This is an optimization exercise on Yosys and OpenROAD, whose aim is small area, not a production implementation.
RTL that was checked went through simulation tests only; none was proved equivalent to the original.
Not every run is shown, and edits may drop behaviour that the tests do not exercise.
For runs 2 to 4 and 6, only the layout was checked, not whether the RTL still works.
Power and IR drop assume default switching activity.

**Run 1: sequential cells grouped by signal name**

Scale: 1 px per um.
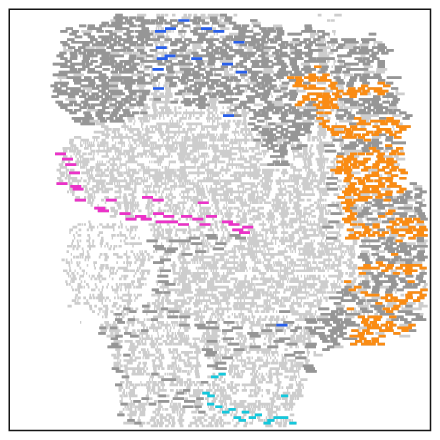
**Run 1: wires at chosen ports, followed through buffers**

Scale: 1 px per um.
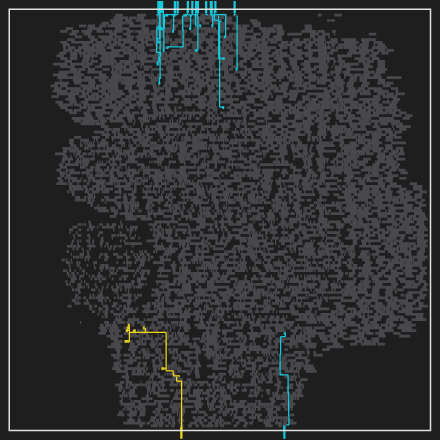
**Run 1: routed metal, one color a layer**

Scale: 1.5 px per um. Only two layers are drawn.
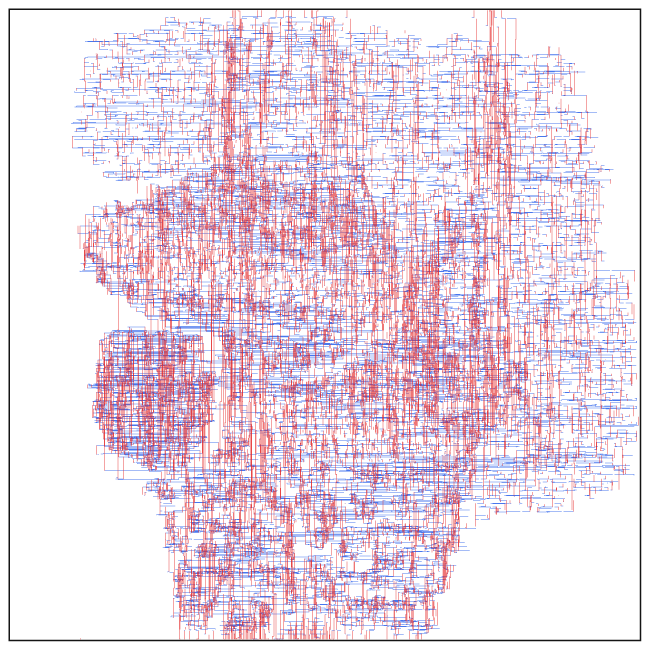
**Run 1: routing congestion map**

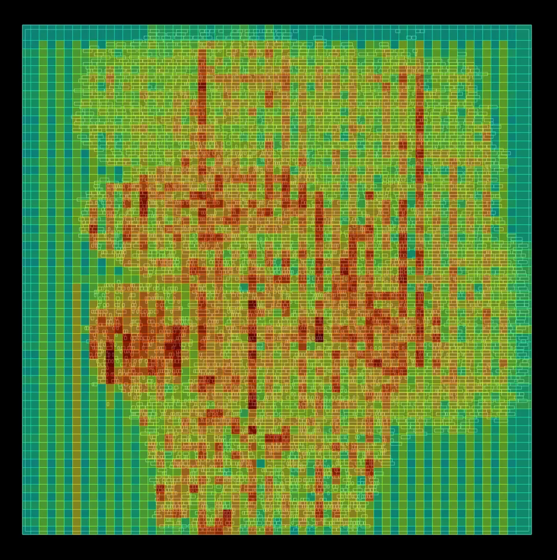
==> flow/config.mk <==
export PLATFORM = sky130hd
export DESIGN_NAME = filter
export DESIGN_NICKNAME = filter
export VERILOG_FILES = /design/flow/design.v
export SDC_FILE = /design/flow/constraint.sdc
export NUM_CORES = 4
export LEC_CHECK = 0
export CAP_MARGIN = 20
export CORE_MARGIN = 2
export CORE_UTILIZATION = 40
export PLACE_DENSITY = 0.6
export SLEW_MARGIN = 20
==> flow/run.sh <==
#!/bin/bash
# synth_recipe.tcl (not shown) runs the flow's synth.tcl, then flattens the netlist and writes it again
# the make line also repeats each setting of config.mk as NAME=value (left out here)
make -C /OpenROAD-flow-scripts/flow DESIGN_CONFIG=/design/flow/config.mk WORK_HOME=/design/flow/orfs CLKGATE_MAP_FILE= SYNTH_SCRIPT=/design/flow/synth_recipe.tcl finish
==> flow/constraint.sdc <==
create_clock -name core_clock -period 100.0 [get_ports {clk}]
set_input_delay 20.0000 -clock core_clock [delete_from_list [all_inputs] [get_ports {clk}]]
set_output_delay 20.0000 -clock core_clock [all_outputs]
set_load 0.01 [all_outputs]
==> flow/design.v <==
module filter(
input                       clk,
input                       rst,
input                       fclk,
input[15:0]                rd_left_data,
input[15:0]                rd_right_data,
output[31:0]               tx_left_data,
output[31:0]               tx_right_data,
input[3:0]                 gain_one,
input[3:0]                 gain_two,
input[3:0]                 gain_thr,
input[3:0]                 gain_fou,
input[3:0]                 gain_fiv,
input[3:0]                 gain_six,
input[3:0]                 gain_sev
    );
reg  [4:0] ph;           
reg        busy;         
reg  [2:0] band;         
reg  [4:0] k;            
reg        fin;          
reg        xpend;        
reg        xact;         
reg  [4:0] xc;           
always @(posedge clk)
  if (rst) ph <= 5'd0;
  else     ph <= (ph == 5'd21) ? 5'd0 : ph + 5'd1;
wire strobe = fclk & ~rst;
wire last_k = (k == 5'd21);
always @(posedge clk)
  if (rst) begin
    busy <= 1'b0; band <= 3'd0; k <= 5'd0; fin <= 1'b0;
    xpend <= 1'b0; xact <= 1'b0; xc <= 5'd0;
  end else begin
    fin <= busy & last_k & (band == 3'd5);
    if (strobe) begin
      busy <= 1'b1; band <= 3'd0; k <= 5'd0;
    end else if (busy) begin
      k <= last_k ? 5'd0 : k + 5'd1;
      if (last_k) begin
        band <= band + 3'd1;
        if (band == 3'd5) begin busy <= 1'b0; xpend <= 1'b1; end
      end
    end
    if (xpend & (ph == 5'd20)) begin
      xpend <= 1'b0; xact <= 1'b1; xc <= 5'd0;
    end else if (xact) begin
      xc <= xc + 5'd1;
      if (xc == 5'd22) xact <= 1'b0;
    end
  end
wire a_splice = xact & (xc != 5'd0);
wire b_bypass = xact & (xc <= 5'd20);
wire b_insert = xact & (xc == 5'd21);
reg signed [14:0] coef;
always @(*) begin
  case ({band,ph})
    {3'd0,5'd0}: coef = 15'sd0;
    {3'd0,5'd1}: coef = 15'sd0;
    {3'd0,5'd2}: coef = 15'sd1;
    {3'd0,5'd3}: coef = 15'sd2;
    {3'd0,5'd4}: coef = 15'sd3;
    {3'd0,5'd5}: coef = 15'sd5;
    {3'd0,5'd6}: coef = 15'sd9;
    {3'd0,5'd7}: coef = 15'sd13;
    {3'd0,5'd8}: coef = 15'sd19;
    {3'd0,5'd9}: coef = 15'sd27;
    {3'd0,5'd10}: coef = 15'sd36;
    {3'd0,5'd11}: coef = 15'sd47;
    {3'd0,5'd12}: coef = 15'sd59;
    {3'd0,5'd13}: coef = 15'sd73;
    {3'd0,5'd14}: coef = 15'sd87;
    {3'd0,5'd15}: coef = 15'sd100;
    {3'd0,5'd16}: coef = 15'sd120;
    {3'd0,5'd17}: coef = 15'sd130;
    {3'd0,5'd18}: coef = 15'sd140;
    {3'd0,5'd19}: coef = 15'sd150;
    {3'd0,5'd20}: coef = 15'sd160;
    {3'd0,5'd21}: coef = 15'sd170;
    {3'd1,5'd0}: coef = 15'sd0;
    {3'd1,5'd1}: coef = 15'sd2;
    {3'd1,5'd2}: coef = 15'sd4;
    {3'd1,5'd3}: coef = 15'sd10;
    {3'd1,5'd4}: coef = 15'sd19;
    {3'd1,5'd5}: coef = 15'sd35;
    {3'd1,5'd6}: coef = 15'sd58;
    {3'd1,5'd7}: coef = 15'sd92;
    {3'd1,5'd8}: coef = 15'sd140;
    {3'd1,5'd9}: coef = 15'sd200;
    {3'd1,5'd10}: coef = 15'sd270;
    {3'd1,5'd11}: coef = 15'sd360;
    {3'd1,5'd12}: coef = 15'sd470;
    {3'd1,5'd13}: coef = 15'sd590;
    {3'd1,5'd14}: coef = 15'sd710;
    {3'd1,5'd15}: coef = 15'sd850;
    {3'd1,5'd16}: coef = 15'sd980;
    {3'd1,5'd17}: coef = 15'sd1110;
    {3'd1,5'd18}: coef = 15'sd1230;
    {3'd1,5'd19}: coef = 15'sd1320;
    {3'd1,5'd20}: coef = 15'sd1400;
    {3'd1,5'd21}: coef = 15'sd1440;
    {3'd2,5'd0}: coef = -15'sd1;
    {3'd2,5'd1}: coef = -15'sd4;
    {3'd2,5'd2}: coef = -15'sd14;
    {3'd2,5'd3}: coef = -15'sd32;
    {3'd2,5'd4}: coef = -15'sd65;
    {3'd2,5'd5}: coef = -15'sd110;
    {3'd2,5'd6}: coef = -15'sd180;
    {3'd2,5'd7}: coef = -15'sd260;
    {3'd2,5'd8}: coef = -15'sd340;
    {3'd2,5'd9}: coef = -15'sd400;
    {3'd2,5'd10}: coef = -15'sd410;
    {3'd2,5'd11}: coef = -15'sd330;
    {3'd2,5'd12}: coef = -15'sd120;
    {3'd2,5'd13}: coef = 15'sd230;
    {3'd2,5'd14}: coef = 15'sd760;
    {3'd2,5'd15}: coef = 15'sd1460;
    {3'd2,5'd16}: coef = 15'sd2290;
    {3'd2,5'd17}: coef = 15'sd3200;
    {3'd2,5'd18}: coef = 15'sd4130;
    {3'd2,5'd19}: coef = 15'sd4970;
    {3'd2,5'd20}: coef = 15'sd5650;
    {3'd2,5'd21}: coef = 15'sd6100;
    {3'd3,5'd0}: coef = 15'sd1;
    {3'd3,5'd1}: coef = 15'sd4;
    {3'd3,5'd2}: coef = 15'sd10;
    {3'd3,5'd3}: coef = 15'sd14;
    {3'd3,5'd4}: coef = 15'sd10;
    {3'd3,5'd5}: coef = -15'sd2;
    {3'd3,5'd6}: coef = 15'sd0;
    {3'd3,5'd7}: coef = 15'sd55;
    {3'd3,5'd8}: coef = 15'sd200;
    {3'd3,5'd9}: coef = 15'sd420;
    {3'd3,5'd10}: coef = 15'sd580;
    {3'd3,5'd11}: coef = 15'sd440;
    {3'd3,5'd12}: coef = -15'sd270;
    {3'd3,5'd13}: coef = -15'sd1680;
    {3'd3,5'd14}: coef = -15'sd3600;
    {3'd3,5'd15}: coef = -15'sd5440;
    {3'd3,5'd16}: coef = -15'sd6320;
    {3'd3,5'd17}: coef = -15'sd5450;
    {3'd3,5'd18}: coef = -15'sd2490;
    {3'd3,5'd19}: coef = 15'sd2110;
    {3'd3,5'd20}: coef = 15'sd7130;
    {3'd3,5'd21}: coef = 15'sd11030;
    {3'd4,5'd0}: coef = -15'sd1;
    {3'd4,5'd1}: coef = -15'sd2;
    {3'd4,5'd2}: coef = 15'sd3;
    {3'd4,5'd3}: coef = 15'sd17;
    {3'd4,5'd4}: coef = 15'sd24;
    {3'd4,5'd5}: coef = 15'sd8;
    {3'd4,5'd6}: coef = 15'sd0;
    {3'd4,5'd7}: coef = 15'sd65;
    {3'd4,5'd8}: coef = 15'sd160;
    {3'd4,5'd9}: coef = 15'sd29;
    {3'd4,5'd10}: coef = -15'sd580;
    {3'd4,5'd11}: coef = -15'sd1350;
    {3'd4,5'd12}: coef = -15'sd1270;
    {3'd4,5'd13}: coef = 15'sd590;
    {3'd4,5'd14}: coef = 15'sd3600;
    {3'd4,5'd15}: coef = 15'sd5160;
    {3'd4,5'd16}: coef = 15'sd2620;
    {3'd4,5'd17}: coef = -15'sd3650;
    {3'd4,5'd18}: coef = -15'sd9280;
    {3'd4,5'd19}: coef = -15'sd8970;
    {3'd4,5'd20}: coef = -15'sd1530;
    {3'd4,5'd21}: coef = 15'sd8110;
    {3'd5,5'd0}: coef = 15'sd0;
    {3'd5,5'd1}: coef = 15'sd2;
    {3'd5,5'd2}: coef = 15'sd0;
    {3'd5,5'd3}: coef = -15'sd19;
    {3'd5,5'd4}: coef = -15'sd34;
    {3'd5,5'd5}: coef = 15'sd37;
    {3'd5,5'd6}: coef = 15'sd180;
    {3'd5,5'd7}: coef = 15'sd120;
    {3'd5,5'd8}: coef = -15'sd360;
    {3'd5,5'd9}: coef = -15'sd730;
    {3'd5,5'd10}: coef = 15'sd0;
    {3'd5,5'd11}: coef = 15'sd1500;
    {3'd5,5'd12}: coef = 15'sd1550;
    {3'd5,5'd13}: coef = -15'sd1090;
    {3'd5,5'd14}: coef = -15'sd3600;
    {3'd5,5'd15}: coef = -15'sd1690;
    {3'd5,5'd16}: coef = 15'sd3700;
    {3'd5,5'd17}: coef = 15'sd5590;
    {3'd5,5'd18}: coef = 15'sd0;
    {3'd5,5'd19}: coef = -15'sd6870;
    {3'd5,5'd20}: coef = -15'sd5600;
    {3'd5,5'd21}: coef = 15'sd3150;
    default: coef = 15'sd0;
  endcase
end
reg [3:0] gdiv;
reg [4:0] dc;            
reg       dact;
always @(posedge clk)
  if (rst) begin dact <= 1'b0; dc <= 5'd0; end
  else if (((busy & (k == 5'd0) & (band != 3'd0)) | fin)) begin
    dact <= 1'b1; dc <= 5'd0;
  end else if (dact) begin
    dc <= dc + 5'd1;
    if (dc == 5'd12) dact <= 1'b0;
  end
always @(posedge clk)
  if ((busy & (k == 5'd0) & (band != 3'd0)) | fin)
    case (band)
      3'd1: gdiv <= gain_one;
      3'd2: gdiv <= gain_thr;
      3'd3: gdiv <= gain_fou;
      3'd4: gdiv <= gain_fiv;
      3'd5: gdiv <= gain_six;
      default: gdiv <= gain_sev;
    endcase
wire dload = (busy & (k == 5'd0) & (band != 3'd0)) | fin;
wire dstep = dact & (dc < 5'd12);
wire dacc  = dact & (dc == 5'd12);
wire oclr  = strobe;
chan L(.clk(clk), .in(rd_left_data), .strobe(strobe), .ph(ph), .busy(busy), .first(k == 5'd0),
       .coef(coef), .a_splice(a_splice), .b_bypass(b_bypass), .b_insert(b_insert),
       .dload(dload), .dstep(dstep), .dacc(dacc), .gain(gdiv), .oclr(oclr), .out(tx_left_data));
chan R(.clk(clk), .in(rd_right_data), .strobe(strobe), .ph(ph), .busy(busy), .first(k == 5'd0),
       .coef(coef), .a_splice(a_splice), .b_bypass(b_bypass), .b_insert(b_insert),
       .dload(dload), .dstep(dstep), .dacc(dacc), .gain(gdiv), .oclr(oclr), .out(tx_right_data));
endmodule
module chan(
input             clk,
input [15:0]      in,
input             strobe,
input [4:0]       ph,
input             busy,
input             first,
input signed [14:0] coef,
input             a_splice,
input             b_bypass,
input             b_insert,
input             dload,
input             dstep,
input             dacc,
input [3:0]       gain,
input             oclr,
output [31:0]     out
);
reg [15:0] ra [0:21];
reg [15:0] rb [0:21];
reg [15:0] y;
integer i;
always @(posedge clk) begin
  for (i = 1; i < 22; i = i + 1) begin
    ra[i] <= ra[i-1];
    rb[i] <= rb[i-1];
  end
  ra[0] <= a_splice ? y : ra[21];
  rb[0] <= b_insert ? ra[20] : (b_bypass ? rb[20] : rb[21]);
  if (strobe)        y <= in;
  else if (a_splice) y <= ra[21];
end
wire [15:0] av = (ph == 5'd0) ? y : ra[0];
wire signed [15:0] avs = av;
wire signed [15:0] bvs = rb[0];
wire signed [16:0] p = avs + bvs;
wire signed [31:0] prd = coef * p;
reg [31:0] acc;
always @(posedge clk)
  if (busy) acc <= (first ? 32'd0 : acc) + prd;
wire        sg_n = acc[31];
wire [23:0] nab  = sg_n ? (~acc[31:8] + {23'd0, (acc[7:0] == 8'd0)}) : acc[31:8];
reg        sg;
reg [11:0] rr;
reg [11:0] nq;
wire [12:0] tt = {rr, nq[11]};
wire        ge = (tt >= 13'd3125);
wire [12:0] td = tt - 13'd3125;
always @(posedge clk)
  if (dload) begin
    sg <= sg_n; rr <= nab[23:12]; nq <= nab[11:0];
  end else if (dstep) begin
    rr <= ge ? td[11:0] : tt[11:0];
    nq <= {nq[10:0], ge};
  end
wire [15:0] prod = nq * gain;
reg  [18:0] o;
always @(posedge clk)
  if (oclr) o <= 19'd0;
  else if (dacc) o <= sg ? o - {3'd0, prod} : o + {3'd0, prod};
assign out = {{13{o[18]}}, o};
endmodule
==> impl_metrics.ini, run 1 <==
[pwr]
clock_power_w = 0.000594
p_seq_w = 0.000666
clkPwrFrac_pct = 44.6
power.internal_w = 0.001031

[worst_setup_path]
setup.worst_path.end = xpend
startpoint_type = input pin
slowest_delay_ns = 0.96

[sta]
timing.final.crit_share_pct = 22.20
worstMarginPinSlew_ns = 1.169
clock_skew_ns = 0.09385
fmax_mhz = 45.05
setup_slack_ns = 77.80

[finish]
n_all_buffers = 184
nMultiInputCombCells = 3590
drive_above_1_share_pct = 6.804

[flow_run]
cap_violations = 0

[placed_design]
pre_cts_slack_ns = 76.99
gp_congestion = 0.8897

[cts]
htreeDepth = 4
cts_root_buf = clkbuf_16
clockBufferDepth = 3

[detailed_routing]
met3_length_um = 6043
viasPerCell = 4.767
wl_met2_um = 69050

[yosys]
post_synth.cell_area_avg_um2 = 11.15

[run_status]
outcome = no timing/DRC/antenna violations
Notes on 'sequential cells grouped by signal name' above:
[orange] `R.rb` | placed flops: 352
[blue] `L.y` | placed flops: 16 | where: top middle
[cyan] `R.o` | placed flops: 19 | where: bottom middle
[magenta] `L.acc` | placed flops: 32

Notes on 'wires at chosen ports, followed through buffers' above:
[yellow] `fclk` | bits: 1 | direction: input | edge: bottom | end cells: 7 | buffers: 1 | wire: 180 um
[cyan] `rd_left_data` | bits: 16 | direction: input | edge: 15 top, 1 bottom | end cells: 16 | buffers: 16 | wire: 829 um
Port Buffers: 122
I/O pins: 127

Notes on 'routed metal, one color a layer' above:
[red] met2 | wire length: 69.1 mm
[blue] met1 | wire length: 66.9 mm
via count: 41801
drt wl/cell: 16.77 um
GRT Total Usage: 17.02%
final WL: 147000 um

Notes on 'routing congestion map' above:
met2 Track Usage GR: 27.71%
GR Util met3: 2.637%
Most Used Layer, Global Route: met2

**Run 1: met3 routing**

Scale: 1.5 px per um. Cells faint in the background.
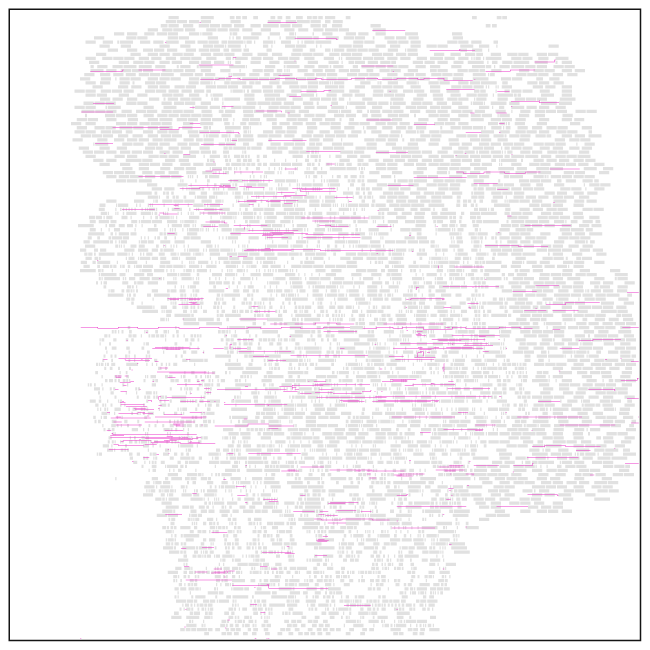

==> run 2: a larger rewrite; changed files in full <==
==> flow/design.v <==
module filter(
input                       clk,                          
input                       rst,                          
input                       fclk,                         
input[15:0]                rd_left_data,
input[15:0]                rd_right_data,
output[31:0]               tx_left_data,
output[31:0]               tx_right_data,
input[3:0]                 gain_one,
input[3:0]                 gain_two,
input[3:0]                 gain_thr,
input[3:0]                 gain_fou,
input[3:0]                 gain_fiv,
input[3:0]                 gain_six,
input[3:0]                 gain_sev
    );
integer i;
wire [15:0] in_l = rd_left_data;
wire [15:0] in_r = rd_right_data;
wire strobe = fclk & ~rst;
reg  [4:0] ph;           
reg        pend;         
reg        busy;         
reg  [2:0] band;         
reg        fin;          
reg        xact;         
reg        dval;         
wire ph0  = (ph == 5'd0);
wire ph21 = (ph == 5'd21);
wire start = (strobe | pend) & ph21;
wire lastpass = busy & (band == 3'd5) & ph21;
always @(posedge clk)
  if (rst) begin
    ph <= 5'd0; pend <= 1'b0; busy <= 1'b0; band <= 3'd0; fin <= 1'b0; xact <= 1'b0; dval <= 1'b0;
  end else begin
    ph <= ph21 ? 5'd0 : ph + 5'd1;
    pend <= (pend | strobe) & ~start;
    fin <= lastpass;
    if (start) begin
      busy <= 1'b1; band <= 3'd0;
    end else if (busy & ph21) begin
      band <= band + 3'd1;
      if (band == 3'd5) busy <= 1'b0;
    end
    if (lastpass) xact <= 1'b1;
    else if (ph21) xact <= 1'b0;
    if (dload) dval <= 1'b1;
    else if (ph == 5'd17) dval <= 1'b0;
  end
wire a_splice = xact;
wire b_bypass = lastpass | (xact & (ph <= 5'd19));
wire b_insert = xact & (ph == 5'd20);
wire dload = (busy & ph0 & (band != 3'd0)) | fin;
wire dstep = (ph >= 5'd1) & (ph <= 5'd12);
wire dcorr = dval & (ph == 5'd13);
reg  [3:0] gdiv;         
always @(*)
  case (band)
    3'd1: gdiv = gain_one;
    3'd2: gdiv = gain_thr;
    3'd3: gdiv = gain_fou;
    3'd4: gdiv = gain_fiv;
    3'd5: gdiv = gain_six;
    default: gdiv = gain_sev;
  endcase
wire gbit = dval & (((ph == 5'd14) & gdiv[0]) | ((ph == 5'd15) & gdiv[1]) |
                    ((ph == 5'd16) & gdiv[2]) | ((ph == 5'd17) & gdiv[3]));
wire [14:0] gmask = {ph == 5'd17, ph >= 5'd16, ph >= 5'd15, 12'hfff};
reg  signed [14:0] coef;
always @(*)
  case ({band, ph})
    {3'd0,5'd0}: coef = 15'sd0;
    {3'd0,5'd1}: coef = 15'sd0;
    {3'd0,5'd2}: coef = 15'sd1;
    {3'd0,5'd3}: coef = 15'sd2;
    {3'd0,5'd4}: coef = 15'sd3;
    {3'd0,5'd5}: coef = 15'sd5;
    {3'd0,5'd6}: coef = 15'sd9;
    {3'd0,5'd7}: coef = 15'sd13;
    {3'd0,5'd8}: coef = 15'sd19;
    {3'd0,5'd9}: coef = 15'sd27;
    {3'd0,5'd10}: coef = 15'sd36;
    {3'd0,5'd11}: coef = 15'sd47;
    {3'd0,5'd12}: coef = 15'sd59;
    {3'd0,5'd13}: coef = 15'sd73;
    {3'd0,5'd14}: coef = 15'sd87;
    {3'd0,5'd15}: coef = 15'sd100;
    {3'd0,5'd16}: coef = 15'sd120;
    {3'd0,5'd17}: coef = 15'sd130;
    {3'd0,5'd18}: coef = 15'sd140;
    {3'd0,5'd19}: coef = 15'sd150;
    {3'd0,5'd20}: coef = 15'sd160;
    {3'd0,5'd21}: coef = 15'sd170;
    {3'd1,5'd0}: coef = 15'sd0;
    {3'd1,5'd1}: coef = 15'sd2;
    {3'd1,5'd2}: coef = 15'sd4;
    {3'd1,5'd3}: coef = 15'sd10;
    {3'd1,5'd4}: coef = 15'sd19;
    {3'd1,5'd5}: coef = 15'sd35;
    {3'd1,5'd6}: coef = 15'sd58;
    {3'd1,5'd7}: coef = 15'sd92;
    {3'd1,5'd8}: coef = 15'sd140;
    {3'd1,5'd9}: coef = 15'sd200;
    {3'd1,5'd10}: coef = 15'sd270;
    {3'd1,5'd11}: coef = 15'sd360;
    {3'd1,5'd12}: coef = 15'sd470;
    {3'd1,5'd13}: coef = 15'sd590;
    {3'd1,5'd14}: coef = 15'sd710;
    {3'd1,5'd15}: coef = 15'sd850;
    {3'd1,5'd16}: coef = 15'sd980;
    {3'd1,5'd17}: coef = 15'sd1110;
    {3'd1,5'd18}: coef = 15'sd1230;
    {3'd1,5'd19}: coef = 15'sd1320;
    {3'd1,5'd20}: coef = 15'sd1400;
    {3'd1,5'd21}: coef = 15'sd1440;
    {3'd2,5'd0}: coef = -15'sd1;
    {3'd2,5'd1}: coef = -15'sd4;
    {3'd2,5'd2}: coef = -15'sd14;
    {3'd2,5'd3}: coef = -15'sd32;
    {3'd2,5'd4}: coef = -15'sd65;
    {3'd2,5'd5}: coef = -15'sd110;
    {3'd2,5'd6}: coef = -15'sd180;
    {3'd2,5'd7}: coef = -15'sd260;
    {3'd2,5'd8}: coef = -15'sd340;
    {3'd2,5'd9}: coef = -15'sd400;
    {3'd2,5'd10}: coef = -15'sd410;
    {3'd2,5'd11}: coef = -15'sd330;
    {3'd2,5'd12}: coef = -15'sd120;
    {3'd2,5'd13}: coef = 15'sd230;
    {3'd2,5'd14}: coef = 15'sd760;
    {3'd2,5'd15}: coef = 15'sd1460;
    {3'd2,5'd16}: coef = 15'sd2290;
    {3'd2,5'd17}: coef = 15'sd3200;
    {3'd2,5'd18}: coef = 15'sd4130;
    {3'd2,5'd19}: coef = 15'sd4970;
    {3'd2,5'd20}: coef = 15'sd5650;
    {3'd2,5'd21}: coef = 15'sd6100;
    {3'd3,5'd0}: coef = 15'sd1;
    {3'd3,5'd1}: coef = 15'sd4;
    {3'd3,5'd2}: coef = 15'sd10;
    {3'd3,5'd3}: coef = 15'sd14;
    {3'd3,5'd4}: coef = 15'sd10;
    {3'd3,5'd5}: coef = -15'sd2;
    {3'd3,5'd6}: coef = 15'sd0;
    {3'd3,5'd7}: coef = 15'sd55;
    {3'd3,5'd8}: coef = 15'sd200;
    {3'd3,5'd9}: coef = 15'sd420;
    {3'd3,5'd10}: coef = 15'sd580;
    {3'd3,5'd11}: coef = 15'sd440;
    {3'd3,5'd12}: coef = -15'sd270;
    {3'd3,5'd13}: coef = -15'sd1680;
    {3'd3,5'd14}: coef = -15'sd3600;
    {3'd3,5'd15}: coef = -15'sd5440;
    {3'd3,5'd16}: coef = -15'sd6320;
    {3'd3,5'd17}: coef = -15'sd5450;
    {3'd3,5'd18}: coef = -15'sd2490;
    {3'd3,5'd19}: coef = 15'sd2110;
    {3'd3,5'd20}: coef = 15'sd7130;
    {3'd3,5'd21}: coef = 15'sd11030;
    {3'd4,5'd0}: coef = -15'sd1;
    {3'd4,5'd1}: coef = -15'sd2;
    {3'd4,5'd2}: coef = 15'sd3;
    {3'd4,5'd3}: coef = 15'sd17;
    {3'd4,5'd4}: coef = 15'sd24;
    {3'd4,5'd5}: coef = 15'sd8;
    {3'd4,5'd6}: coef = 15'sd0;
    {3'd4,5'd7}: coef = 15'sd65;
    {3'd4,5'd8}: coef = 15'sd160;
    {3'd4,5'd9}: coef = 15'sd29;
    {3'd4,5'd10}: coef = -15'sd580;
    {3'd4,5'd11}: coef = -15'sd1350;
    {3'd4,5'd12}: coef = -15'sd1270;
    {3'd4,5'd13}: coef = 15'sd590;
    {3'd4,5'd14}: coef = 15'sd3600;
    {3'd4,5'd15}: coef = 15'sd5160;
    {3'd4,5'd16}: coef = 15'sd2620;
    {3'd4,5'd17}: coef = -15'sd3650;
    {3'd4,5'd18}: coef = -15'sd9280;
    {3'd4,5'd19}: coef = -15'sd8970;
    {3'd4,5'd20}: coef = -15'sd1530;
    {3'd4,5'd21}: coef = 15'sd8110;
    {3'd5,5'd0}: coef = 15'sd0;
    {3'd5,5'd1}: coef = 15'sd2;
    {3'd5,5'd2}: coef = 15'sd0;
    {3'd5,5'd3}: coef = -15'sd19;
    {3'd5,5'd4}: coef = -15'sd34;
    {3'd5,5'd5}: coef = 15'sd37;
    {3'd5,5'd6}: coef = 15'sd180;
    {3'd5,5'd7}: coef = 15'sd120;
    {3'd5,5'd8}: coef = -15'sd360;
    {3'd5,5'd9}: coef = -15'sd730;
    {3'd5,5'd10}: coef = 15'sd0;
    {3'd5,5'd11}: coef = 15'sd1500;
    {3'd5,5'd12}: coef = 15'sd1550;
    {3'd5,5'd13}: coef = -15'sd1090;
    {3'd5,5'd14}: coef = -15'sd3600;
    {3'd5,5'd15}: coef = -15'sd1690;
    {3'd5,5'd16}: coef = 15'sd3700;
    {3'd5,5'd17}: coef = 15'sd5590;
    {3'd5,5'd18}: coef = 15'sd0;
    {3'd5,5'd19}: coef = -15'sd6870;
    {3'd5,5'd20}: coef = -15'sd5600;
    {3'd5,5'd21}: coef = 15'sd3150;
    default: coef = 15'sd0;
  endcase
wire [7:0] one, two, neg;
assign one[0] = coef[0] ^ 1'b0;
assign two[0] = (coef[1] & ~coef[0] & ~1'b0) | (~coef[1] & coef[0] & 1'b0);
assign neg[0] = coef[1];
assign one[1] = coef[2] ^ coef[1];
assign two[1] = (coef[3] & ~coef[2] & ~coef[1]) | (~coef[3] & coef[2] & coef[1]);
assign neg[1] = coef[3];
assign one[2] = coef[4] ^ coef[3];
assign two[2] = (coef[5] & ~coef[4] & ~coef[3]) | (~coef[5] & coef[4] & coef[3]);
assign neg[2] = coef[5];
assign one[3] = coef[6] ^ coef[5];
assign two[3] = (coef[7] & ~coef[6] & ~coef[5]) | (~coef[7] & coef[6] & coef[5]);
assign neg[3] = coef[7];
assign one[4] = coef[8] ^ coef[7];
assign two[4] = (coef[9] & ~coef[8] & ~coef[7]) | (~coef[9] & coef[8] & coef[7]);
assign neg[4] = coef[9];
assign one[5] = coef[10] ^ coef[9];
assign two[5] = (coef[11] & ~coef[10] & ~coef[9]) | (~coef[11] & coef[10] & coef[9]);
assign neg[5] = coef[11];
assign one[6] = coef[12] ^ coef[11];
assign two[6] = (coef[13] & ~coef[12] & ~coef[11]) | (~coef[13] & coef[12] & coef[11]);
assign neg[6] = coef[13];
assign one[7] = coef[14] ^ coef[13];
assign two[7] = (coef[14] & ~coef[14] & ~coef[13]) | (~coef[14] & coef[14] & coef[13]);
assign neg[7] = coef[14];
reg  [15:0] ra_l [0:21];    
reg  [15:0] rb_l [0:21];    
reg  [15:0] y_l;            
always @(posedge clk) begin
  for (i = 1; i < 22; i = i + 1) begin
    ra_l[i] <= ra_l[i-1];
    rb_l[i] <= rb_l[i-1];
  end
  ra_l[0] <= a_splice ? y_l : ra_l[21];
  rb_l[0] <= b_insert ? ra_l[20] : (b_bypass ? rb_l[20] : rb_l[21]);
  if (strobe)        y_l <= in_l;
  else if (a_splice) y_l <= ra_l[21];
end
wire [15:0] av_l = (ph == 5'd0) ? y_l : ra_l[0];
wire [15:0] bv_l = rb_l[0];
wire pa_l_s0, pa_l_c0;
fa pa_l_fa0 (.a(av_l[0]), .b(bv_l[0]), .c(1'b0), .s(pa_l_s0), .co(pa_l_c0));
wire pa_l_s1, pa_l_c1;
fa pa_l_fa1 (.a(av_l[1]), .b(bv_l[1]), .c(pa_l_c0), .s(pa_l_s1), .co(pa_l_c1));
wire pa_l_s2, pa_l_c2;
fa pa_l_fa2 (.a(av_l[2]), .b(bv_l[2]), .c(pa_l_c1), .s(pa_l_s2), .co(pa_l_c2));
wire pa_l_s3, pa_l_c3;
fa pa_l_fa3 (.a(av_l[3]), .b(bv_l[3]), .c(pa_l_c2), .s(pa_l_s3), .co(pa_l_c3));
wire pa_l_s4, pa_l_c4;
fa pa_l_fa4 (.a(av_l[4]), .b(bv_l[4]), .c(pa_l_c3), .s(pa_l_s4), .co(pa_l_c4));
wire pa_l_s5, pa_l_c5;
fa pa_l_fa5 (.a(av_l[5]), .b(bv_l[5]), .c(pa_l_c4), .s(pa_l_s5), .co(pa_l_c5));
wire pa_l_s6, pa_l_c6;
fa pa_l_fa6 (.a(av_l[6]), .b(bv_l[6]), .c(pa_l_c5), .s(pa_l_s6), .co(pa_l_c6));
wire pa_l_s7, pa_l_c7;
fa pa_l_fa7 (.a(av_l[7]), .b(bv_l[7]), .c(pa_l_c6), .s(pa_l_s7), .co(pa_l_c7));
wire pa_l_s8, pa_l_c8;
fa pa_l_fa8 (.a(av_l[8]), .b(bv_l[8]), .c(pa_l_c7), .s(pa_l_s8), .co(pa_l_c8));
wire pa_l_s9, pa_l_c9;
fa pa_l_fa9 (.a(av_l[9]), .b(bv_l[9]), .c(pa_l_c8), .s(pa_l_s9), .co(pa_l_c9));
wire pa_l_s10, pa_l_c10;
fa pa_l_fa10 (.a(av_l[10]), .b(bv_l[10]), .c(pa_l_c9), .s(pa_l_s10), .co(pa_l_c10));
wire pa_l_s11, pa_l_c11;
fa pa_l_fa11 (.a(av_l[11]), .b(bv_l[11]), .c(pa_l_c10), .s(pa_l_s11), .co(pa_l_c11));
wire pa_l_s12, pa_l_c12;
fa pa_l_fa12 (.a(av_l[12]), .b(bv_l[12]), .c(pa_l_c11), .s(pa_l_s12), .co(pa_l_c12));
wire pa_l_s13, pa_l_c13;
fa pa_l_fa13 (.a(av_l[13]), .b(bv_l[13]), .c(pa_l_c12), .s(pa_l_s13), .co(pa_l_c13));
wire pa_l_s14, pa_l_c14;
fa pa_l_fa14 (.a(av_l[14]), .b(bv_l[14]), .c(pa_l_c13), .s(pa_l_s14), .co(pa_l_c14));
wire pa_l_s15, pa_l_c15;
fa pa_l_fa15 (.a(av_l[15]), .b(bv_l[15]), .c(pa_l_c14), .s(pa_l_s15), .co(pa_l_c15));
wire [16:0] p_l = {av_l[15] ^ bv_l[15] ^ pa_l_c15, pa_l_s15, pa_l_s14, pa_l_s13, pa_l_s12, pa_l_s11, pa_l_s10, pa_l_s9, pa_l_s8, pa_l_s7, pa_l_s6, pa_l_s5, pa_l_s4, pa_l_s3, pa_l_s2, pa_l_s1, pa_l_s0};
reg  [31:0] acc_l;
wire [31:0] sum_l;
bmac m_l (.p(p_l), .one(one), .two(two), .neg(neg), .acc((ph == 5'd0) ? 32'd1432616960 : acc_l), .sum(sum_l));
always @(posedge clk) acc_l <= sum_l;
reg         sg_l;     
reg         z_l;      
reg  [11:0] rr_l;     
reg  [11:0] nq_l;     
wire [12:0] tt_l = {rr_l, nq_l[11]};
wire [12:0] td_l = tt_l + 13'd5067;    
wire        ge_l = dstep & (tt_l >= 13'd3125);
wire [23:0] ld_l = acc_l[31:8] ^ {24{acc_l[31]}};
always @(posedge clk) begin
  if (dload) begin
    sg_l <= acc_l[31];
    z_l  <= acc_l[31] & (acc_l[7:0] == 8'd0);
  end
  rr_l <= dload ? ld_l[23:12] : (ge_l ? td_l[11:0] : tt_l[11:0]);
  nq_l <= dload ? ld_l[11:0] : {nq_l[10:0], ge_l};
end
wire        corr_l = dcorr & z_l & (rr_l == 12'd3124);
wire [14:0] win_l = {rr_l[3:0], nq_l[11:1]} & gmask;
wire [14:0] ad_l = corr_l ? {11'd0, gdiv} : (gbit ? win_l : 15'd0);
wire        sx_l = sg_l & (dcorr | gbit);
reg  [18:0] o_l;
wire oa_l_s0, oa_l_c0;
fa oa_l_fa0 (.a(o_l[0]), .b((ad_l[0] ^ sx_l)), .c(sx_l), .s(oa_l_s0), .co(oa_l_c0));
wire oa_l_s1, oa_l_c1;
fa oa_l_fa1 (.a(o_l[1]), .b((ad_l[1] ^ sx_l)), .c(oa_l_c0), .s(oa_l_s1), .co(oa_l_c1));
wire oa_l_s2, oa_l_c2;
fa oa_l_fa2 (.a(o_l[2]), .b((ad_l[2] ^ sx_l)), .c(oa_l_c1), .s(oa_l_s2), .co(oa_l_c2));
wire oa_l_s3, oa_l_c3;
fa oa_l_fa3 (.a(o_l[3]), .b((ad_l[3] ^ sx_l)), .c(oa_l_c2), .s(oa_l_s3), .co(oa_l_c3));
wire oa_l_s4, oa_l_c4;
fa oa_l_fa4 (.a(o_l[4]), .b((ad_l[4] ^ sx_l)), .c(oa_l_c3), .s(oa_l_s4), .co(oa_l_c4));
wire oa_l_s5, oa_l_c5;
fa oa_l_fa5 (.a(o_l[5]), .b((ad_l[5] ^ sx_l)), .c(oa_l_c4), .s(oa_l_s5), .co(oa_l_c5));
wire oa_l_s6, oa_l_c6;
fa oa_l_fa6 (.a(o_l[6]), .b((ad_l[6] ^ sx_l)), .c(oa_l_c5), .s(oa_l_s6), .co(oa_l_c6));
wire oa_l_s7, oa_l_c7;
fa oa_l_fa7 (.a(o_l[7]), .b((ad_l[7] ^ sx_l)), .c(oa_l_c6), .s(oa_l_s7), .co(oa_l_c7));
wire oa_l_s8, oa_l_c8;
fa oa_l_fa8 (.a(o_l[8]), .b((ad_l[8] ^ sx_l)), .c(oa_l_c7), .s(oa_l_s8), .co(oa_l_c8));
wire oa_l_s9, oa_l_c9;
fa oa_l_fa9 (.a(o_l[9]), .b((ad_l[9] ^ sx_l)), .c(oa_l_c8), .s(oa_l_s9), .co(oa_l_c9));
wire oa_l_s10, oa_l_c10;
fa oa_l_fa10 (.a(o_l[10]), .b((ad_l[10] ^ sx_l)), .c(oa_l_c9), .s(oa_l_s10), .co(oa_l_c10));
wire oa_l_s11, oa_l_c11;
fa oa_l_fa11 (.a(o_l[11]), .b((ad_l[11] ^ sx_l)), .c(oa_l_c10), .s(oa_l_s11), .co(oa_l_c11));
wire oa_l_s12, oa_l_c12;
fa oa_l_fa12 (.a(o_l[12]), .b((ad_l[12] ^ sx_l)), .c(oa_l_c11), .s(oa_l_s12), .co(oa_l_c12));
wire oa_l_s13, oa_l_c13;
fa oa_l_fa13 (.a(o_l[13]), .b((ad_l[13] ^ sx_l)), .c(oa_l_c12), .s(oa_l_s13), .co(oa_l_c13));
wire oa_l_s14, oa_l_c14;
fa oa_l_fa14 (.a(o_l[14]), .b((ad_l[14] ^ sx_l)), .c(oa_l_c13), .s(oa_l_s14), .co(oa_l_c14));
wire oa_l_s15, oa_l_c15;
fa oa_l_fa15 (.a(o_l[15]), .b(sx_l), .c(oa_l_c14), .s(oa_l_s15), .co(oa_l_c15));
wire oa_l_s16, oa_l_c16;
fa oa_l_fa16 (.a(o_l[16]), .b(sx_l), .c(oa_l_c15), .s(oa_l_s16), .co(oa_l_c16));
wire oa_l_s17, oa_l_c17;
fa oa_l_fa17 (.a(o_l[17]), .b(sx_l), .c(oa_l_c16), .s(oa_l_s17), .co(oa_l_c17));
wire oa_l_s18, oa_l_c18;
fa oa_l_fa18 (.a(o_l[18]), .b(sx_l), .c(oa_l_c17), .s(oa_l_s18), .co(oa_l_c18));
always @(posedge clk) o_l <= strobe ? 19'd0 : {oa_l_s18, oa_l_s17, oa_l_s16, oa_l_s15, oa_l_s14, oa_l_s13, oa_l_s12, oa_l_s11, oa_l_s10, oa_l_s9, oa_l_s8, oa_l_s7, oa_l_s6, oa_l_s5, oa_l_s4, oa_l_s3, oa_l_s2, oa_l_s1, oa_l_s0};
reg  [15:0] ra_r [0:21];    
reg  [15:0] rb_r [0:21];    
reg  [15:0] y_r;            
always @(posedge clk) begin
  for (i = 1; i < 22; i = i + 1) begin
    ra_r[i] <= ra_r[i-1];
    rb_r[i] <= rb_r[i-1];
  end
  ra_r[0] <= a_splice ? y_r : ra_r[21];
  rb_r[0] <= b_insert ? ra_r[20] : (b_bypass ? rb_r[20] : rb_r[21]);
  if (strobe)        y_r <= in_r;
  else if (a_splice) y_r <= ra_r[21];
end
wire [15:0] av_r = (ph == 5'd0) ? y_r : ra_r[0];
wire [15:0] bv_r = rb_r[0];
wire pa_r_s0, pa_r_c0;
fa pa_r_fa0 (.a(av_r[0]), .b(bv_r[0]), .c(1'b0), .s(pa_r_s0), .co(pa_r_c0));
wire pa_r_s1, pa_r_c1;
fa pa_r_fa1 (.a(av_r[1]), .b(bv_r[1]), .c(pa_r_c0), .s(pa_r_s1), .co(pa_r_c1));
wire pa_r_s2, pa_r_c2;
fa pa_r_fa2 (.a(av_r[2]), .b(bv_r[2]), .c(pa_r_c1), .s(pa_r_s2), .co(pa_r_c2));
wire pa_r_s3, pa_r_c3;
fa pa_r_fa3 (.a(av_r[3]), .b(bv_r[3]), .c(pa_r_c2), .s(pa_r_s3), .co(pa_r_c3));
wire pa_r_s4, pa_r_c4;
fa pa_r_fa4 (.a(av_r[4]), .b(bv_r[4]), .c(pa_r_c3), .s(pa_r_s4), .co(pa_r_c4));
wire pa_r_s5, pa_r_c5;
fa pa_r_fa5 (.a(av_r[5]), .b(bv_r[5]), .c(pa_r_c4), .s(pa_r_s5), .co(pa_r_c5));
wire pa_r_s6, pa_r_c6;
fa pa_r_fa6 (.a(av_r[6]), .b(bv_r[6]), .c(pa_r_c5), .s(pa_r_s6), .co(pa_r_c6));
wire pa_r_s7, pa_r_c7;
fa pa_r_fa7 (.a(av_r[7]), .b(bv_r[7]), .c(pa_r_c6), .s(pa_r_s7), .co(pa_r_c7));
wire pa_r_s8, pa_r_c8;
fa pa_r_fa8 (.a(av_r[8]), .b(bv_r[8]), .c(pa_r_c7), .s(pa_r_s8), .co(pa_r_c8));
wire pa_r_s9, pa_r_c9;
fa pa_r_fa9 (.a(av_r[9]), .b(bv_r[9]), .c(pa_r_c8), .s(pa_r_s9), .co(pa_r_c9));
wire pa_r_s10, pa_r_c10;
fa pa_r_fa10 (.a(av_r[10]), .b(bv_r[10]), .c(pa_r_c9), .s(pa_r_s10), .co(pa_r_c10));
wire pa_r_s11, pa_r_c11;
fa pa_r_fa11 (.a(av_r[11]), .b(bv_r[11]), .c(pa_r_c10), .s(pa_r_s11), .co(pa_r_c11));
wire pa_r_s12, pa_r_c12;
fa pa_r_fa12 (.a(av_r[12]), .b(bv_r[12]), .c(pa_r_c11), .s(pa_r_s12), .co(pa_r_c12));
wire pa_r_s13, pa_r_c13;
fa pa_r_fa13 (.a(av_r[13]), .b(bv_r[13]), .c(pa_r_c12), .s(pa_r_s13), .co(pa_r_c13));
wire pa_r_s14, pa_r_c14;
fa pa_r_fa14 (.a(av_r[14]), .b(bv_r[14]), .c(pa_r_c13), .s(pa_r_s14), .co(pa_r_c14));
wire pa_r_s15, pa_r_c15;
fa pa_r_fa15 (.a(av_r[15]), .b(bv_r[15]), .c(pa_r_c14), .s(pa_r_s15), .co(pa_r_c15));
wire [16:0] p_r = {av_r[15] ^ bv_r[15] ^ pa_r_c15, pa_r_s15, pa_r_s14, pa_r_s13, pa_r_s12, pa_r_s11, pa_r_s10, pa_r_s9, pa_r_s8, pa_r_s7, pa_r_s6, pa_r_s5, pa_r_s4, pa_r_s3, pa_r_s2, pa_r_s1, pa_r_s0};
reg  [31:0] acc_r;
wire [31:0] sum_r;
bmac m_r (.p(p_r), .one(one), .two(two), .neg(neg), .acc((ph == 5'd0) ? 32'd1432616960 : acc_r), .sum(sum_r));
always @(posedge clk) acc_r <= sum_r;
reg         sg_r;     
reg         z_r;      
reg  [11:0] rr_r;     
reg  [11:0] nq_r;     
wire [12:0] tt_r = {rr_r, nq_r[11]};
wire [12:0] td_r = tt_r + 13'd5067;    
wire        ge_r = dstep & (tt_r >= 13'd3125);
wire [23:0] ld_r = acc_r[31:8] ^ {24{acc_r[31]}};
always @(posedge clk) begin
  if (dload) begin
    sg_r <= acc_r[31];
    z_r  <= acc_r[31] & (acc_r[7:0] == 8'd0);
  end
  rr_r <= dload ? ld_r[23:12] : (ge_r ? td_r[11:0] : tt_r[11:0]);
  nq_r <= dload ? ld_r[11:0] : {nq_r[10:0], ge_r};
end
wire        corr_r = dcorr & z_r & (rr_r == 12'd3124);
wire [14:0] win_r = {rr_r[3:0], nq_r[11:1]} & gmask;
wire [14:0] ad_r = corr_r ? {11'd0, gdiv} : (gbit ? win_r : 15'd0);
wire        sx_r = sg_r & (dcorr | gbit);
reg  [18:0] o_r;
wire oa_r_s0, oa_r_c0;
fa oa_r_fa0 (.a(o_r[0]), .b((ad_r[0] ^ sx_r)), .c(sx_r), .s(oa_r_s0), .co(oa_r_c0));
wire oa_r_s1, oa_r_c1;
fa oa_r_fa1 (.a(o_r[1]), .b((ad_r[1] ^ sx_r)), .c(oa_r_c0), .s(oa_r_s1), .co(oa_r_c1));
wire oa_r_s2, oa_r_c2;
fa oa_r_fa2 (.a(o_r[2]), .b((ad_r[2] ^ sx_r)), .c(oa_r_c1), .s(oa_r_s2), .co(oa_r_c2));
wire oa_r_s3, oa_r_c3;
fa oa_r_fa3 (.a(o_r[3]), .b((ad_r[3] ^ sx_r)), .c(oa_r_c2), .s(oa_r_s3), .co(oa_r_c3));
wire oa_r_s4, oa_r_c4;
fa oa_r_fa4 (.a(o_r[4]), .b((ad_r[4] ^ sx_r)), .c(oa_r_c3), .s(oa_r_s4), .co(oa_r_c4));
wire oa_r_s5, oa_r_c5;
fa oa_r_fa5 (.a(o_r[5]), .b((ad_r[5] ^ sx_r)), .c(oa_r_c4), .s(oa_r_s5), .co(oa_r_c5));
wire oa_r_s6, oa_r_c6;
fa oa_r_fa6 (.a(o_r[6]), .b((ad_r[6] ^ sx_r)), .c(oa_r_c5), .s(oa_r_s6), .co(oa_r_c6));
wire oa_r_s7, oa_r_c7;
fa oa_r_fa7 (.a(o_r[7]), .b((ad_r[7] ^ sx_r)), .c(oa_r_c6), .s(oa_r_s7), .co(oa_r_c7));
wire oa_r_s8, oa_r_c8;
fa oa_r_fa8 (.a(o_r[8]), .b((ad_r[8] ^ sx_r)), .c(oa_r_c7), .s(oa_r_s8), .co(oa_r_c8));
wire oa_r_s9, oa_r_c9;
fa oa_r_fa9 (.a(o_r[9]), .b((ad_r[9] ^ sx_r)), .c(oa_r_c8), .s(oa_r_s9), .co(oa_r_c9));
wire oa_r_s10, oa_r_c10;
fa oa_r_fa10 (.a(o_r[10]), .b((ad_r[10] ^ sx_r)), .c(oa_r_c9), .s(oa_r_s10), .co(oa_r_c10));
wire oa_r_s11, oa_r_c11;
fa oa_r_fa11 (.a(o_r[11]), .b((ad_r[11] ^ sx_r)), .c(oa_r_c10), .s(oa_r_s11), .co(oa_r_c11));
wire oa_r_s12, oa_r_c12;
fa oa_r_fa12 (.a(o_r[12]), .b((ad_r[12] ^ sx_r)), .c(oa_r_c11), .s(oa_r_s12), .co(oa_r_c12));
wire oa_r_s13, oa_r_c13;
fa oa_r_fa13 (.a(o_r[13]), .b((ad_r[13] ^ sx_r)), .c(oa_r_c12), .s(oa_r_s13), .co(oa_r_c13));
wire oa_r_s14, oa_r_c14;
fa oa_r_fa14 (.a(o_r[14]), .b((ad_r[14] ^ sx_r)), .c(oa_r_c13), .s(oa_r_s14), .co(oa_r_c14));
wire oa_r_s15, oa_r_c15;
fa oa_r_fa15 (.a(o_r[15]), .b(sx_r), .c(oa_r_c14), .s(oa_r_s15), .co(oa_r_c15));
wire oa_r_s16, oa_r_c16;
fa oa_r_fa16 (.a(o_r[16]), .b(sx_r), .c(oa_r_c15), .s(oa_r_s16), .co(oa_r_c16));
wire oa_r_s17, oa_r_c17;
fa oa_r_fa17 (.a(o_r[17]), .b(sx_r), .c(oa_r_c16), .s(oa_r_s17), .co(oa_r_c17));
wire oa_r_s18, oa_r_c18;
fa oa_r_fa18 (.a(o_r[18]), .b(sx_r), .c(oa_r_c17), .s(oa_r_s18), .co(oa_r_c18));
always @(posedge clk) o_r <= strobe ? 19'd0 : {oa_r_s18, oa_r_s17, oa_r_s16, oa_r_s15, oa_r_s14, oa_r_s13, oa_r_s12, oa_r_s11, oa_r_s10, oa_r_s9, oa_r_s8, oa_r_s7, oa_r_s6, oa_r_s5, oa_r_s4, oa_r_s3, oa_r_s2, oa_r_s1, oa_r_s0};
assign tx_left_data  = {{13{o_l[18]}}, o_l};
assign tx_right_data = {{13{o_r[18]}}, o_r};
endmodule
module bmac(
input  [16:0] p,
input  [7:0]  one,
input  [7:0]  two,
input  [7:0]  neg,
input  [31:0] acc,
output [31:0] sum
);
  wire n1 = ((one[0] & p[0])) ^ neg[0];
  wire n2 = ((one[0] & p[1]) | (two[0] & p[0])) ^ neg[0];
  wire n3 = ((one[0] & p[2]) | (two[0] & p[1])) ^ neg[0];
  wire n4 = ((one[0] & p[3]) | (two[0] & p[2])) ^ neg[0];
  wire n5 = ((one[0] & p[4]) | (two[0] & p[3])) ^ neg[0];
  wire n6 = ((one[0] & p[5]) | (two[0] & p[4])) ^ neg[0];
  wire n7 = ((one[0] & p[6]) | (two[0] & p[5])) ^ neg[0];
  wire n8 = ((one[0] & p[7]) | (two[0] & p[6])) ^ neg[0];
  wire n9 = ((one[0] & p[8]) | (two[0] & p[7])) ^ neg[0];
  wire n10 = ((one[0] & p[9]) | (two[0] & p[8])) ^ neg[0];
  wire n11 = ((one[0] & p[10]) | (two[0] & p[9])) ^ neg[0];
  wire n12 = ((one[0] & p[11]) | (two[0] & p[10])) ^ neg[0];
  wire n13 = ((one[0] & p[12]) | (two[0] & p[11])) ^ neg[0];
  wire n14 = ((one[0] & p[13]) | (two[0] & p[12])) ^ neg[0];
  wire n15 = ((one[0] & p[14]) | (two[0] & p[13])) ^ neg[0];
  wire n16 = ((one[0] & p[15]) | (two[0] & p[14])) ^ neg[0];
  wire n17 = ((one[0] & p[16]) | (two[0] & p[15])) ^ neg[0];
  wire n18 = ~(((one[0] & p[16]) | (two[0] & p[16])) ^ neg[0]);
  wire n19 = ((one[1] & p[0])) ^ neg[1];
  wire n20 = ((one[1] & p[1]) | (two[1] & p[0])) ^ neg[1];
  wire n21 = ((one[1] & p[2]) | (two[1] & p[1])) ^ neg[1];
  wire n22 = ((one[1] & p[3]) | (two[1] & p[2])) ^ neg[1];
  wire n23 = ((one[1] & p[4]) | (two[1] & p[3])) ^ neg[1];
  wire n24 = ((one[1] & p[5]) | (two[1] & p[4])) ^ neg[1];
  wire n25 = ((one[1] & p[6]) | (two[1] & p[5])) ^ neg[1];
  wire n26 = ((one[1] & p[7]) | (two[1] & p[6])) ^ neg[1];
  wire n27 = ((one[1] & p[8]) | (two[1] & p[7])) ^ neg[1];
  wire n28 = ((one[1] & p[9]) | (two[1] & p[8])) ^ neg[1];
  wire n29 = ((one[1] & p[10]) | (two[1] & p[9])) ^ neg[1];
  wire n30 = ((one[1] & p[11]) | (two[1] & p[10])) ^ neg[1];
  wire n31 = ((one[1] & p[12]) | (two[1] & p[11])) ^ neg[1];
  wire n32 = ((one[1] & p[13]) | (two[1] & p[12])) ^ neg[1];
  wire n33 = ((one[1] & p[14]) | (two[1] & p[13])) ^ neg[1];
  wire n34 = ((one[1] & p[15]) | (two[1] & p[14])) ^ neg[1];
  wire n35 = ((one[1] & p[16]) | (two[1] & p[15])) ^ neg[1];
  wire n36 = ~(((one[1] & p[16]) | (two[1] & p[16])) ^ neg[1]);
  wire n37 = ((one[2] & p[0])) ^ neg[2];
  wire n38 = ((one[2] & p[1]) | (two[2] & p[0])) ^ neg[2];
  wire n39 = ((one[2] & p[2]) | (two[2] & p[1])) ^ neg[2];
  wire n40 = ((one[2] & p[3]) | (two[2] & p[2])) ^ neg[2];
  wire n41 = ((one[2] & p[4]) | (two[2] & p[3])) ^ neg[2];
  wire n42 = ((one[2] & p[5]) | (two[2] & p[4])) ^ neg[2];
  wire n43 = ((one[2] & p[6]) | (two[2] & p[5])) ^ neg[2];
  wire n44 = ((one[2] & p[7]) | (two[2] & p[6])) ^ neg[2];
  wire n45 = ((one[2] & p[8]) | (two[2] & p[7])) ^ neg[2];
  wire n46 = ((one[2] & p[9]) | (two[2] & p[8])) ^ neg[2];
  wire n47 = ((one[2] & p[10]) | (two[2] & p[9])) ^ neg[2];
  wire n48 = ((one[2] & p[11]) | (two[2] & p[10])) ^ neg[2];
  wire n49 = ((one[2] & p[12]) | (two[2] & p[11])) ^ neg[2];
  wire n50 = ((one[2] & p[13]) | (two[2] & p[12])) ^ neg[2];
  wire n51 = ((one[2] & p[14]) | (two[2] & p[13])) ^ neg[2];
  wire n52 = ((one[2] & p[15]) | (two[2] & p[14])) ^ neg[2];
  wire n53 = ((one[2] & p[16]) | (two[2] & p[15])) ^ neg[2];
  wire n54 = ~(((one[2] & p[16]) | (two[2] & p[16])) ^ neg[2]);
  wire n55 = ((one[3] & p[0])) ^ neg[3];
  wire n56 = ((one[3] & p[1]) | (two[3] & p[0])) ^ neg[3];
  wire n57 = ((one[3] & p[2]) | (two[3] & p[1])) ^ neg[3];
  wire n58 = ((one[3] & p[3]) | (two[3] & p[2])) ^ neg[3];
  wire n59 = ((one[3] & p[4]) | (two[3] & p[3])) ^ neg[3];
  wire n60 = ((one[3] & p[5]) | (two[3] & p[4])) ^ neg[3];
  wire n61 = ((one[3] & p[6]) | (two[3] & p[5])) ^ neg[3];
  wire n62 = ((one[3] & p[7]) | (two[3] & p[6])) ^ neg[3];
  wire n63 = ((one[3] & p[8]) | (two[3] & p[7])) ^ neg[3];
  wire n64 = ((one[3] & p[9]) | (two[3] & p[8])) ^ neg[3];
  wire n65 = ((one[3] & p[10]) | (two[3] & p[9])) ^ neg[3];
  wire n66 = ((one[3] & p[11]) | (two[3] & p[10])) ^ neg[3];
  wire n67 = ((one[3] & p[12]) | (two[3] & p[11])) ^ neg[3];
  wire n68 = ((one[3] & p[13]) | (two[3] & p[12])) ^ neg[3];
  wire n69 = ((one[3] & p[14]) | (two[3] & p[13])) ^ neg[3];
  wire n70 = ((one[3] & p[15]) | (two[3] & p[14])) ^ neg[3];
  wire n71 = ((one[3] & p[16]) | (two[3] & p[15])) ^ neg[3];
  wire n72 = ~(((one[3] & p[16]) | (two[3] & p[16])) ^ neg[3]);
  wire n73 = ((one[4] & p[0])) ^ neg[4];
  wire n74 = ((one[4] & p[1]) | (two[4] & p[0])) ^ neg[4];
  wire n75 = ((one[4] & p[2]) | (two[4] & p[1])) ^ neg[4];
  wire n76 = ((one[4] & p[3]) | (two[4] & p[2])) ^ neg[4];
  wire n77 = ((one[4] & p[4]) | (two[4] & p[3])) ^ neg[4];
  wire n78 = ((one[4] & p[5]) | (two[4] & p[4])) ^ neg[4];
  wire n79 = ((one[4] & p[6]) | (two[4] & p[5])) ^ neg[4];
  wire n80 = ((one[4] & p[7]) | (two[4] & p[6])) ^ neg[4];
  wire n81 = ((one[4] & p[8]) | (two[4] & p[7])) ^ neg[4];
  wire n82 = ((one[4] & p[9]) | (two[4] & p[8])) ^ neg[4];
  wire n83 = ((one[4] & p[10]) | (two[4] & p[9])) ^ neg[4];
  wire n84 = ((one[4] & p[11]) | (two[4] & p[10])) ^ neg[4];
  wire n85 = ((one[4] & p[12]) | (two[4] & p[11])) ^ neg[4];
  wire n86 = ((one[4] & p[13]) | (two[4] & p[12])) ^ neg[4];
  wire n87 = ((one[4] & p[14]) | (two[4] & p[13])) ^ neg[4];
  wire n88 = ((one[4] & p[15]) | (two[4] & p[14])) ^ neg[4];
  wire n89 = ((one[4] & p[16]) | (two[4] & p[15])) ^ neg[4];
  wire n90 = ~(((one[4] & p[16]) | (two[4] & p[16])) ^ neg[4]);
  wire n91 = ((one[5] & p[0])) ^ neg[5];
  wire n92 = ((one[5] & p[1]) | (two[5] & p[0])) ^ neg[5];
  wire n93 = ((one[5] & p[2]) | (two[5] & p[1])) ^ neg[5];
  wire n94 = ((one[5] & p[3]) | (two[5] & p[2])) ^ neg[5];
  wire n95 = ((one[5] & p[4]) | (two[5] & p[3])) ^ neg[5];
  wire n96 = ((one[5] & p[5]) | (two[5] & p[4])) ^ neg[5];
  wire n97 = ((one[5] & p[6]) | (two[5] & p[5])) ^ neg[5];
  wire n98 = ((one[5] & p[7]) | (two[5] & p[6])) ^ neg[5];
  wire n99 = ((one[5] & p[8]) | (two[5] & p[7])) ^ neg[5];
  wire n100 = ((one[5] & p[9]) | (two[5] & p[8])) ^ neg[5];
  wire n101 = ((one[5] & p[10]) | (two[5] & p[9])) ^ neg[5];
  wire n102 = ((one[5] & p[11]) | (two[5] & p[10])) ^ neg[5];
  wire n103 = ((one[5] & p[12]) | (two[5] & p[11])) ^ neg[5];
  wire n104 = ((one[5] & p[13]) | (two[5] & p[12])) ^ neg[5];
  wire n105 = ((one[5] & p[14]) | (two[5] & p[13])) ^ neg[5];
  wire n106 = ((one[5] & p[15]) | (two[5] & p[14])) ^ neg[5];
  wire n107 = ((one[5] & p[16]) | (two[5] & p[15])) ^ neg[5];
  wire n108 = ~(((one[5] & p[16]) | (two[5] & p[16])) ^ neg[5]);
  wire n109 = ((one[6] & p[0])) ^ neg[6];
  wire n110 = ((one[6] & p[1]) | (two[6] & p[0])) ^ neg[6];
  wire n111 = ((one[6] & p[2]) | (two[6] & p[1])) ^ neg[6];
  wire n112 = ((one[6] & p[3]) | (two[6] & p[2])) ^ neg[6];
  wire n113 = ((one[6] & p[4]) | (two[6] & p[3])) ^ neg[6];
  wire n114 = ((one[6] & p[5]) | (two[6] & p[4])) ^ neg[6];
  wire n115 = ((one[6] & p[6]) | (two[6] & p[5])) ^ neg[6];
  wire n116 = ((one[6] & p[7]) | (two[6] & p[6])) ^ neg[6];
  wire n117 = ((one[6] & p[8]) | (two[6] & p[7])) ^ neg[6];
  wire n118 = ((one[6] & p[9]) | (two[6] & p[8])) ^ neg[6];
  wire n119 = ((one[6] & p[10]) | (two[6] & p[9])) ^ neg[6];
  wire n120 = ((one[6] & p[11]) | (two[6] & p[10])) ^ neg[6];
  wire n121 = ((one[6] & p[12]) | (two[6] & p[11])) ^ neg[6];
  wire n122 = ((one[6] & p[13]) | (two[6] & p[12])) ^ neg[6];
  wire n123 = ((one[6] & p[14]) | (two[6] & p[13])) ^ neg[6];
  wire n124 = ((one[6] & p[15]) | (two[6] & p[14])) ^ neg[6];
  wire n125 = ((one[6] & p[16]) | (two[6] & p[15])) ^ neg[6];
  wire n126 = ~(((one[6] & p[16]) | (two[6] & p[16])) ^ neg[6]);
  wire n127 = ((one[7] & p[0])) ^ neg[7];
  wire n128 = ((one[7] & p[1]) | (two[7] & p[0])) ^ neg[7];
  wire n129 = ((one[7] & p[2]) | (two[7] & p[1])) ^ neg[7];
  wire n130 = ((one[7] & p[3]) | (two[7] & p[2])) ^ neg[7];
  wire n131 = ((one[7] & p[4]) | (two[7] & p[3])) ^ neg[7];
  wire n132 = ((one[7] & p[5]) | (two[7] & p[4])) ^ neg[7];
  wire n133 = ((one[7] & p[6]) | (two[7] & p[5])) ^ neg[7];
  wire n134 = ((one[7] & p[7]) | (two[7] & p[6])) ^ neg[7];
  wire n135 = ((one[7] & p[8]) | (two[7] & p[7])) ^ neg[7];
  wire n136 = ((one[7] & p[9]) | (two[7] & p[8])) ^ neg[7];
  wire n137 = ((one[7] & p[10]) | (two[7] & p[9])) ^ neg[7];
  wire n138 = ((one[7] & p[11]) | (two[7] & p[10])) ^ neg[7];
  wire n139 = ((one[7] & p[12]) | (two[7] & p[11])) ^ neg[7];
  wire n140 = ((one[7] & p[13]) | (two[7] & p[12])) ^ neg[7];
  wire n141 = ((one[7] & p[14]) | (two[7] & p[13])) ^ neg[7];
  wire n142 = ((one[7] & p[15]) | (two[7] & p[14])) ^ neg[7];
  wire n143 = ((one[7] & p[16]) | (two[7] & p[15])) ^ neg[7];
  wire n144 = ~(((one[7] & p[16]) | (two[7] & p[16])) ^ neg[7]);
  wire s145, c145;
  fa u145 (.a(n1), .b(neg[0]), .c(acc[0]), .s(s145), .co(c145));
  wire s146, c146;
  fa u146 (.a(n2), .b(acc[1]), .c(c145), .s(s146), .co(c146));
  wire s147, c147;
  fa u147 (.a(n3), .b(n19), .c(neg[1]), .s(s147), .co(c147));
  wire s148, c148;
  fa u148 (.a(acc[2]), .b(c146), .c(s147), .s(s148), .co(c148));
  wire s149, c149;
  fa u149 (.a(n4), .b(n20), .c(acc[3]), .s(s149), .co(c149));
  wire s150, c150;
  fa u150 (.a(c147), .b(c148), .c(s149), .s(s150), .co(c150));
  wire s151, c151;
  fa u151 (.a(n5), .b(n21), .c(n37), .s(s151), .co(c151));
  wire s152, c152;
  fa u152 (.a(neg[2]), .b(acc[4]), .c(c149), .s(s152), .co(c152));
  wire s153, c153;
  fa u153 (.a(c150), .b(s151), .c(s152), .s(s153), .co(c153));
  wire s154, c154;
  fa u154 (.a(n6), .b(n22), .c(n38), .s(s154), .co(c154));
  wire s155, c155;
  fa u155 (.a(acc[5]), .b(c151), .c(c152), .s(s155), .co(c155));
  wire s156, c156;
  fa u156 (.a(c153), .b(s154), .c(s155), .s(s156), .co(c156));
  wire s157, c157;
  fa u157 (.a(n7), .b(n23), .c(n39), .s(s157), .co(c157));
  wire s158, c158;
  fa u158 (.a(n55), .b(neg[3]), .c(acc[6]), .s(s158), .co(c158));
  wire s159, c159;
  fa u159 (.a(c154), .b(c155), .c(c156), .s(s159), .co(c159));
  wire s160, c160;
  fa u160 (.a(s157), .b(s158), .c(s159), .s(s160), .co(c160));
  wire s161, c161;
  fa u161 (.a(n8), .b(n24), .c(n40), .s(s161), .co(c161));
  wire s162, c162;
  fa u162 (.a(n56), .b(acc[7]), .c(c157), .s(s162), .co(c162));
  wire s163, c163;
  fa u163 (.a(c158), .b(c159), .c(c160), .s(s163), .co(c163));
  wire s164, c164;
  fa u164 (.a(s161), .b(s162), .c(s163), .s(s164), .co(c164));
  wire s165, c165;
  fa u165 (.a(n9), .b(n25), .c(n41), .s(s165), .co(c165));
  wire s166, c166;
  fa u166 (.a(n57), .b(n73), .c(neg[4]), .s(s166), .co(c166));
  wire s167, c167;
  fa u167 (.a(acc[8]), .b(c161), .c(c162), .s(s167), .co(c167));
  wire s168, c168;
  fa u168 (.a(c163), .b(c164), .c(s165), .s(s168), .co(c168));
  wire s169, c169;
  fa u169 (.a(s166), .b(s167), .c(s168), .s(s169), .co(c169));
  wire s170, c170;
  fa u170 (.a(n10), .b(n26), .c(n42), .s(s170), .co(c170));
  wire s171, c171;
  fa u171 (.a(n58), .b(n74), .c(acc[9]), .s(s171), .co(c171));
  wire s172, c172;
  fa u172 (.a(c165), .b(c166), .c(c167), .s(s172), .co(c172));
  wire s173, c173;
  fa u173 (.a(c168), .b(c169), .c(s170), .s(s173), .co(c173));
  wire s174, c174;
  fa u174 (.a(s171), .b(s172), .c(s173), .s(s174), .co(c174));
  wire s175, c175;
  fa u175 (.a(n11), .b(n27), .c(n43), .s(s175), .co(c175));
  wire s176, c176;
  fa u176 (.a(n59), .b(n75), .c(n91), .s(s176), .co(c176));
  wire s177, c177;
  fa u177 (.a(neg[5]), .b(acc[10]), .c(c170), .s(s177), .co(c177));
  wire s178, c178;
  fa u178 (.a(c171), .b(c172), .c(c173), .s(s178), .co(c178));
  wire s179, c179;
  fa u179 (.a(c174), .b(s175), .c(s176), .s(s179), .co(c179));
  wire s180, c180;
  fa u180 (.a(s177), .b(s178), .c(s179), .s(s180), .co(c180));
  wire s181, c181;
  fa u181 (.a(n12), .b(n28), .c(n44), .s(s181), .co(c181));
  wire s182, c182;
  fa u182 (.a(n60), .b(n76), .c(n92), .s(s182), .co(c182));
  wire s183, c183;
  fa u183 (.a(acc[11]), .b(c175), .c(c176), .s(s183), .co(c183));
  wire s184, c184;
  fa u184 (.a(c177), .b(c178), .c(c179), .s(s184), .co(c184));
  wire s185, c185;
  fa u185 (.a(c180), .b(s181), .c(s182), .s(s185), .co(c185));
  wire s186, c186;
  fa u186 (.a(s183), .b(s184), .c(s185), .s(s186), .co(c186));
  wire s187, c187;
  fa u187 (.a(n13), .b(n29), .c(n45), .s(s187), .co(c187));
  wire s188, c188;
  fa u188 (.a(n61), .b(n77), .c(n93), .s(s188), .co(c188));
  wire s189, c189;
  fa u189 (.a(n109), .b(neg[6]), .c(acc[12]), .s(s189), .co(c189));
  wire s190, c190;
  fa u190 (.a(c181), .b(c182), .c(c183), .s(s190), .co(c190));
  wire s191, c191;
  fa u191 (.a(c184), .b(c185), .c(c186), .s(s191), .co(c191));
  wire s192, c192;
  fa u192 (.a(s187), .b(s188), .c(s189), .s(s192), .co(c192));
  wire s193, c193;
  fa u193 (.a(s190), .b(s191), .c(s192), .s(s193), .co(c193));
  wire s194, c194;
  fa u194 (.a(n14), .b(n30), .c(n46), .s(s194), .co(c194));
  wire s195, c195;
  fa u195 (.a(n62), .b(n78), .c(n94), .s(s195), .co(c195));
  wire s196, c196;
  fa u196 (.a(n110), .b(acc[13]), .c(c187), .s(s196), .co(c196));
  wire s197, c197;
  fa u197 (.a(c188), .b(c189), .c(c190), .s(s197), .co(c197));
  wire s198, c198;
  fa u198 (.a(c191), .b(c192), .c(c193), .s(s198), .co(c198));
  wire s199, c199;
  fa u199 (.a(s194), .b(s195), .c(s196), .s(s199), .co(c199));
  wire s200, c200;
  fa u200 (.a(s197), .b(s198), .c(s199), .s(s200), .co(c200));
  wire s201, c201;
  fa u201 (.a(n15), .b(n31), .c(n47), .s(s201), .co(c201));
  wire s202, c202;
  fa u202 (.a(n63), .b(n79), .c(n95), .s(s202), .co(c202));
  wire s203, c203;
  fa u203 (.a(n111), .b(n127), .c(neg[7]), .s(s203), .co(c203));
  wire s204, c204;
  fa u204 (.a(acc[14]), .b(c194), .c(c195), .s(s204), .co(c204));
  wire s205, c205;
  fa u205 (.a(c196), .b(c197), .c(c198), .s(s205), .co(c205));
  wire s206, c206;
  fa u206 (.a(c199), .b(c200), .c(s201), .s(s206), .co(c206));
  wire s207, c207;
  fa u207 (.a(s202), .b(s203), .c(s204), .s(s207), .co(c207));
  wire s208, c208;
  fa u208 (.a(s205), .b(s206), .c(s207), .s(s208), .co(c208));
  wire s209, c209;
  fa u209 (.a(n16), .b(n32), .c(n48), .s(s209), .co(c209));
  wire s210, c210;
  fa u210 (.a(n64), .b(n80), .c(n96), .s(s210), .co(c210));
  wire s211, c211;
  fa u211 (.a(n112), .b(n128), .c(acc[15]), .s(s211), .co(c211));
  wire s212, c212;
  fa u212 (.a(c201), .b(c202), .c(c203), .s(s212), .co(c212));
  wire s213, c213;
  fa u213 (.a(c204), .b(c205), .c(c206), .s(s213), .co(c213));
  wire s214, c214;
  fa u214 (.a(c207), .b(c208), .c(s209), .s(s214), .co(c214));
  wire s215, c215;
  fa u215 (.a(s210), .b(s211), .c(s212), .s(s215), .co(c215));
  wire s216, c216;
  fa u216 (.a(s213), .b(s214), .c(s215), .s(s216), .co(c216));
  wire s217, c217;
  fa u217 (.a(n17), .b(n33), .c(n49), .s(s217), .co(c217));
  wire s218, c218;
  fa u218 (.a(n65), .b(n81), .c(n97), .s(s218), .co(c218));
  wire s219, c219;
  fa u219 (.a(n113), .b(n129), .c(acc[16]), .s(s219), .co(c219));
  wire s220, c220;
  fa u220 (.a(c209), .b(c210), .c(c211), .s(s220), .co(c220));
  wire s221, c221;
  fa u221 (.a(c212), .b(c213), .c(c214), .s(s221), .co(c221));
  wire s222, c222;
  fa u222 (.a(c215), .b(c216), .c(s217), .s(s222), .co(c222));
  wire s223, c223;
  fa u223 (.a(s218), .b(s219), .c(s220), .s(s223), .co(c223));
  wire s224, c224;
  fa u224 (.a(s221), .b(s222), .c(s223), .s(s224), .co(c224));
  wire s225, c225;
  fa u225 (.a(n18), .b(n34), .c(n50), .s(s225), .co(c225));
  wire s226, c226;
  fa u226 (.a(n66), .b(n82), .c(n98), .s(s226), .co(c226));
  wire s227, c227;
  fa u227 (.a(n114), .b(n130), .c(acc[17]), .s(s227), .co(c227));
  wire s228, c228;
  fa u228 (.a(c217), .b(c218), .c(c219), .s(s228), .co(c228));
  wire s229, c229;
  fa u229 (.a(c220), .b(c221), .c(c222), .s(s229), .co(c229));
  wire s230, c230;
  fa u230 (.a(c223), .b(c224), .c(s225), .s(s230), .co(c230));
  wire s231, c231;
  fa u231 (.a(s226), .b(s227), .c(s228), .s(s231), .co(c231));
  wire s232, c232;
  fa u232 (.a(s229), .b(s230), .c(s231), .s(s232), .co(c232));
  wire s233, c233;
  fa u233 (.a(n35), .b(n51), .c(n67), .s(s233), .co(c233));
  wire s234, c234;
  fa u234 (.a(n83), .b(n99), .c(n115), .s(s234), .co(c234));
  wire s235, c235;
  fa u235 (.a(n131), .b(acc[18]), .c(c225), .s(s235), .co(c235));
  wire s236, c236;
  fa u236 (.a(c226), .b(c227), .c(c228), .s(s236), .co(c236));
  wire s237, c237;
  fa u237 (.a(c229), .b(c230), .c(c231), .s(s237), .co(c237));
  wire s238, c238;
  fa u238 (.a(c232), .b(s233), .c(s234), .s(s238), .co(c238));
  wire s239, c239;
  fa u239 (.a(s235), .b(s236), .c(s237), .s(s239), .co(c239));
  wire s240, c240;
  ha u240 (.a(s238), .b(s239), .s(s240), .co(c240));
  wire s241, c241;
  fa u241 (.a(n36), .b(n52), .c(n68), .s(s241), .co(c241));
  wire s242, c242;
  fa u242 (.a(n84), .b(n100), .c(n116), .s(s242), .co(c242));
  wire s243, c243;
  fa u243 (.a(n132), .b(acc[19]), .c(c233), .s(s243), .co(c243));
  wire s244, c244;
  fa u244 (.a(c234), .b(c235), .c(c236), .s(s244), .co(c244));
  wire s245, c245;
  fa u245 (.a(c237), .b(c238), .c(c239), .s(s245), .co(c245));
  wire s246, c246;
  fa u246 (.a(c240), .b(s241), .c(s242), .s(s246), .co(c246));
  wire s247, c247;
  fa u247 (.a(s243), .b(s244), .c(s245), .s(s247), .co(c247));
  wire s248, c248;
  ha u248 (.a(s246), .b(s247), .s(s248), .co(c248));
  wire s249, c249;
  fa u249 (.a(n53), .b(n69), .c(n85), .s(s249), .co(c249));
  wire s250, c250;
  fa u250 (.a(n101), .b(n117), .c(n133), .s(s250), .co(c250));
  wire s251, c251;
  fa u251 (.a(acc[20]), .b(c241), .c(c242), .s(s251), .co(c251));
  wire s252, c252;
  fa u252 (.a(c243), .b(c244), .c(c245), .s(s252), .co(c252));
  wire s253, c253;
  fa u253 (.a(c246), .b(c247), .c(c248), .s(s253), .co(c253));
  wire s254, c254;
  fa u254 (.a(s249), .b(s250), .c(s251), .s(s254), .co(c254));
  wire s255, c255;
  fa u255 (.a(s252), .b(s253), .c(s254), .s(s255), .co(c255));
  wire s256, c256;
  fa u256 (.a(n54), .b(n70), .c(n86), .s(s256), .co(c256));
  wire s257, c257;
  fa u257 (.a(n102), .b(n118), .c(n134), .s(s257), .co(c257));
  wire s258, c258;
  fa u258 (.a(acc[21]), .b(c249), .c(c250), .s(s258), .co(c258));
  wire s259, c259;
  fa u259 (.a(c251), .b(c252), .c(c253), .s(s259), .co(c259));
  wire s260, c260;
  fa u260 (.a(c254), .b(c255), .c(s256), .s(s260), .co(c260));
  wire s261, c261;
  fa u261 (.a(s257), .b(s258), .c(s259), .s(s261), .co(c261));
  wire s262, c262;
  ha u262 (.a(s260), .b(s261), .s(s262), .co(c262));
  wire s263, c263;
  fa u263 (.a(n71), .b(n87), .c(n103), .s(s263), .co(c263));
  wire s264, c264;
  fa u264 (.a(n119), .b(n135), .c(acc[22]), .s(s264), .co(c264));
  wire s265, c265;
  fa u265 (.a(c256), .b(c257), .c(c258), .s(s265), .co(c265));
  wire s266, c266;
  fa u266 (.a(c259), .b(c260), .c(c261), .s(s266), .co(c266));
  wire s267, c267;
  fa u267 (.a(c262), .b(s263), .c(s264), .s(s267), .co(c267));
  wire s268, c268;
  fa u268 (.a(s265), .b(s266), .c(s267), .s(s268), .co(c268));
  wire s269, c269;
  fa u269 (.a(n72), .b(n88), .c(n104), .s(s269), .co(c269));
  wire s270, c270;
  fa u270 (.a(n120), .b(n136), .c(acc[23]), .s(s270), .co(c270));
  wire s271, c271;
  fa u271 (.a(c263), .b(c264), .c(c265), .s(s271), .co(c271));
  wire s272, c272;
  fa u272 (.a(c266), .b(c267), .c(c268), .s(s272), .co(c272));
  wire s273, c273;
  fa u273 (.a(s269), .b(s270), .c(s271), .s(s273), .co(c273));
  wire s274, c274;
  ha u274 (.a(s272), .b(s273), .s(s274), .co(c274));
  wire s275, c275;
  fa u275 (.a(n89), .b(n105), .c(n121), .s(s275), .co(c275));
  wire s276, c276;
  fa u276 (.a(n137), .b(acc[24]), .c(c269), .s(s276), .co(c276));
  wire s277, c277;
  fa u277 (.a(c270), .b(c271), .c(c272), .s(s277), .co(c277));
  wire s278, c278;
  fa u278 (.a(c273), .b(c274), .c(s275), .s(s278), .co(c278));
  wire s279, c279;
  fa u279 (.a(s276), .b(s277), .c(s278), .s(s279), .co(c279));
  wire s280, c280;
  fa u280 (.a(n90), .b(n106), .c(n122), .s(s280), .co(c280));
  wire s281, c281;
  fa u281 (.a(n138), .b(acc[25]), .c(c275), .s(s281), .co(c281));
  wire s282, c282;
  fa u282 (.a(c276), .b(c277), .c(c278), .s(s282), .co(c282));
  wire s283, c283;
  fa u283 (.a(c279), .b(s280), .c(s281), .s(s283), .co(c283));
  wire s284, c284;
  ha u284 (.a(s282), .b(s283), .s(s284), .co(c284));
  wire s285, c285;
  fa u285 (.a(n107), .b(n123), .c(n139), .s(s285), .co(c285));
  wire s286, c286;
  fa u286 (.a(acc[26]), .b(c280), .c(c281), .s(s286), .co(c286));
  wire s287, c287;
  fa u287 (.a(c282), .b(c283), .c(c284), .s(s287), .co(c287));
  wire s288, c288;
  fa u288 (.a(s285), .b(s286), .c(s287), .s(s288), .co(c288));
  wire s289, c289;
  fa u289 (.a(n108), .b(n124), .c(n140), .s(s289), .co(c289));
  wire s290, c290;
  fa u290 (.a(acc[27]), .b(c285), .c(c286), .s(s290), .co(c290));
  wire s291, c291;
  fa u291 (.a(c287), .b(c288), .c(s289), .s(s291), .co(c291));
  wire s292, c292;
  ha u292 (.a(s290), .b(s291), .s(s292), .co(c292));
  wire s293, c293;
  fa u293 (.a(n125), .b(n141), .c(acc[28]), .s(s293), .co(c293));
  wire s294, c294;
  fa u294 (.a(c289), .b(c290), .c(c291), .s(s294), .co(c294));
  wire s295, c295;
  fa u295 (.a(c292), .b(s293), .c(s294), .s(s295), .co(c295));
  wire s296, c296;
  fa u296 (.a(n126), .b(n142), .c(acc[29]), .s(s296), .co(c296));
  wire s297, c297;
  fa u297 (.a(c293), .b(c294), .c(c295), .s(s297), .co(c297));
  wire s298, c298;
  ha u298 (.a(s296), .b(s297), .s(s298), .co(c298));
  wire s299, c299;
  fa u299 (.a(n143), .b(acc[30]), .c(c296), .s(s299), .co(c299));
  wire s300, c300;
  fa u300 (.a(c297), .b(c298), .c(s299), .s(s300), .co(c300));
  wire s301, c301;
  fa u301 (.a(n144), .b(acc[31]), .c(c299), .s(s301), .co(c301));
  wire s302, c302;
  ha u302 (.a(c300), .b(s301), .s(s302), .co(c302));
  assign sum = {s302, s300, s298, s295, s292, s288, s284, s279, s274, s268, s262, s255, s248, s240, s232, s224, s216, s208, s200, s193, s186, s180, s174, s169, s164, s160, s156, s153, s150, s148, s146, s145};
endmodule
module fa(input a, input b, input c, output s, output co);
  assign s  = a ^ b ^ c;
  assign co = (a & b) | (a & c) | (b & c);
endmodule
module ha(input a, input b, output s, output co);
  assign s  = a ^ b;
  assign co = a & b;
endmodule
==> flow/config.mk <==
export PLATFORM = sky130hd
export DESIGN_NAME = filter
export DESIGN_NICKNAME = filter
export VERILOG_FILES = /design/flow/design.v
export SDC_FILE = /design/flow/constraint.sdc
export NUM_CORES = 4
export LEC_CHECK = 0
export CAP_MARGIN = 20
export CORE_MARGIN = 2
export CORE_UTILIZATION = 60
export PLACE_DENSITY = 0.7
export SLEW_MARGIN = 20
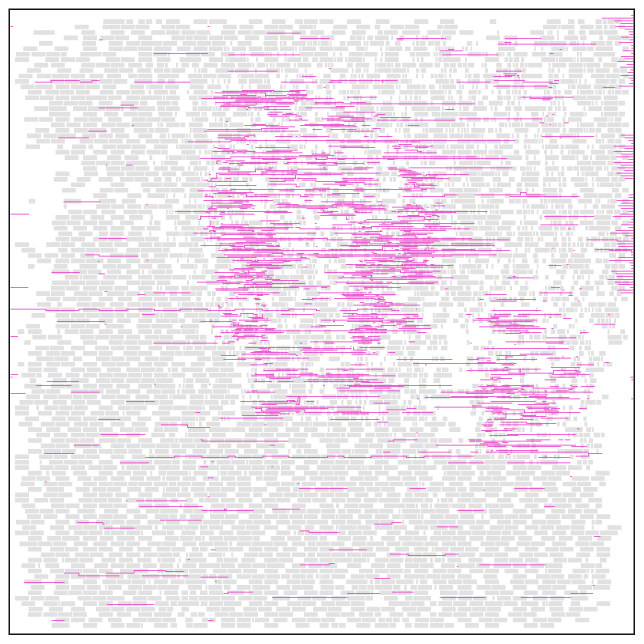
**Above:** run 2 (met3 routing).
Scale: 2 px per um. Cells faint in the background.
main direction: horizontal
share of all routed wire: 9.8%
longest straight run: 146 um
nets with wire on the layer: 477
wire length on this layer: 13200 um
final WL: 135100 um
via count: 35930
GR Util met3: 6.968%

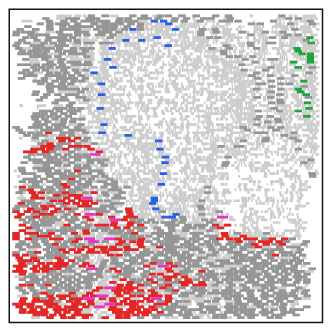
**Above:** run 2 (sequential cells grouped by signal name).
Scale: 1 px per um.
[blue] `acc_r` | placed flops: 32
[red] `ra_r` | placed flops: 352
[magenta] `y_r` | placed flops: 16
[green] `o_l` | placed flops: 19 | where: top right
not colored: 1188
Sequential cell area: 32540 um2
Seq/total area: 51.05%
fin util: 68.08%
power of the sequential group: 0.000697 W

==> impl_metrics.ini, run 2 <==
[finish]
nMultiInputCombCells = 2529
multi_input_area_um2 = 20990
largest_class = flip-flops and latches
drive_above_1_share_pct = 9.463
n_all_buffers = 208

[yosys]
yosysTopAreaCell = dfxtp_1
post_synth.cell_area_avg_um2 = 11.47
synth_edf_count = 36

[sta]
slew_violations = 0
timing.final.crit_share_pct = 29.14
setup_slack_ns = 70.86
fmax_mhz = 34.32
worstMarginPinSlew_ns = 1.150
clock_skew_ns = 0.06902

[detailed_routing]
viasPerCell = 5.715
met3_length_um = 13230
drc = 0
wire_per_inst_um = 21.49
wl_met2_um = 60060
top_layer = met4

[worst_setup_path]
slowest_delay_ns = 0.48
setup.worst_path.end = o_r[18]
r2r-end = acc_r[31]
startpoint_type = input pin
cp.arrival_ns = 29.73
crit_family = adder cells

[flow_run]
cap_violations = 0

[pwr]
clkPwrFrac_pct = 38.5
power.density_nw_per_um2 = 23.64
clock_power_w = 0.000580
power.internal_w = 0.001097
pwr-share-seq_pct = 46.2

[placed_design]
gp_congestion = 0.9637
pre_cts_slack_ns = 70.07
port_buffers = 122

[global_routing]
first_global_vias = 36106
grt_busiest_layer = met2

[cts]
clockBufferDepth = 3
tritoncts.num_buffers = 146

[run_status]
outcome = no timing/DRC/antenna violations

[worst_hold_path]
min_path_cells = 0
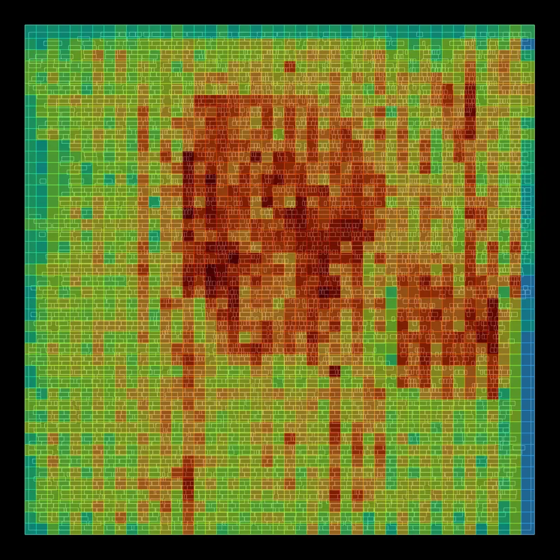
**Above:** run 2 (routing congestion map).
GRT Total Usage: 28.07%
met2 Track Usage GR: 43.39%
global-route met1 utilization: 37.56%

**Run 2: wires at chosen ports, followed through buffers**

Scale: 1 px per um.
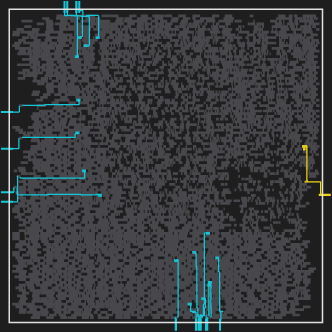

==> run 3, diff against run 2 <==
--- a/flow/design.v
+++ b/flow/design.v
@@ -284,17 +284,17 @@
 reg         z_l;      
 reg  [11:0] rr_l;     
 reg  [11:0] nq_l;     
-wire [12:0] tt_l = {rr_l, nq_l[11]};
+wire [12:0] tt_l = {rr_l, nq_l[11] ^ (sg_l & dstep)};
 wire [12:0] td_l = tt_l + 13'd5067;    
 wire        ge_l = dstep & (tt_l >= 13'd3125);
-wire [23:0] ld_l = acc_l[31:8] ^ {24{acc_l[31]}};
+wire [11:0] ld_l = acc_l[31:20] ^ {12{acc_l[31]}};
 always @(posedge clk) begin
   if (dload) begin
     sg_l <= acc_l[31];
     z_l  <= acc_l[31] & (acc_l[7:0] == 8'd0);
   end
-  rr_l <= dload ? ld_l[23:12] : (ge_l ? td_l[11:0] : tt_l[11:0]);
-  nq_l <= dload ? ld_l[11:0] : {nq_l[10:0], ge_l};
+  rr_l <= dload ? ld_l : (ge_l ? td_l[11:0] : tt_l[11:0]);
+  nq_l <= dload ? acc_l[19:8] : {nq_l[10:0], ge_l};
 end
 wire        corr_l = dcorr & z_l & (rr_l == 12'd3124);
 wire [14:0] win_l = {rr_l[3:0], nq_l[11:1]} & gmask;
@@ -396,17 +396,17 @@
 reg         z_r;      
 reg  [11:0] rr_r;     
 reg  [11:0] nq_r;     
-wire [12:0] tt_r = {rr_r, nq_r[11]};
+wire [12:0] tt_r = {rr_r, nq_r[11] ^ (sg_r & dstep)};
 wire [12:0] td_r = tt_r + 13'd5067;    
 wire        ge_r = dstep & (tt_r >= 13'd3125);
-wire [23:0] ld_r = acc_r[31:8] ^ {24{acc_r[31]}};
+wire [11:0] ld_r = acc_r[31:20] ^ {12{acc_r[31]}};
 always @(posedge clk) begin
   if (dload) begin
     sg_r <= acc_r[31];
     z_r  <= acc_r[31] & (acc_r[7:0] == 8'd0);
   end
-  rr_r <= dload ? ld_r[23:12] : (ge_r ? td_r[11:0] : tt_r[11:0]);
-  nq_r <= dload ? ld_r[11:0] : {nq_r[10:0], ge_r};
+  rr_r <= dload ? ld_r : (ge_r ? td_r[11:0] : tt_r[11:0]);
+  nq_r <= dload ? acc_r[19:8] : {nq_r[10:0], ge_r};
 end
 wire        corr_r = dcorr & z_r & (rr_r == 12'd3124);
 wire [14:0] win_r = {rr_r[3:0], nq_r[11:1]} & gmask;
==> flow/flow/run.sh (new file) <==
#!/bin/bash
# Own layout flow: the standard ORFS flow (standard.sh), with
#  - port buffers of the smallest buffer cell,
#  - clock tree synthesis without dummy loads and with the buffer list below.
# Each step's full log stays in orfs/logs/; this script's own output goes to run.log.
set -euo pipefail
exec > >(tee -a run.log) 2>&1
export BUFFER_PORTS_ARGS="-buffer_cell sky130_fd_sc_hd__buf_1"
export CTS_ARGS="-sink_clustering_enable -repair_clock_nets -dont_use_dummy_load ${CTS_EXTRA:-}"
bash standard.sh
==> flow/standard.sh (new file) <==
#!/bin/bash
# synth_recipe.tcl (not shown) runs the flow's synth.tcl, then flattens the netlist and writes it again
# the make line also repeats each setting of config.mk as NAME=value (left out here)
make -C /OpenROAD-flow-scripts/flow DESIGN_CONFIG=/design/flow/config.mk WORK_HOME=/design/flow/orfs CLKGATE_MAP_FILE= SYNTH_SCRIPT=/design/flow/synth_recipe.tcl "${@:-finish}"
removed: flow/run.sh
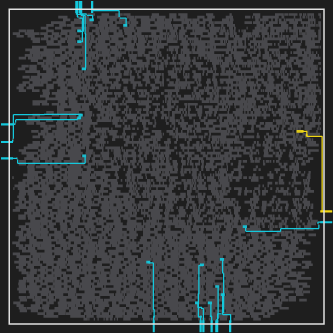
**Above:** run 3 (wires at chosen ports, followed through buffers).
Scale: 1 px per um.
[cyan] `rd_left_data` | bits: 16 | direction: input | edge: 7 bottom, 5 top, 3 left, 1 right | end cells: 16 | buffers: 16 | wire: 866 um
[yellow] `fclk` | bits: 1 | direction: input | edge: right | end cells: 2 | buffers: 1 | wire: 103 um

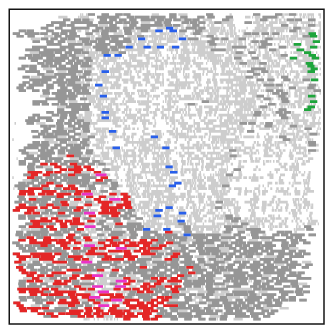
**Above:** run 3 (sequential cells grouped by signal name).
Scale: 1 px per um.
[magenta] `y_r` | placed flops: 16
[red] `ra_r` | placed flops: 352
[blue] `acc_r` | placed flops: 32
[green] `o_l` | placed flops: 19 | where: top right
not colored: 1188

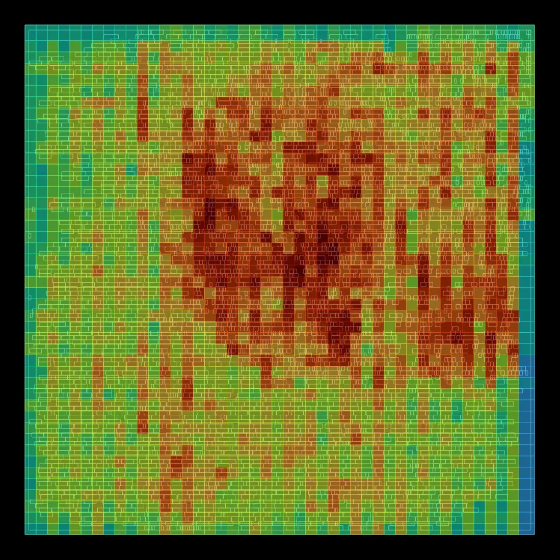
**Above:** run 3 (routing congestion map).
drt wl/cell: 21.85 um
GR Util met3: 6.722%
global-route met1 utilization: 38.08%

==> impl_metrics.ini, run 3 <==
[global_routing]
use_met2_pct = 42.96
grtUsageTotal_pct = 28.08
grt_busiest_layer = met2
first_global_vias = 36169

[finish]
n_all_buffers = 207
drive_above_1_share_pct = 7.367
nMultiInputCombCells = 2596
seq_share_pct = 52.64

[worst_setup_path]
r2r-end = acc_l[31]
crit_family = adder cells
startpoint_type = input pin
setup.worst_path.end = o_r[17]
cp.arrival_ns = 29.35

[detailed_routing]
wl_met2_um = 59840
top_layer = met5
routed_wl_um = 136200
vias = 36340
viasPerCell = 5.830
drc = 0
met3_length_um = 13410

[pwr]
p_seq_w = 0.000699
clock_power_w = 0.000463
clkPwrFrac_pct = 34.4
pwr-share-seq_pct = 52.1
power.density_nw_per_um2 = 21.73

[cts]
clockBufferDepth = 3
tritoncts.num_buffers = 146

[flow_run]
cap_violations = 0

[sta]
slew_violations = 0
worstMarginPinSlew_ns = 1.099
fmax_mhz = 34.75
timing.final.crit_share_pct = 28.78
clock_skew_ns = 0.1110

[yosys]
post_synth.cell_area_avg_um2 = 11.44

[run_status]
outcome = no timing/DRC/antenna violations

[placed_design]
port_buffers = 122
pre_cts_slack_ns = 70.48
gp_congestion = 1.004
**Run 3: met3 routing**

Scale: 2 px per um. Cells faint in the background.
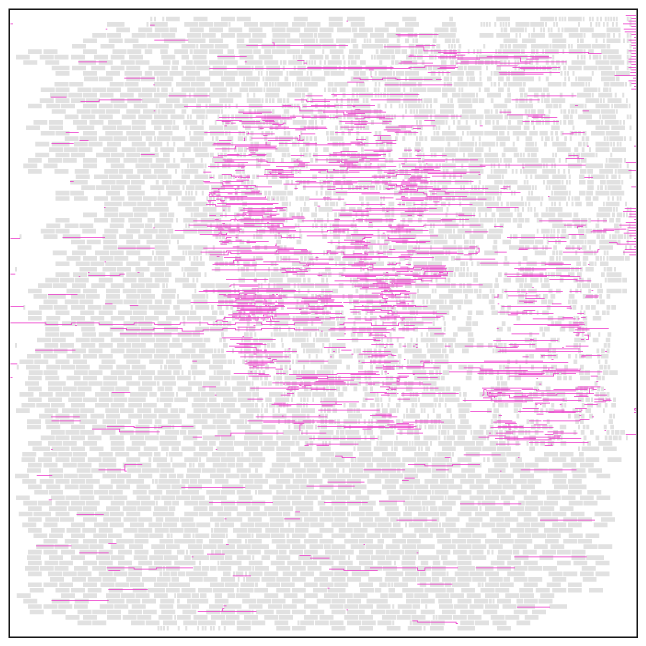

--- run 4: outline of the changes from run 3 ---
flow/design.v: 935 -> 900 lines; modules unchanged: 2
  filter: edited, 457 -> 457 lines
  bmac: edited, 470 -> 435 lines
--- a/flow/flow/run.sh
+++ b/flow/flow/run.sh
@@ -7,4 +7,4 @@
 exec > >(tee -a run.log) 2>&1
 export BUFFER_PORTS_ARGS="-buffer_cell sky130_fd_sc_hd__buf_1"
-export CTS_ARGS="-sink_clustering_enable -repair_clock_nets -dont_use_dummy_load ${CTS_EXTRA:-}"
+export CTS_ARGS="-sink_clustering_enable -repair_clock_nets -dont_use_dummy_load -buf_list sky130_fd_sc_hd__clkbuf_8"
 bash standard.sh
--- a/flow/config.mk
+++ b/flow/config.mk
@@ -8,5 +8,6 @@
 export CAP_MARGIN = 20
 export CORE_MARGIN = 2
-export CORE_UTILIZATION = 60
-export PLACE_DENSITY = 0.7
+export CORE_UTILIZATION = 55
+export PLACE_DENSITY = 0.65
 export SLEW_MARGIN = 20
+export SYNTH_HIERARCHICAL = 1
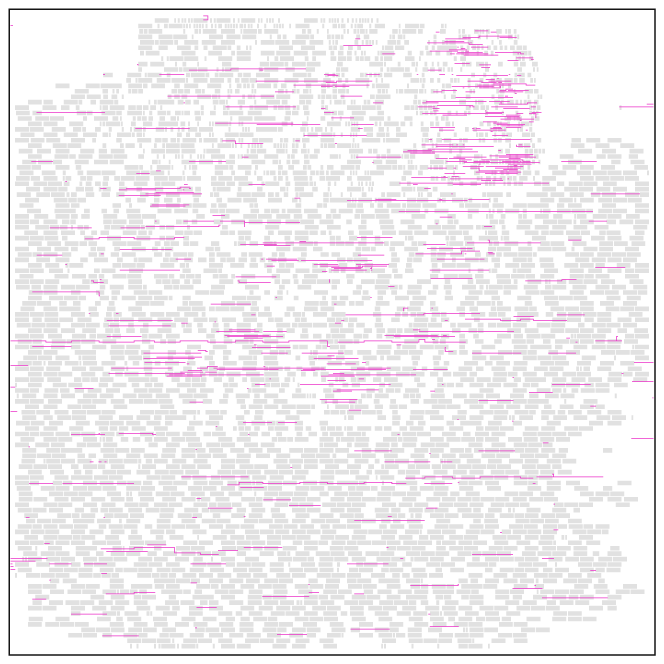
**Above:** run 4 (met3 routing).
Scale: 2 px per um. Cells faint in the background.
share of all routed wire: 5.5%
wire length on this layer: 6030 um
main direction: horizontal
nets with wire on the layer: 219
GR Util met3: 4.389%
final WL: 110300 um
via count: 28818

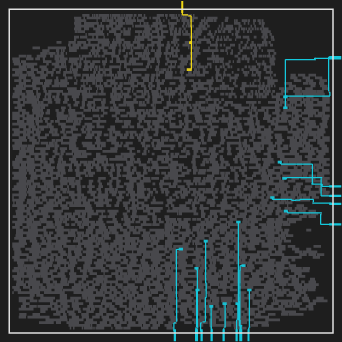
**Above:** run 4 (wires at chosen ports, followed through buffers).
Scale: 1 px per um.
[cyan] `rd_left_data` | bits: 16 | direction: input | edge: 10 bottom, 6 right | end cells: 16 | buffers: 16 | wire: 1050 um
[yellow] `fclk` | bits: 1 | direction: input | edge: top | end cells: 2 | buffers: 1 | wire: 69.5 um

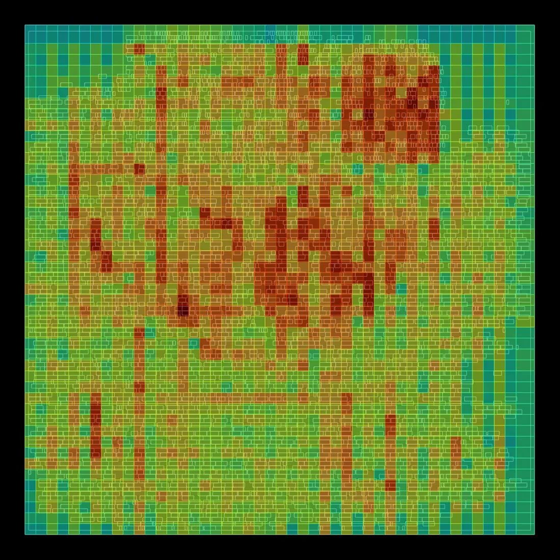
**Above:** run 4 (routing congestion map).
fin util: 59.06%
global-route met1 utilization: 30.08%

==> impl_metrics.ini, run 4 <==
[worst_setup_path]
endpoint_kind = flop
cp.arrival_ns = 30.19
reg2reg_from = ph[1]
crit_family = adder cells
path_buf_inv = 1
startpoint_type = input pin

[sta]
slew_violations = 0
fmax_mhz = 33.92
timing.final.crit_share_pct = 29.48
hold_viol_final = 0
fin_crit_ns = 29.48
clock_skew_ns = 0.1112
worstMarginPinSlew_ns = 1.002

[detailed_routing]
wl_met2_um = 50500
viasPerCell = 5.334
drc = 0
wire_per_inst_um = 20.42
met3_length_um = 6026

[finish]
nMultiInputCombCells = 2059
multi_input_area_share_pct = 35.21
n_all_buffers = 186
largest_class = flip-flops and latches
seq_share_pct = 55.01
nFlopsAndLatches = 1607
drive_above_1_share_pct = 17.97

[placed_design]
gp_congestion = 0.9252
dpl_cell_area_um2 = 56010
port_buffers = 122
pre_cts_slack_ns = 69.81

[yosys]
syn_area_um2 = 55670
yosysTopAreaCellShare_pct = 56.49
post_synth.cell_area_avg_um2 = 13.85

[pwr]
total_power_w = 0.001252
clkPwrFrac_pct = 31.9
p_seq_w = 0.000696
clock_power_w = 0.000400
pwr-share-seq_pct = 55.6

[global_routing]
first_global_vias = 30415
use_met2_pct = 34.13
grtUsageTotal_pct = 22.00
grt_busiest_layer = met2

[run_status]
outcome = no timing/DRC/antenna violations

[flow_run]
cap_violations = 0

[cts]
tritoncts.num_buffers = 227
clockBufferDepth = 3
htreeDepth = 4

[worst_hold_path]
hp-class = reg -> reg
min_path_cells = 0

[floorplanning]
start_util_pct = 55.59
**Run 4: routed metal, one color a layer**

Scale: 2 px per um. Only two layers are drawn.
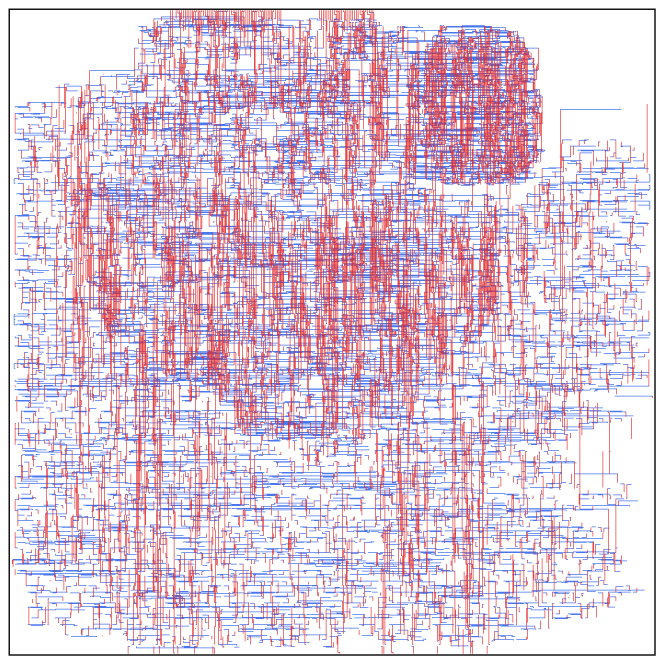

==> run 5: too many edits to list; what changed since run 4 <==
flow/design.v: 900 -> 900 lines; modules unchanged: 3
  filter: edited, 457 -> 457 lines
==> flow/flow/run.sh (replaced) <==
#!/bin/bash
# Own layout flow: the standard ORFS flow (standard.sh, which runs the
# standard synthesis unchanged), with these changes to how the layout is made:
#  - the buffers that synthesis (abc) inserted are removed at floorplan
#    (REMOVE_ABC_BUFFERS), and every cell is swapped to the smallest cell of its
#    family (flow/downsize.tcl); placement's repair_design then re-buffers and
#    re-sizes where slew, capacitance or fanout need it;
#  - ports are buffered with the smallest buffer cell;
#  - clock tree synthesis uses clkbuf_8 with larger sink clusters and no dummy loads.
# ORFS keeps each step's full log in orfs/logs/; this script's output goes to run.log.
set -euo pipefail
exec > >(tee -a run.log) 2>&1
here=$(pwd)
export REMOVE_ABC_BUFFERS=1
export POST_FLOORPLAN_TCL="$here/flow/post_floorplan.tcl"
export BUFFER_PORTS_ARGS="-buffer_cell sky130_fd_sc_hd__buf_1"
export CTS_ARGS="-sink_clustering_enable -repair_clock_nets -dont_use_dummy_load -buf_list sky130_fd_sc_hd__clkbuf_8 -sink_clustering_size 14 -sink_clustering_max_diameter 60"
bash standard.sh
==> flow/flow/downsize.tcl (new file) <==
# Swap every standard cell to the smallest cell of its family (same function, same
# footprint name in the library), then let repair_design fix slew/cap/fanout.
proc my_downsize {} {
  set fam {}
  foreach lc [get_lib_cells sky130_fd_sc_hd__*] {
    set n [get_name $lc]
    if {![regexp {^(sky130_fd_sc_hd__[a-z0-9]+)_([0-9]+)$} $n -> base drv]} { continue }
    if {[get_property $lc dont_use]} { continue }
    set a [get_property $lc area]
    if {![dict exists $fam $base] || $a < [lindex [dict get $fam $base] 1]} { dict set fam $base [list $n $a] }
  }
  set cnt 0; set saved 0.0
  foreach inst [get_cells *] {
    set m [get_property $inst ref_name]
    if {![regexp {^(sky130_fd_sc_hd__[a-z0-9]+)_([0-9]+)$} $m -> base drv]} { continue }
    if {[string match "*tap*" $base] || [string match "*clkbuf*" $base] || [string match "*clkinv*" $base] || [string match "*conb*" $base]} { continue }
    if {![dict exists $fam $base]} { continue }
    lassign [dict get $fam $base] small sa
    if {$small ne $m} {
      set oa [get_property [get_lib_cells */$m] area]
      if {$sa < $oa} {
        replace_cell $inst $small
        incr cnt; set saved [expr $saved + $oa - $sa]
      }
    }
  }
  puts "my_downsize: swapped $cnt cells, saved $saved um2"
}
==> flow/flow/post_floorplan.tcl (new file) <==
# Sourced by ORFS at the end of the floorplan step (POST_FLOORPLAN_TCL).
source [file join [file dirname [info script]] downsize.tcl]
my_downsize
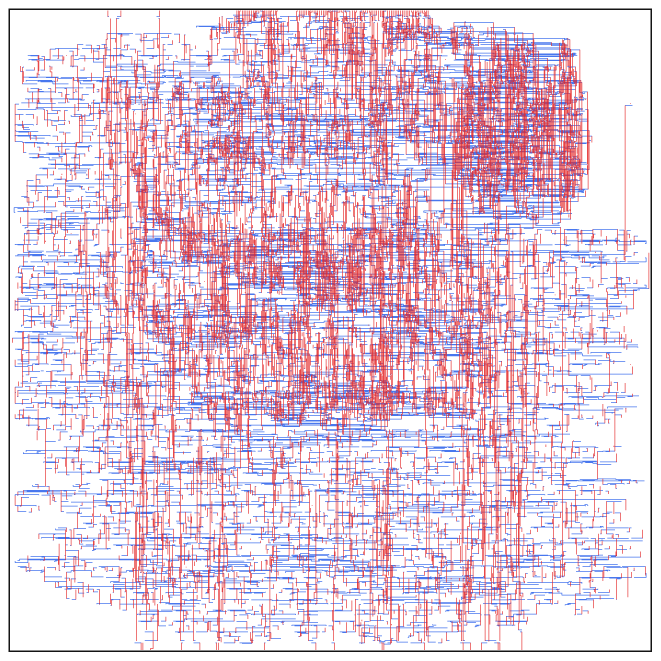
**Above:** run 5 (routed metal, one color a layer).
Scale: 2 px per um. Only two layers are drawn.
[blue] met1 | wire length: 47.3 mm
[red] met2 | wire length: 48.1 mm
final WL: 105300 um
GRT Total Usage: 21.14%

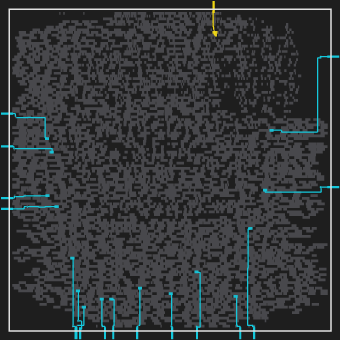
**Above:** run 5 (wires at chosen ports, followed through buffers).
Scale: 1 px per um.
[cyan] `rd_left_data` | bits: 16 | direction: input | edge: 10 bottom, 4 left, 2 right | end cells: 16 | buffers: 16 | wire: 907 um
[yellow] `fclk` | bits: 1 | direction: input | edge: top | end cells: 2 | buffers: 1 | wire: 26.8 um

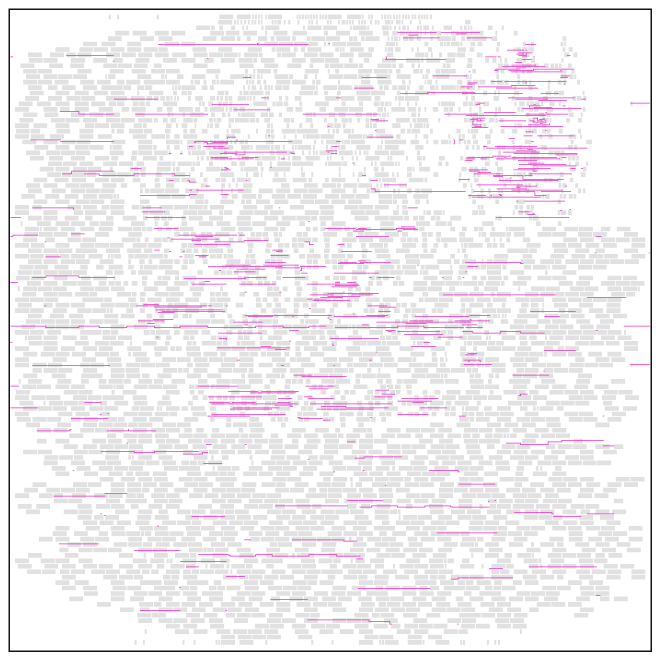
**Above:** run 5 (met3 routing).
Scale: 2 px per um. Cells faint in the background.
longest straight run: 75.0 um
share of all routed wire: 5.6%
GR Util met3: 3.549%
via count: 27988

==> impl_metrics.ini, run 5 <==
[run_status]
outcome = no timing/DRC/antenna violations

[pwr]
clkPwrFrac_pct = 27.3
pwr-share-comb_pct = 12.0
total_power_w = 0.001138
power.internal_w = 0.0008514
clock_power_w = 0.000311
p_seq_w = 0.000690
pwr-share-seq_pct = 60.7

[global_routing]
met1_usage_pct = 29.30
grt_busiest_layer = met2
first_global_vias = 29227
use_met2_pct = 32.95

[sta]
worstMarginPinSlew_ns = 1.168
timing.final.crit_share_pct = 29.10
clock_skew_ns = 0.08044
hold_viol_final = 0
fin_crit_ns = 29.10
fmax_mhz = 34.37

[worst_setup_path]
endpoint_kind = flop
reg2reg_from = band[0]
path_buf_inv = 4
crit_family = adder cells
startpoint_type = input pin

[detailed_routing]
met3_length_um = 5863
drc = 0
viasPerCell = 5.324
wire_per_inst_um = 20.03

[floorplanning]
rows = 116

[cts]
tritoncts.num_buffers = 140
htreeDepth = 4
clockBufferDepth = 3

[worst_hold_path]
min_to = ra_l[15][10]
min_path_cells = 0
hp-class = reg -> reg

[placed_design]
dpl_cell_area_um2 = 54050
gp_congestion = 0.8957
port_buffers = 122

[finish]
multi_input_area_um2 = 18910
final_util_pct = 56.24
drive_above_1_share_pct = 9.454
final_area_um2 = 55990
seq_share_pct = 58.10
nFlopsAndLatches = 1607
largest_class = flip-flops and latches
n_all_buffers = 175

[yosys]
yosysTopAreaCellShare_pct = 57.16
netlist_top_cells_count = dfxtp_1 (1571), fa_1 (348), xnor2_1 (265)
post_synth.cell_area_avg_um2 = 13.92

[flow_run]
cap_violations = 0
**Run 5: sequential cells grouped by signal name**

Scale: 1 px per um.
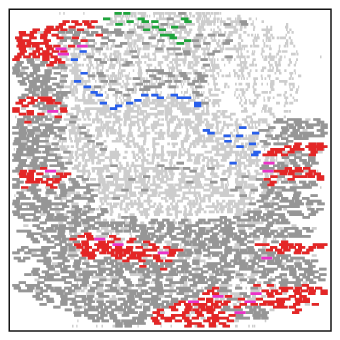

==> run 6, diff against run 5 <==
--- a/flow/design.v
+++ b/flow/design.v
@@ -201,7 +201,7 @@
     8'b1?11?011: coef = {1'b0, -14'sd6870};
     8'b1?11?100: coef = {1'b0, -14'sd5600};
     8'b1?11?101: coef = {1'b0, 14'sd3150};
-    default: coef = 15'd0;
+    default: coef = 15'bx;    
   endcase
 wire dbl = coef[14];
 wire [6:0] one, two, neg;
==> flow/flow/run.sh (replaced) <==
#!/bin/bash
# Own layout flow: the standard ORFS flow (standard.sh, which runs the
# standard synthesis unchanged), with these changes to how the layout is made:
#  - the buffers that synthesis (abc) inserted are removed at floorplan
#    (REMOVE_ABC_BUFFERS), and every cell is swapped to the smallest cell of its
#    family (flow/downsize.tcl); placement's repair_design then re-buffers and
#    re-sizes where slew, capacitance or fanout need it;
#  - ports are buffered with the smallest buffer cell;
#  - clock tree synthesis uses clkbuf_4 with larger sink clusters and no dummy loads.
# ORFS keeps each step's full log in orfs/logs/; this script's output goes to run.log.
set -euo pipefail
exec > >(tee -a run.log) 2>&1
here=$(pwd)
export REMOVE_ABC_BUFFERS=1
export POST_FLOORPLAN_TCL="$here/flow/post_floorplan.tcl"
export BUFFER_PORTS_ARGS="-buffer_cell sky130_fd_sc_hd__buf_1"
export CTS_ARGS="-sink_clustering_enable -repair_clock_nets -dont_use_dummy_load -buf_list sky130_fd_sc_hd__clkbuf_4 -sink_clustering_size 10 -sink_clustering_max_diameter 40"
bash standard.sh
--- a/flow/config.mk
+++ b/flow/config.mk
@@ -5,9 +5,9 @@
 export SDC_FILE = /design/flow/constraint.sdc
 export NUM_CORES = 4
 export LEC_CHECK = 0
-export CAP_MARGIN = 20
+export CAP_MARGIN = 10
 export CORE_MARGIN = 2
 export CORE_UTILIZATION = 55
 export PLACE_DENSITY = 0.65
-export SLEW_MARGIN = 20
+export SLEW_MARGIN = 10
 export SYNTH_HIERARCHICAL = 1
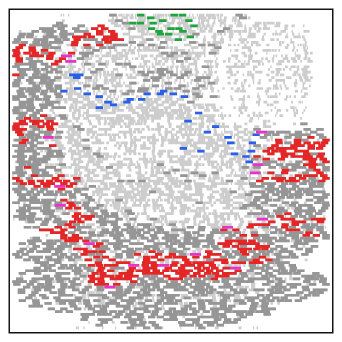
**Above:** run 6 (sequential cells grouped by signal name).
Scale: 1 px per um.
[green] `o_l` | placed flops: 19 | where: top middle
[blue] `acc_r` | placed flops: 32
[magenta] `y_r` | placed flops: 16
[red] `ra_r` | placed flops: 352 | where: spread over the die
not colored: 1188
Seq/total area: 57.95%
fin util: 56.06%
Sequential cell area: 32540 um2
power of the sequential group: 0.000696 W

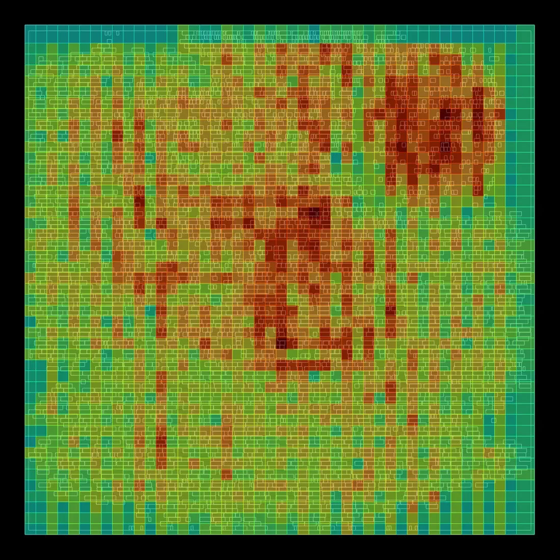
**Above:** run 6 (routing congestion map).
drt wl/cell: 20.59 um
global-route met1 utilization: 30.11%
GR Util met3: 4.647%
met2 Track Usage GR: 33.70%

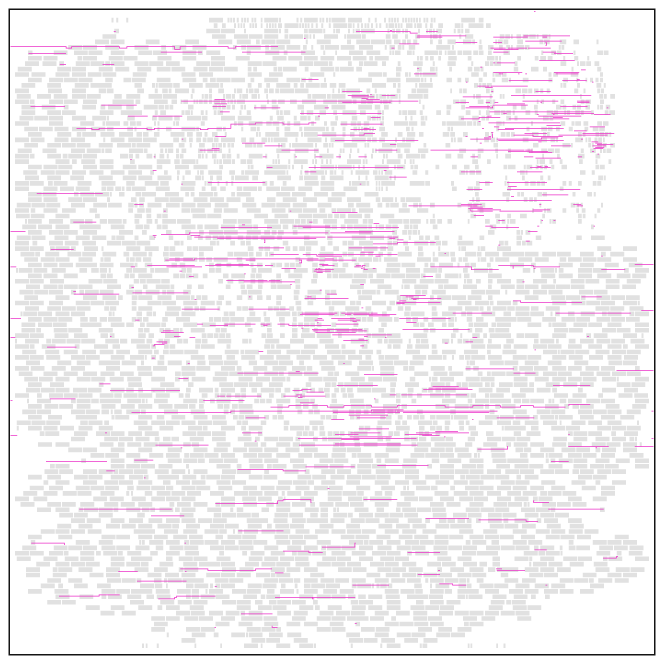
**Above:** run 6 (met3 routing).
Scale: 2 px per um. Cells faint in the background.
main direction: horizontal
nets with wire on the layer: 220
share of all routed wire: 5.5%
wire length on this layer: 6130 um
longest straight run: 118 um
final WL: 110700 um
via count: 28808

==> impl_metrics.ini, run 6 <==
[sta]
fmax_mhz = 34.53
hold_viol_final = 0
timing.final.crit_share_pct = 28.96
clock_skew_ns = 0.1566
fin_crit_ns = 28.96
worstMarginPinSlew_ns = 1.229

[detailed_routing]
viasPerCell = 5.357
met3_length_um = 6132
drc = 0
drt-met1-wl_um = 50070

[pwr]
power.internal_w = 0.0008301
total_power_w = 0.001129
pwr-share-comb_pct = 13.8
clkPwrFrac_pct = 24.6
clock_power_w = 0.000277

[placed_design]
port_buffers = 122
gp_congestion = 0.9486

[worst_hold_path]
min_path_cells = 0
min_to = rb_r[7][11]

[worst_setup_path]
endpoint_kind = flop
path_buf_inv = 2
reg2reg_from = band[2]
crit_family = adder cells

[cts]
tritoncts.num_buffers = 202
htreeDepth = 4
clockBufferDepth = 3

[floorplanning]
rows = 116

[global_routing]
first_global_vias = 29918
grt_busiest_layer = met2
grtUsageTotal_pct = 21.97

[finish]
final_area_um2 = 56140
largest_class = flip-flops and latches
drive_above_1_share_pct = 11.14
multi_input_area_um2 = 19480
nFlopsAndLatches = 1607

[yosys]
synth-simple-area-share_pct = 6.053
yosysTopAreaCellShare_pct = 56.56
synth_compound_area_share_pct = 8.893

[run_status]
outcome = no timing/DRC/antenna violations

[flow_run]
cap_violations = 0
**Run 6: routed metal, one color a layer**

Scale: 2 px per um. Only two layers are drawn.
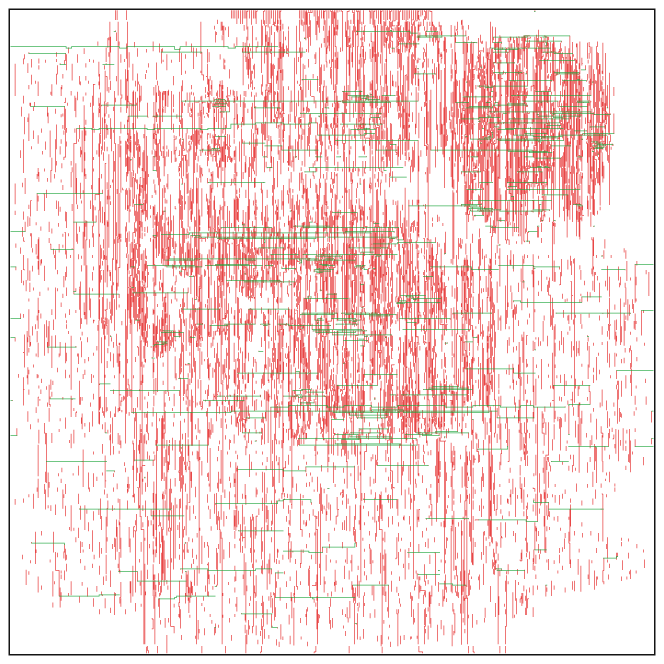

==> run 7, diff against run 6 <==
--- a/flow/design.v
+++ b/flow/design.v
@@ -201,7 +201,7 @@
     8'b1?11?011: coef = {1'b0, -14'sd6870};
     8'b1?11?100: coef = {1'b0, -14'sd5600};
     8'b1?11?101: coef = {1'b0, 14'sd3150};
-    default: coef = 15'bx;    
+    default: coef = 15'd0;
   endcase
 wire dbl = coef[14];
 wire [6:0] one, two, neg;
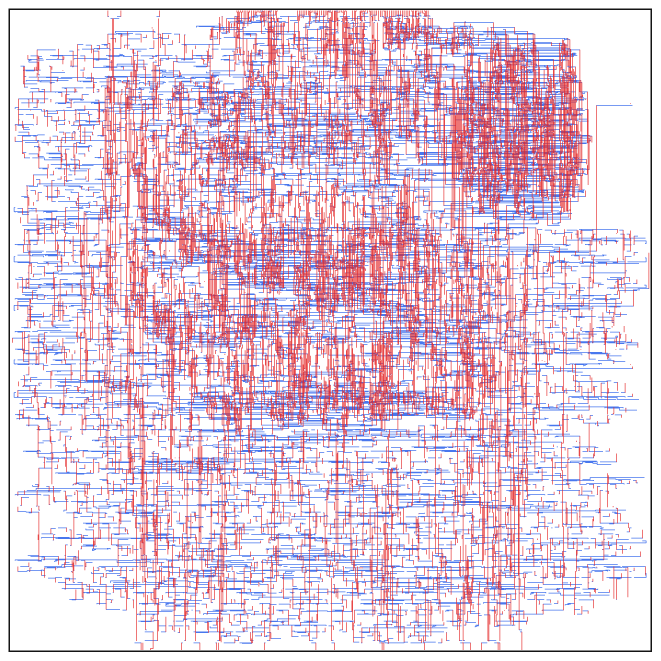
**Above:** run 7 (routed metal, one color a layer).
Scale: 2 px per um. Only two layers are drawn.
[blue] met1 | wire length: 47.7 mm
[red] met2 | wire length: 47.9 mm
via count: 28257
drt wl/cell: 19.83 um

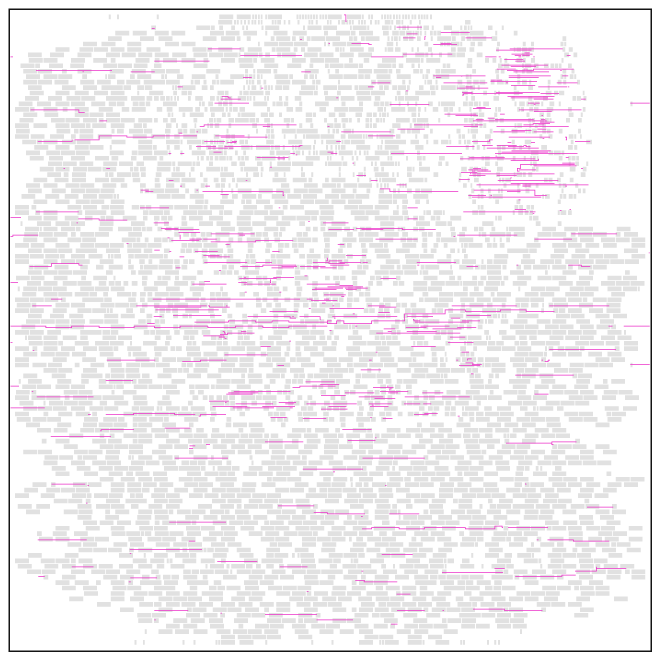
**Above:** run 7 (met3 routing).
Scale: 2 px per um. Cells faint in the background.
wire length on this layer: 5780 um
share of all routed wire: 5.5%
nets with wire on the layer: 211

==> impl_metrics.ini, run 7 <==
[run_status]
outcome = no timing/DRC/antenna violations

[cts]
clockBufferDepth = 3
cts_sinks = 1607
tritoncts.num_buffers = 200
htreeDepth = 4

[pwr]
clkPwrFrac_pct = 25.0
pwr-share-comb_pct = 12.4
total_power_w = 0.001102
p_seq_w = 0.000690
clock_power_w = 0.000275
power.internal_w = 0.0008181

[worst_setup_path]
reg2reg_from = band[0]
crit_family = adder cells
r2r-end = acc_l[31]
endpoint_kind = flop
path_buf_inv = 4

[sta]
worstMarginPinSlew_ns = 1.178
fin_crit_ns = 28.86
setup_slack_ns = 71.14
fmax_mhz = 34.65
timing.final.crit_share_pct = 28.86
clock_skew_ns = 0.1598

[yosys]
synth_compound_area_share_pct = 8.666
yosysTopAreaCellShare_pct = 57.16
synth-simple-area-share_pct = 5.662

[finish]
n_all_buffers = 175
multi_input_area_um2 = 18910
largest_class = flip-flops and latches
final_util_pct = 55.81
mostFrequentLayoutCells = dfxtp_1 (1569), fa_1 (348), xnor2_1 (261)
drive_above_1_share_pct = 10.78
final_area_um2 = 55570
nFlopsAndLatches = 1607
seq_area_um2 = 32530

[detailed_routing]
drc = 0
drt-met1-wl_um = 47720
met3_length_um = 5780
viasPerCell = 5.311

[worst_hold_path]
min_path_cells = 0
min_to = rb_r[15][10]

[placed_design]
port_buffers = 122
dp.cells = 5114
gp_congestion = 0.8957

[global_routing]
first_global_vias = 29656
grt_busiest_layer = met2

[flow_run]
cap_violations = 0

[floorplanning]
coreArea_um2 = 99570
rows = 116
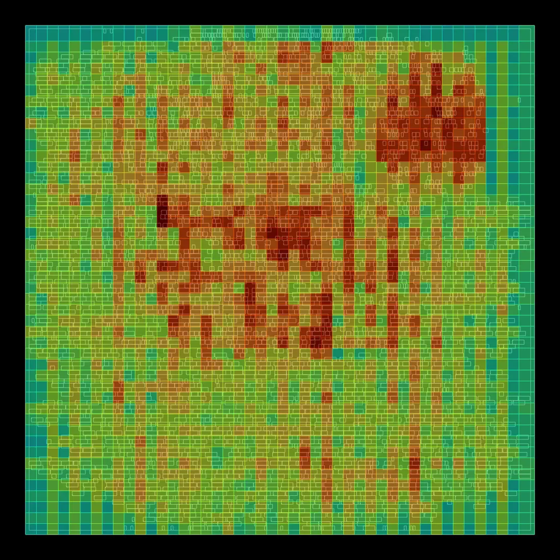
**Above:** run 7 (routing congestion map).
GRT Total Usage: 21.25%
met2 Track Usage GR: 32.77%
global-route met1 utilization: 29.16%
GR Util met3: 4.104%

**Run 7: sequential cells grouped by signal name**

Scale: 1 px per um.
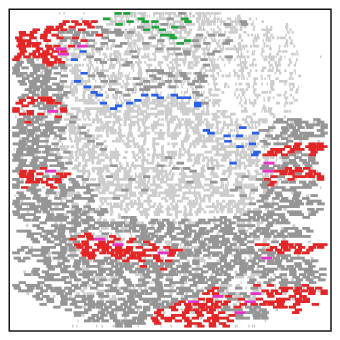

==> run 8, diff against run 7 <==
--- a/flow/flow/run.sh
+++ b/flow/flow/run.sh
@@ -14,5 +14,5 @@
 export REMOVE_ABC_BUFFERS=1
 export POST_FLOORPLAN_TCL="$here/flow/post_floorplan.tcl"
 export BUFFER_PORTS_ARGS="-buffer_cell sky130_fd_sc_hd__buf_1"
-export CTS_ARGS="-sink_clustering_enable -repair_clock_nets -dont_use_dummy_load -buf_list sky130_fd_sc_hd__clkbuf_4 -sink_clustering_size 10 -sink_clustering_max_diameter 40"
+export CTS_ARGS="-sink_clustering_enable -repair_clock_nets -dont_use_dummy_load -buf_list sky130_fd_sc_hd__clkbuf_4 -sink_clustering_size 11 -sink_clustering_max_diameter 50"
 bash standard.sh
--- a/flow/config.mk
+++ b/flow/config.mk
@@ -5,9 +5,9 @@
 export SDC_FILE = /design/flow/constraint.sdc
 export NUM_CORES = 4
 export LEC_CHECK = 0
-export CAP_MARGIN = 10
+export CAP_MARGIN = 0
 export CORE_MARGIN = 2
 export CORE_UTILIZATION = 55
 export PLACE_DENSITY = 0.65
-export SLEW_MARGIN = 10
+export SLEW_MARGIN = 0
 export SYNTH_HIERARCHICAL = 1
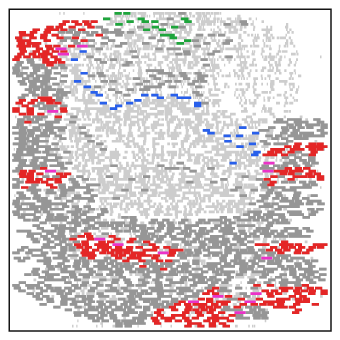
**Above:** run 8 (sequential cells grouped by signal name).
Scale: 1 px per um.
[magenta] `y_r` | placed flops: 16 | where: spread over the die
[blue] `acc_r` | placed flops: 32
[green] `o_l` | placed flops: 19 | where: top middle
[red] `ra_r` | placed flops: 352 | where: spread over the die
not colored: 1188

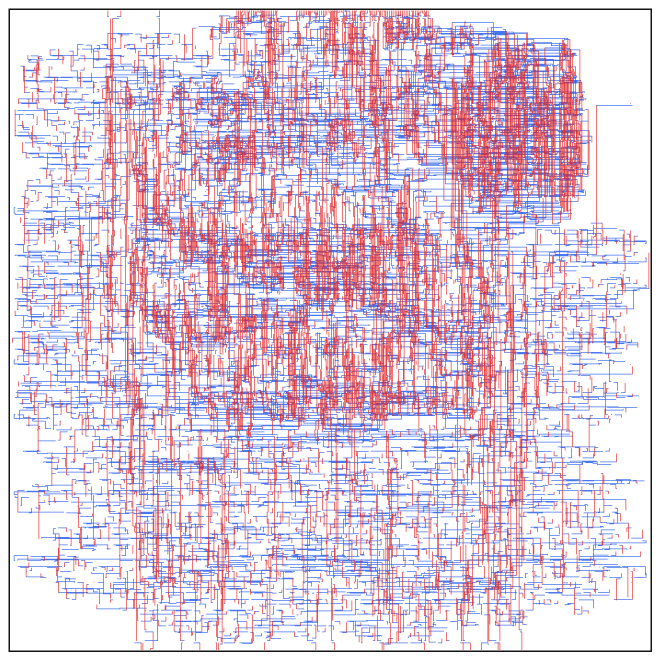
**Above:** run 8 (routed metal, one color a layer).
Scale: 2 px per um. Only two layers are drawn.
[blue] met1 | wire length: 47.4 mm
[red] met2 | wire length: 48.2 mm

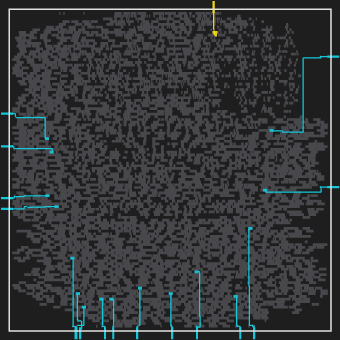
**Above:** run 8 (wires at chosen ports, followed through buffers).
Scale: 1 px per um.
[yellow] `fclk` | bits: 1 | direction: input | edge: top | end cells: 2 | buffers: 1 | wire: 25.9 um
[cyan] `rd_left_data` | bits: 16 | direction: input | edge: 10 bottom, 4 left, 2 right | end cells: 16 | buffers: 16 | wire: 901 um

==> impl_metrics.ini, run 8 <==
[cts]
clockBufferDepth = 3
cts_sinks = 1607
htreeDepth = 4
tritoncts.num_buffers = 176

[global_routing]
grtUsageTotal_pct = 21.21
use_met3_pct = 3.669
met1_usage_pct = 29.28

[detailed_routing]
viasPerCell = 5.324
drt-met1-wl_um = 47360
vias = 28209

[sta]
worstMarginPinSlew_ns = 1.169
fmax_mhz = 34.70
fin_crit_ns = 28.82
clock_skew_ns = 0.1515

[finish]
final_area_um2 = 55390
n_all_buffers = 175

[floorplanning]
rows = 116

[worst_setup_path]
path_buf_inv = 4
endpoint_kind = flop
r2r-end = acc_l[31]
crit_family = adder cells

[placed_design]
port_buffers = 122
gp_congestion = 0.8957

[run_status]
outcome = no timing/DRC/antenna violations

[yosys]
synth-simple-area-share_pct = 5.662

[pwr]
total_power_w = 0.001090
power.internal_w = 0.0008076

[worst_hold_path]
min_to = ra_l[2][2]

[flow_run]
cap_violations = 0
**Run 8: routing congestion map**

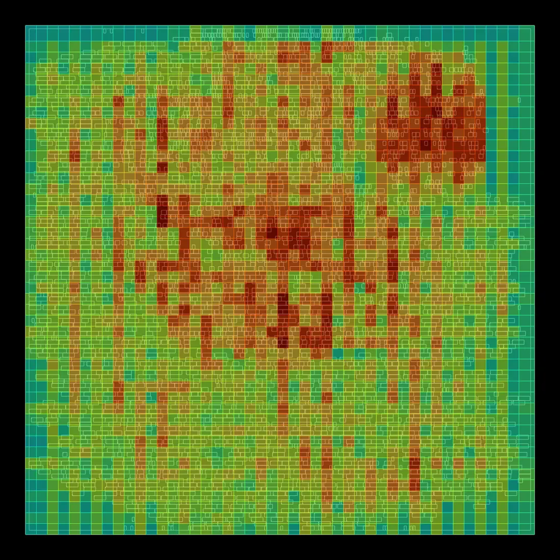

==> run 9, diff against run 8 <==
--- a/flow/design.v
+++ b/flow/design.v
@@ -23,7 +23,7 @@
 reg        busy;         
 reg  [2:0] band;         
 reg        fin;          
-reg        xact;         
+reg  [1:0] xl;           
 reg        dval;         
 wire ph0  = (ph == 5'd0);
 wire ph21 = (ph == 5'd21);
@@ -31,9 +31,9 @@
 wire lastpass = busy & (band == 3'd5) & ph21;
 always @(posedge clk)
   if (rst) begin
-    ph <= 5'd0; pend <= 1'b0; busy <= 1'b0; band <= 3'd0; fin <= 1'b0; xact <= 1'b0; dval <= 1'b0;
+    ph <= 5'd0; pend <= 1'b0; busy <= 1'b0; band <= 3'd0; fin <= 1'b0; xl <= 2'd0; dval <= 1'b0;
   end else begin
-    ph <= ph21 ? 5'd0 : ph + 5'd1;
+    if (~(xl == 2'd3)) ph <= ph21 ? 5'd0 : ph + 5'd1;
     pend <= (pend | strobe) & ~start;
     fin <= lastpass;
     if (start) begin
@@ -42,14 +42,14 @@
       band <= band + 3'd1;
       if (band == 3'd5) busy <= 1'b0;
     end
-    if (lastpass) xact <= 1'b1;
-    else if (ph21) xact <= 1'b0;
+    if (lastpass) xl <= 2'd1;
+    else if ((xl != 2'd0) & ph21) xl <= xl + 2'd1;
+    else if ((xl == 2'd3) & ph0) xl <= 2'd0;
     if (dload) dval <= 1'b1;
     else if (ph == 5'd17) dval <= 1'b0;
   end
-wire a_splice = xact;
-wire b_bypass = lastpass | (xact & (ph <= 5'd19));
-wire b_insert = xact & (ph == 5'd20);
+wire a_splice = (xl != 2'd0);
+wire b_insert = lastpass;
 wire dload = (busy & ph0 & (band != 3'd0)) | fin;
 wire dstep = (ph >= 5'd1) & (ph <= 5'd12);
 wire dcorr = dval & (ph == 5'd13);
@@ -235,7 +235,7 @@
     rb_l[i] <= rb_l[i-1];
   end
   ra_l[0] <= a_splice ? y_l : ra_l[21];
-  rb_l[0] <= b_insert ? ra_l[20] : (b_bypass ? rb_l[20] : rb_l[21]);
+  rb_l[0] <= b_insert ? ra_l[21] : rb_l[21];
   if (strobe)        y_l <= in_l;
   else if (a_splice) y_l <= ra_l[21];
 end
@@ -348,7 +348,7 @@
     rb_r[i] <= rb_r[i-1];
   end
   ra_r[0] <= a_splice ? y_r : ra_r[21];
-  rb_r[0] <= b_insert ? ra_r[20] : (b_bypass ? rb_r[20] : rb_r[21]);
+  rb_r[0] <= b_insert ? ra_r[21] : rb_r[21];
   if (strobe)        y_r <= in_r;
   else if (a_splice) y_r <= ra_r[21];
 end
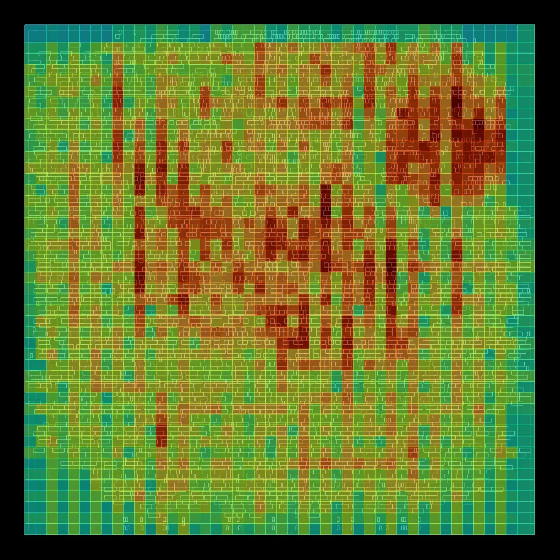
**Above:** run 9 (routing congestion map).
GRT Total Usage: 21.41%
drt wl/cell: 20.02 um

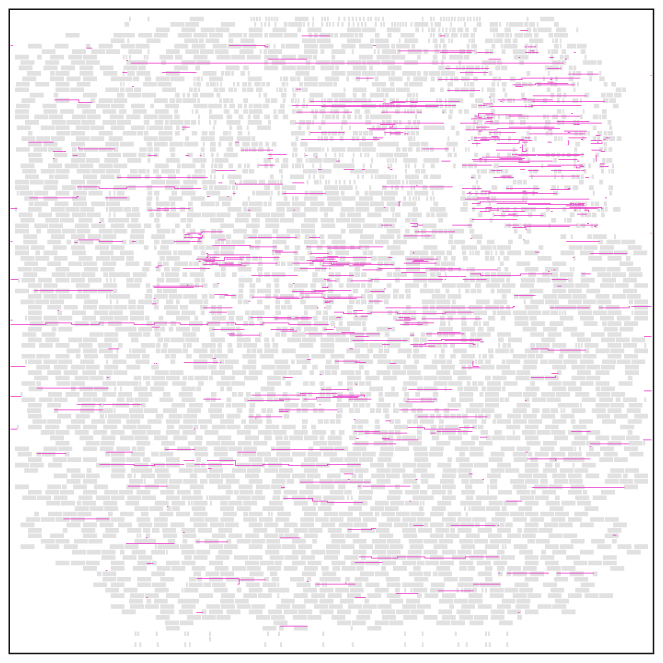
**Above:** run 9 (met3 routing).
Scale: 2 px per um. Cells faint in the background.
nets with wire on the layer: 238
longest straight run: 216 um
via count: 28559
final WL: 107100 um
GR Util met3: 4.118%

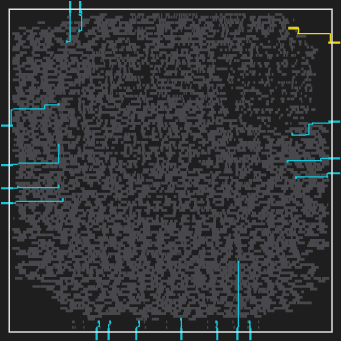
**Above:** run 9 (wires at chosen ports, followed through buffers).
Scale: 1 px per um.
[yellow] `fclk` | bits: 1 | direction: input | edge: right | end cells: 2 | buffers: 1 | wire: 53.4 um
[cyan] `rd_left_data` | bits: 16 | direction: input | edge: 7 bottom, 4 left, 3 right, 2 top | end cells: 16 | buffers: 16 | wire: 573 um

==> impl_metrics.ini, run 9 <==
[worst_setup_path]
path_depth = 29
crit_type = in -> reg
r2r-end = acc_l[31]
crit_family = adder cells
path_max_fanout = 45
path_buf_inv = 2
cp.required_ns = 100.94

[flow_run]
cap_violations = 0

[yosys]
synth-simple-area-share_pct = 6.319
yosysTopAreaCellShare_pct = 56.81
muxShareOfSynthArea_pct = 2.900
yosys.area_share.adder_pct = 13.25
synth_edf_count = 36

[floorplanning]
rows = 116
die_w_um = 321.4

[cts]
clockBufferDepth = 3
tritoncts.num_buffers = 173
cts_sinks = 1608

[global_routing]
grt_start_max_net_pins = 72
met1_usage_pct = 29.96
grt_busiest_layer = met2

[pwr]
pwr-share-comb_pct = 13.1
power.density_nw_per_um2 = 19.82
p_sw_w = 0.0002894
total_power_w = 0.001102
power-top-group = registers
power.internal_w = 0.0008127

[finish]
mostFrequentLayoutCells = dfxtp_1 (1571), fa_1 (348), xnor2_1 (262)
final_area_um2 = 55600
final_common_cell = dfxtp_1

[sta]
clock_skew_ns = 0.1060
fmax_mhz = 34.62
fin_crit_ns = 28.88
worstMarginPinSlew_ns = 1.201

[detailed_routing]
viasPerCell = 5.341
drt-met1-wl_um = 48760

[worst_hold_path]
hold_start = rb_l[20][8]
min_to = rb_l[21][8]

[run_status]
outcome = no timing/DRC/antenna violations

[placed_design]
gp_congestion = 0.9278
port_buffers = 122
pre_cts_slack_ns = 70.11

port drivers added, routing unchanged:
In the flow no input, the clock included, has a driving cell. The finished layouts below were timed again as built, in two steps.
Step 1, drivers: a clkbuf_16 drives clk and a buf_2 each remaining input, both assumed.
Step 2 times the ports against the registers' clock, not the clock port: input delays grow and output delays shrink by t, the midpoint of the rising clock arrivals with the driver on.
Three values: ideal, step 1, step 2; two values: the first two.
run	shift t [ns]	slack for setup (ns)	hold WS [ns]
run 1	0.851	77.804 / 77.834 / 76.983	0.289 / 0.289 / 0.289
run 2	0.800	70.861 / 70.903 / 70.103	0.293 / 0.293 / 0.293
run 3	0.780	71.224 / 71.259 / 70.488	0.261 / 0.261 / 0.261
run 4	0.909	70.519 / 70.560 / 69.651	0.269 / 0.269 / 0.269
run 5	0.841	70.905 / 70.950 / 70.109	0.293 / 0.293 / 0.293
run 6	1.073	71.039 / 71.085 / 70.011	0.258 / 0.258 / 0.258
run 7	1.103	71.137 / 71.178 / 70.074	0.158 / 0.158 / 0.158
run 8	1.134	71.180 / 71.227 / 70.094	0.227 / 0.227 / 0.227
run 9	1.084	71.117 / 71.158 / 70.074	0.253 / 0.253 / 0.253
After both steps every run listed still meets setup and hold. The setup slack of run 8, which loses most, moves by +0.047 ns with the drivers and by -1.086 ns with both steps.
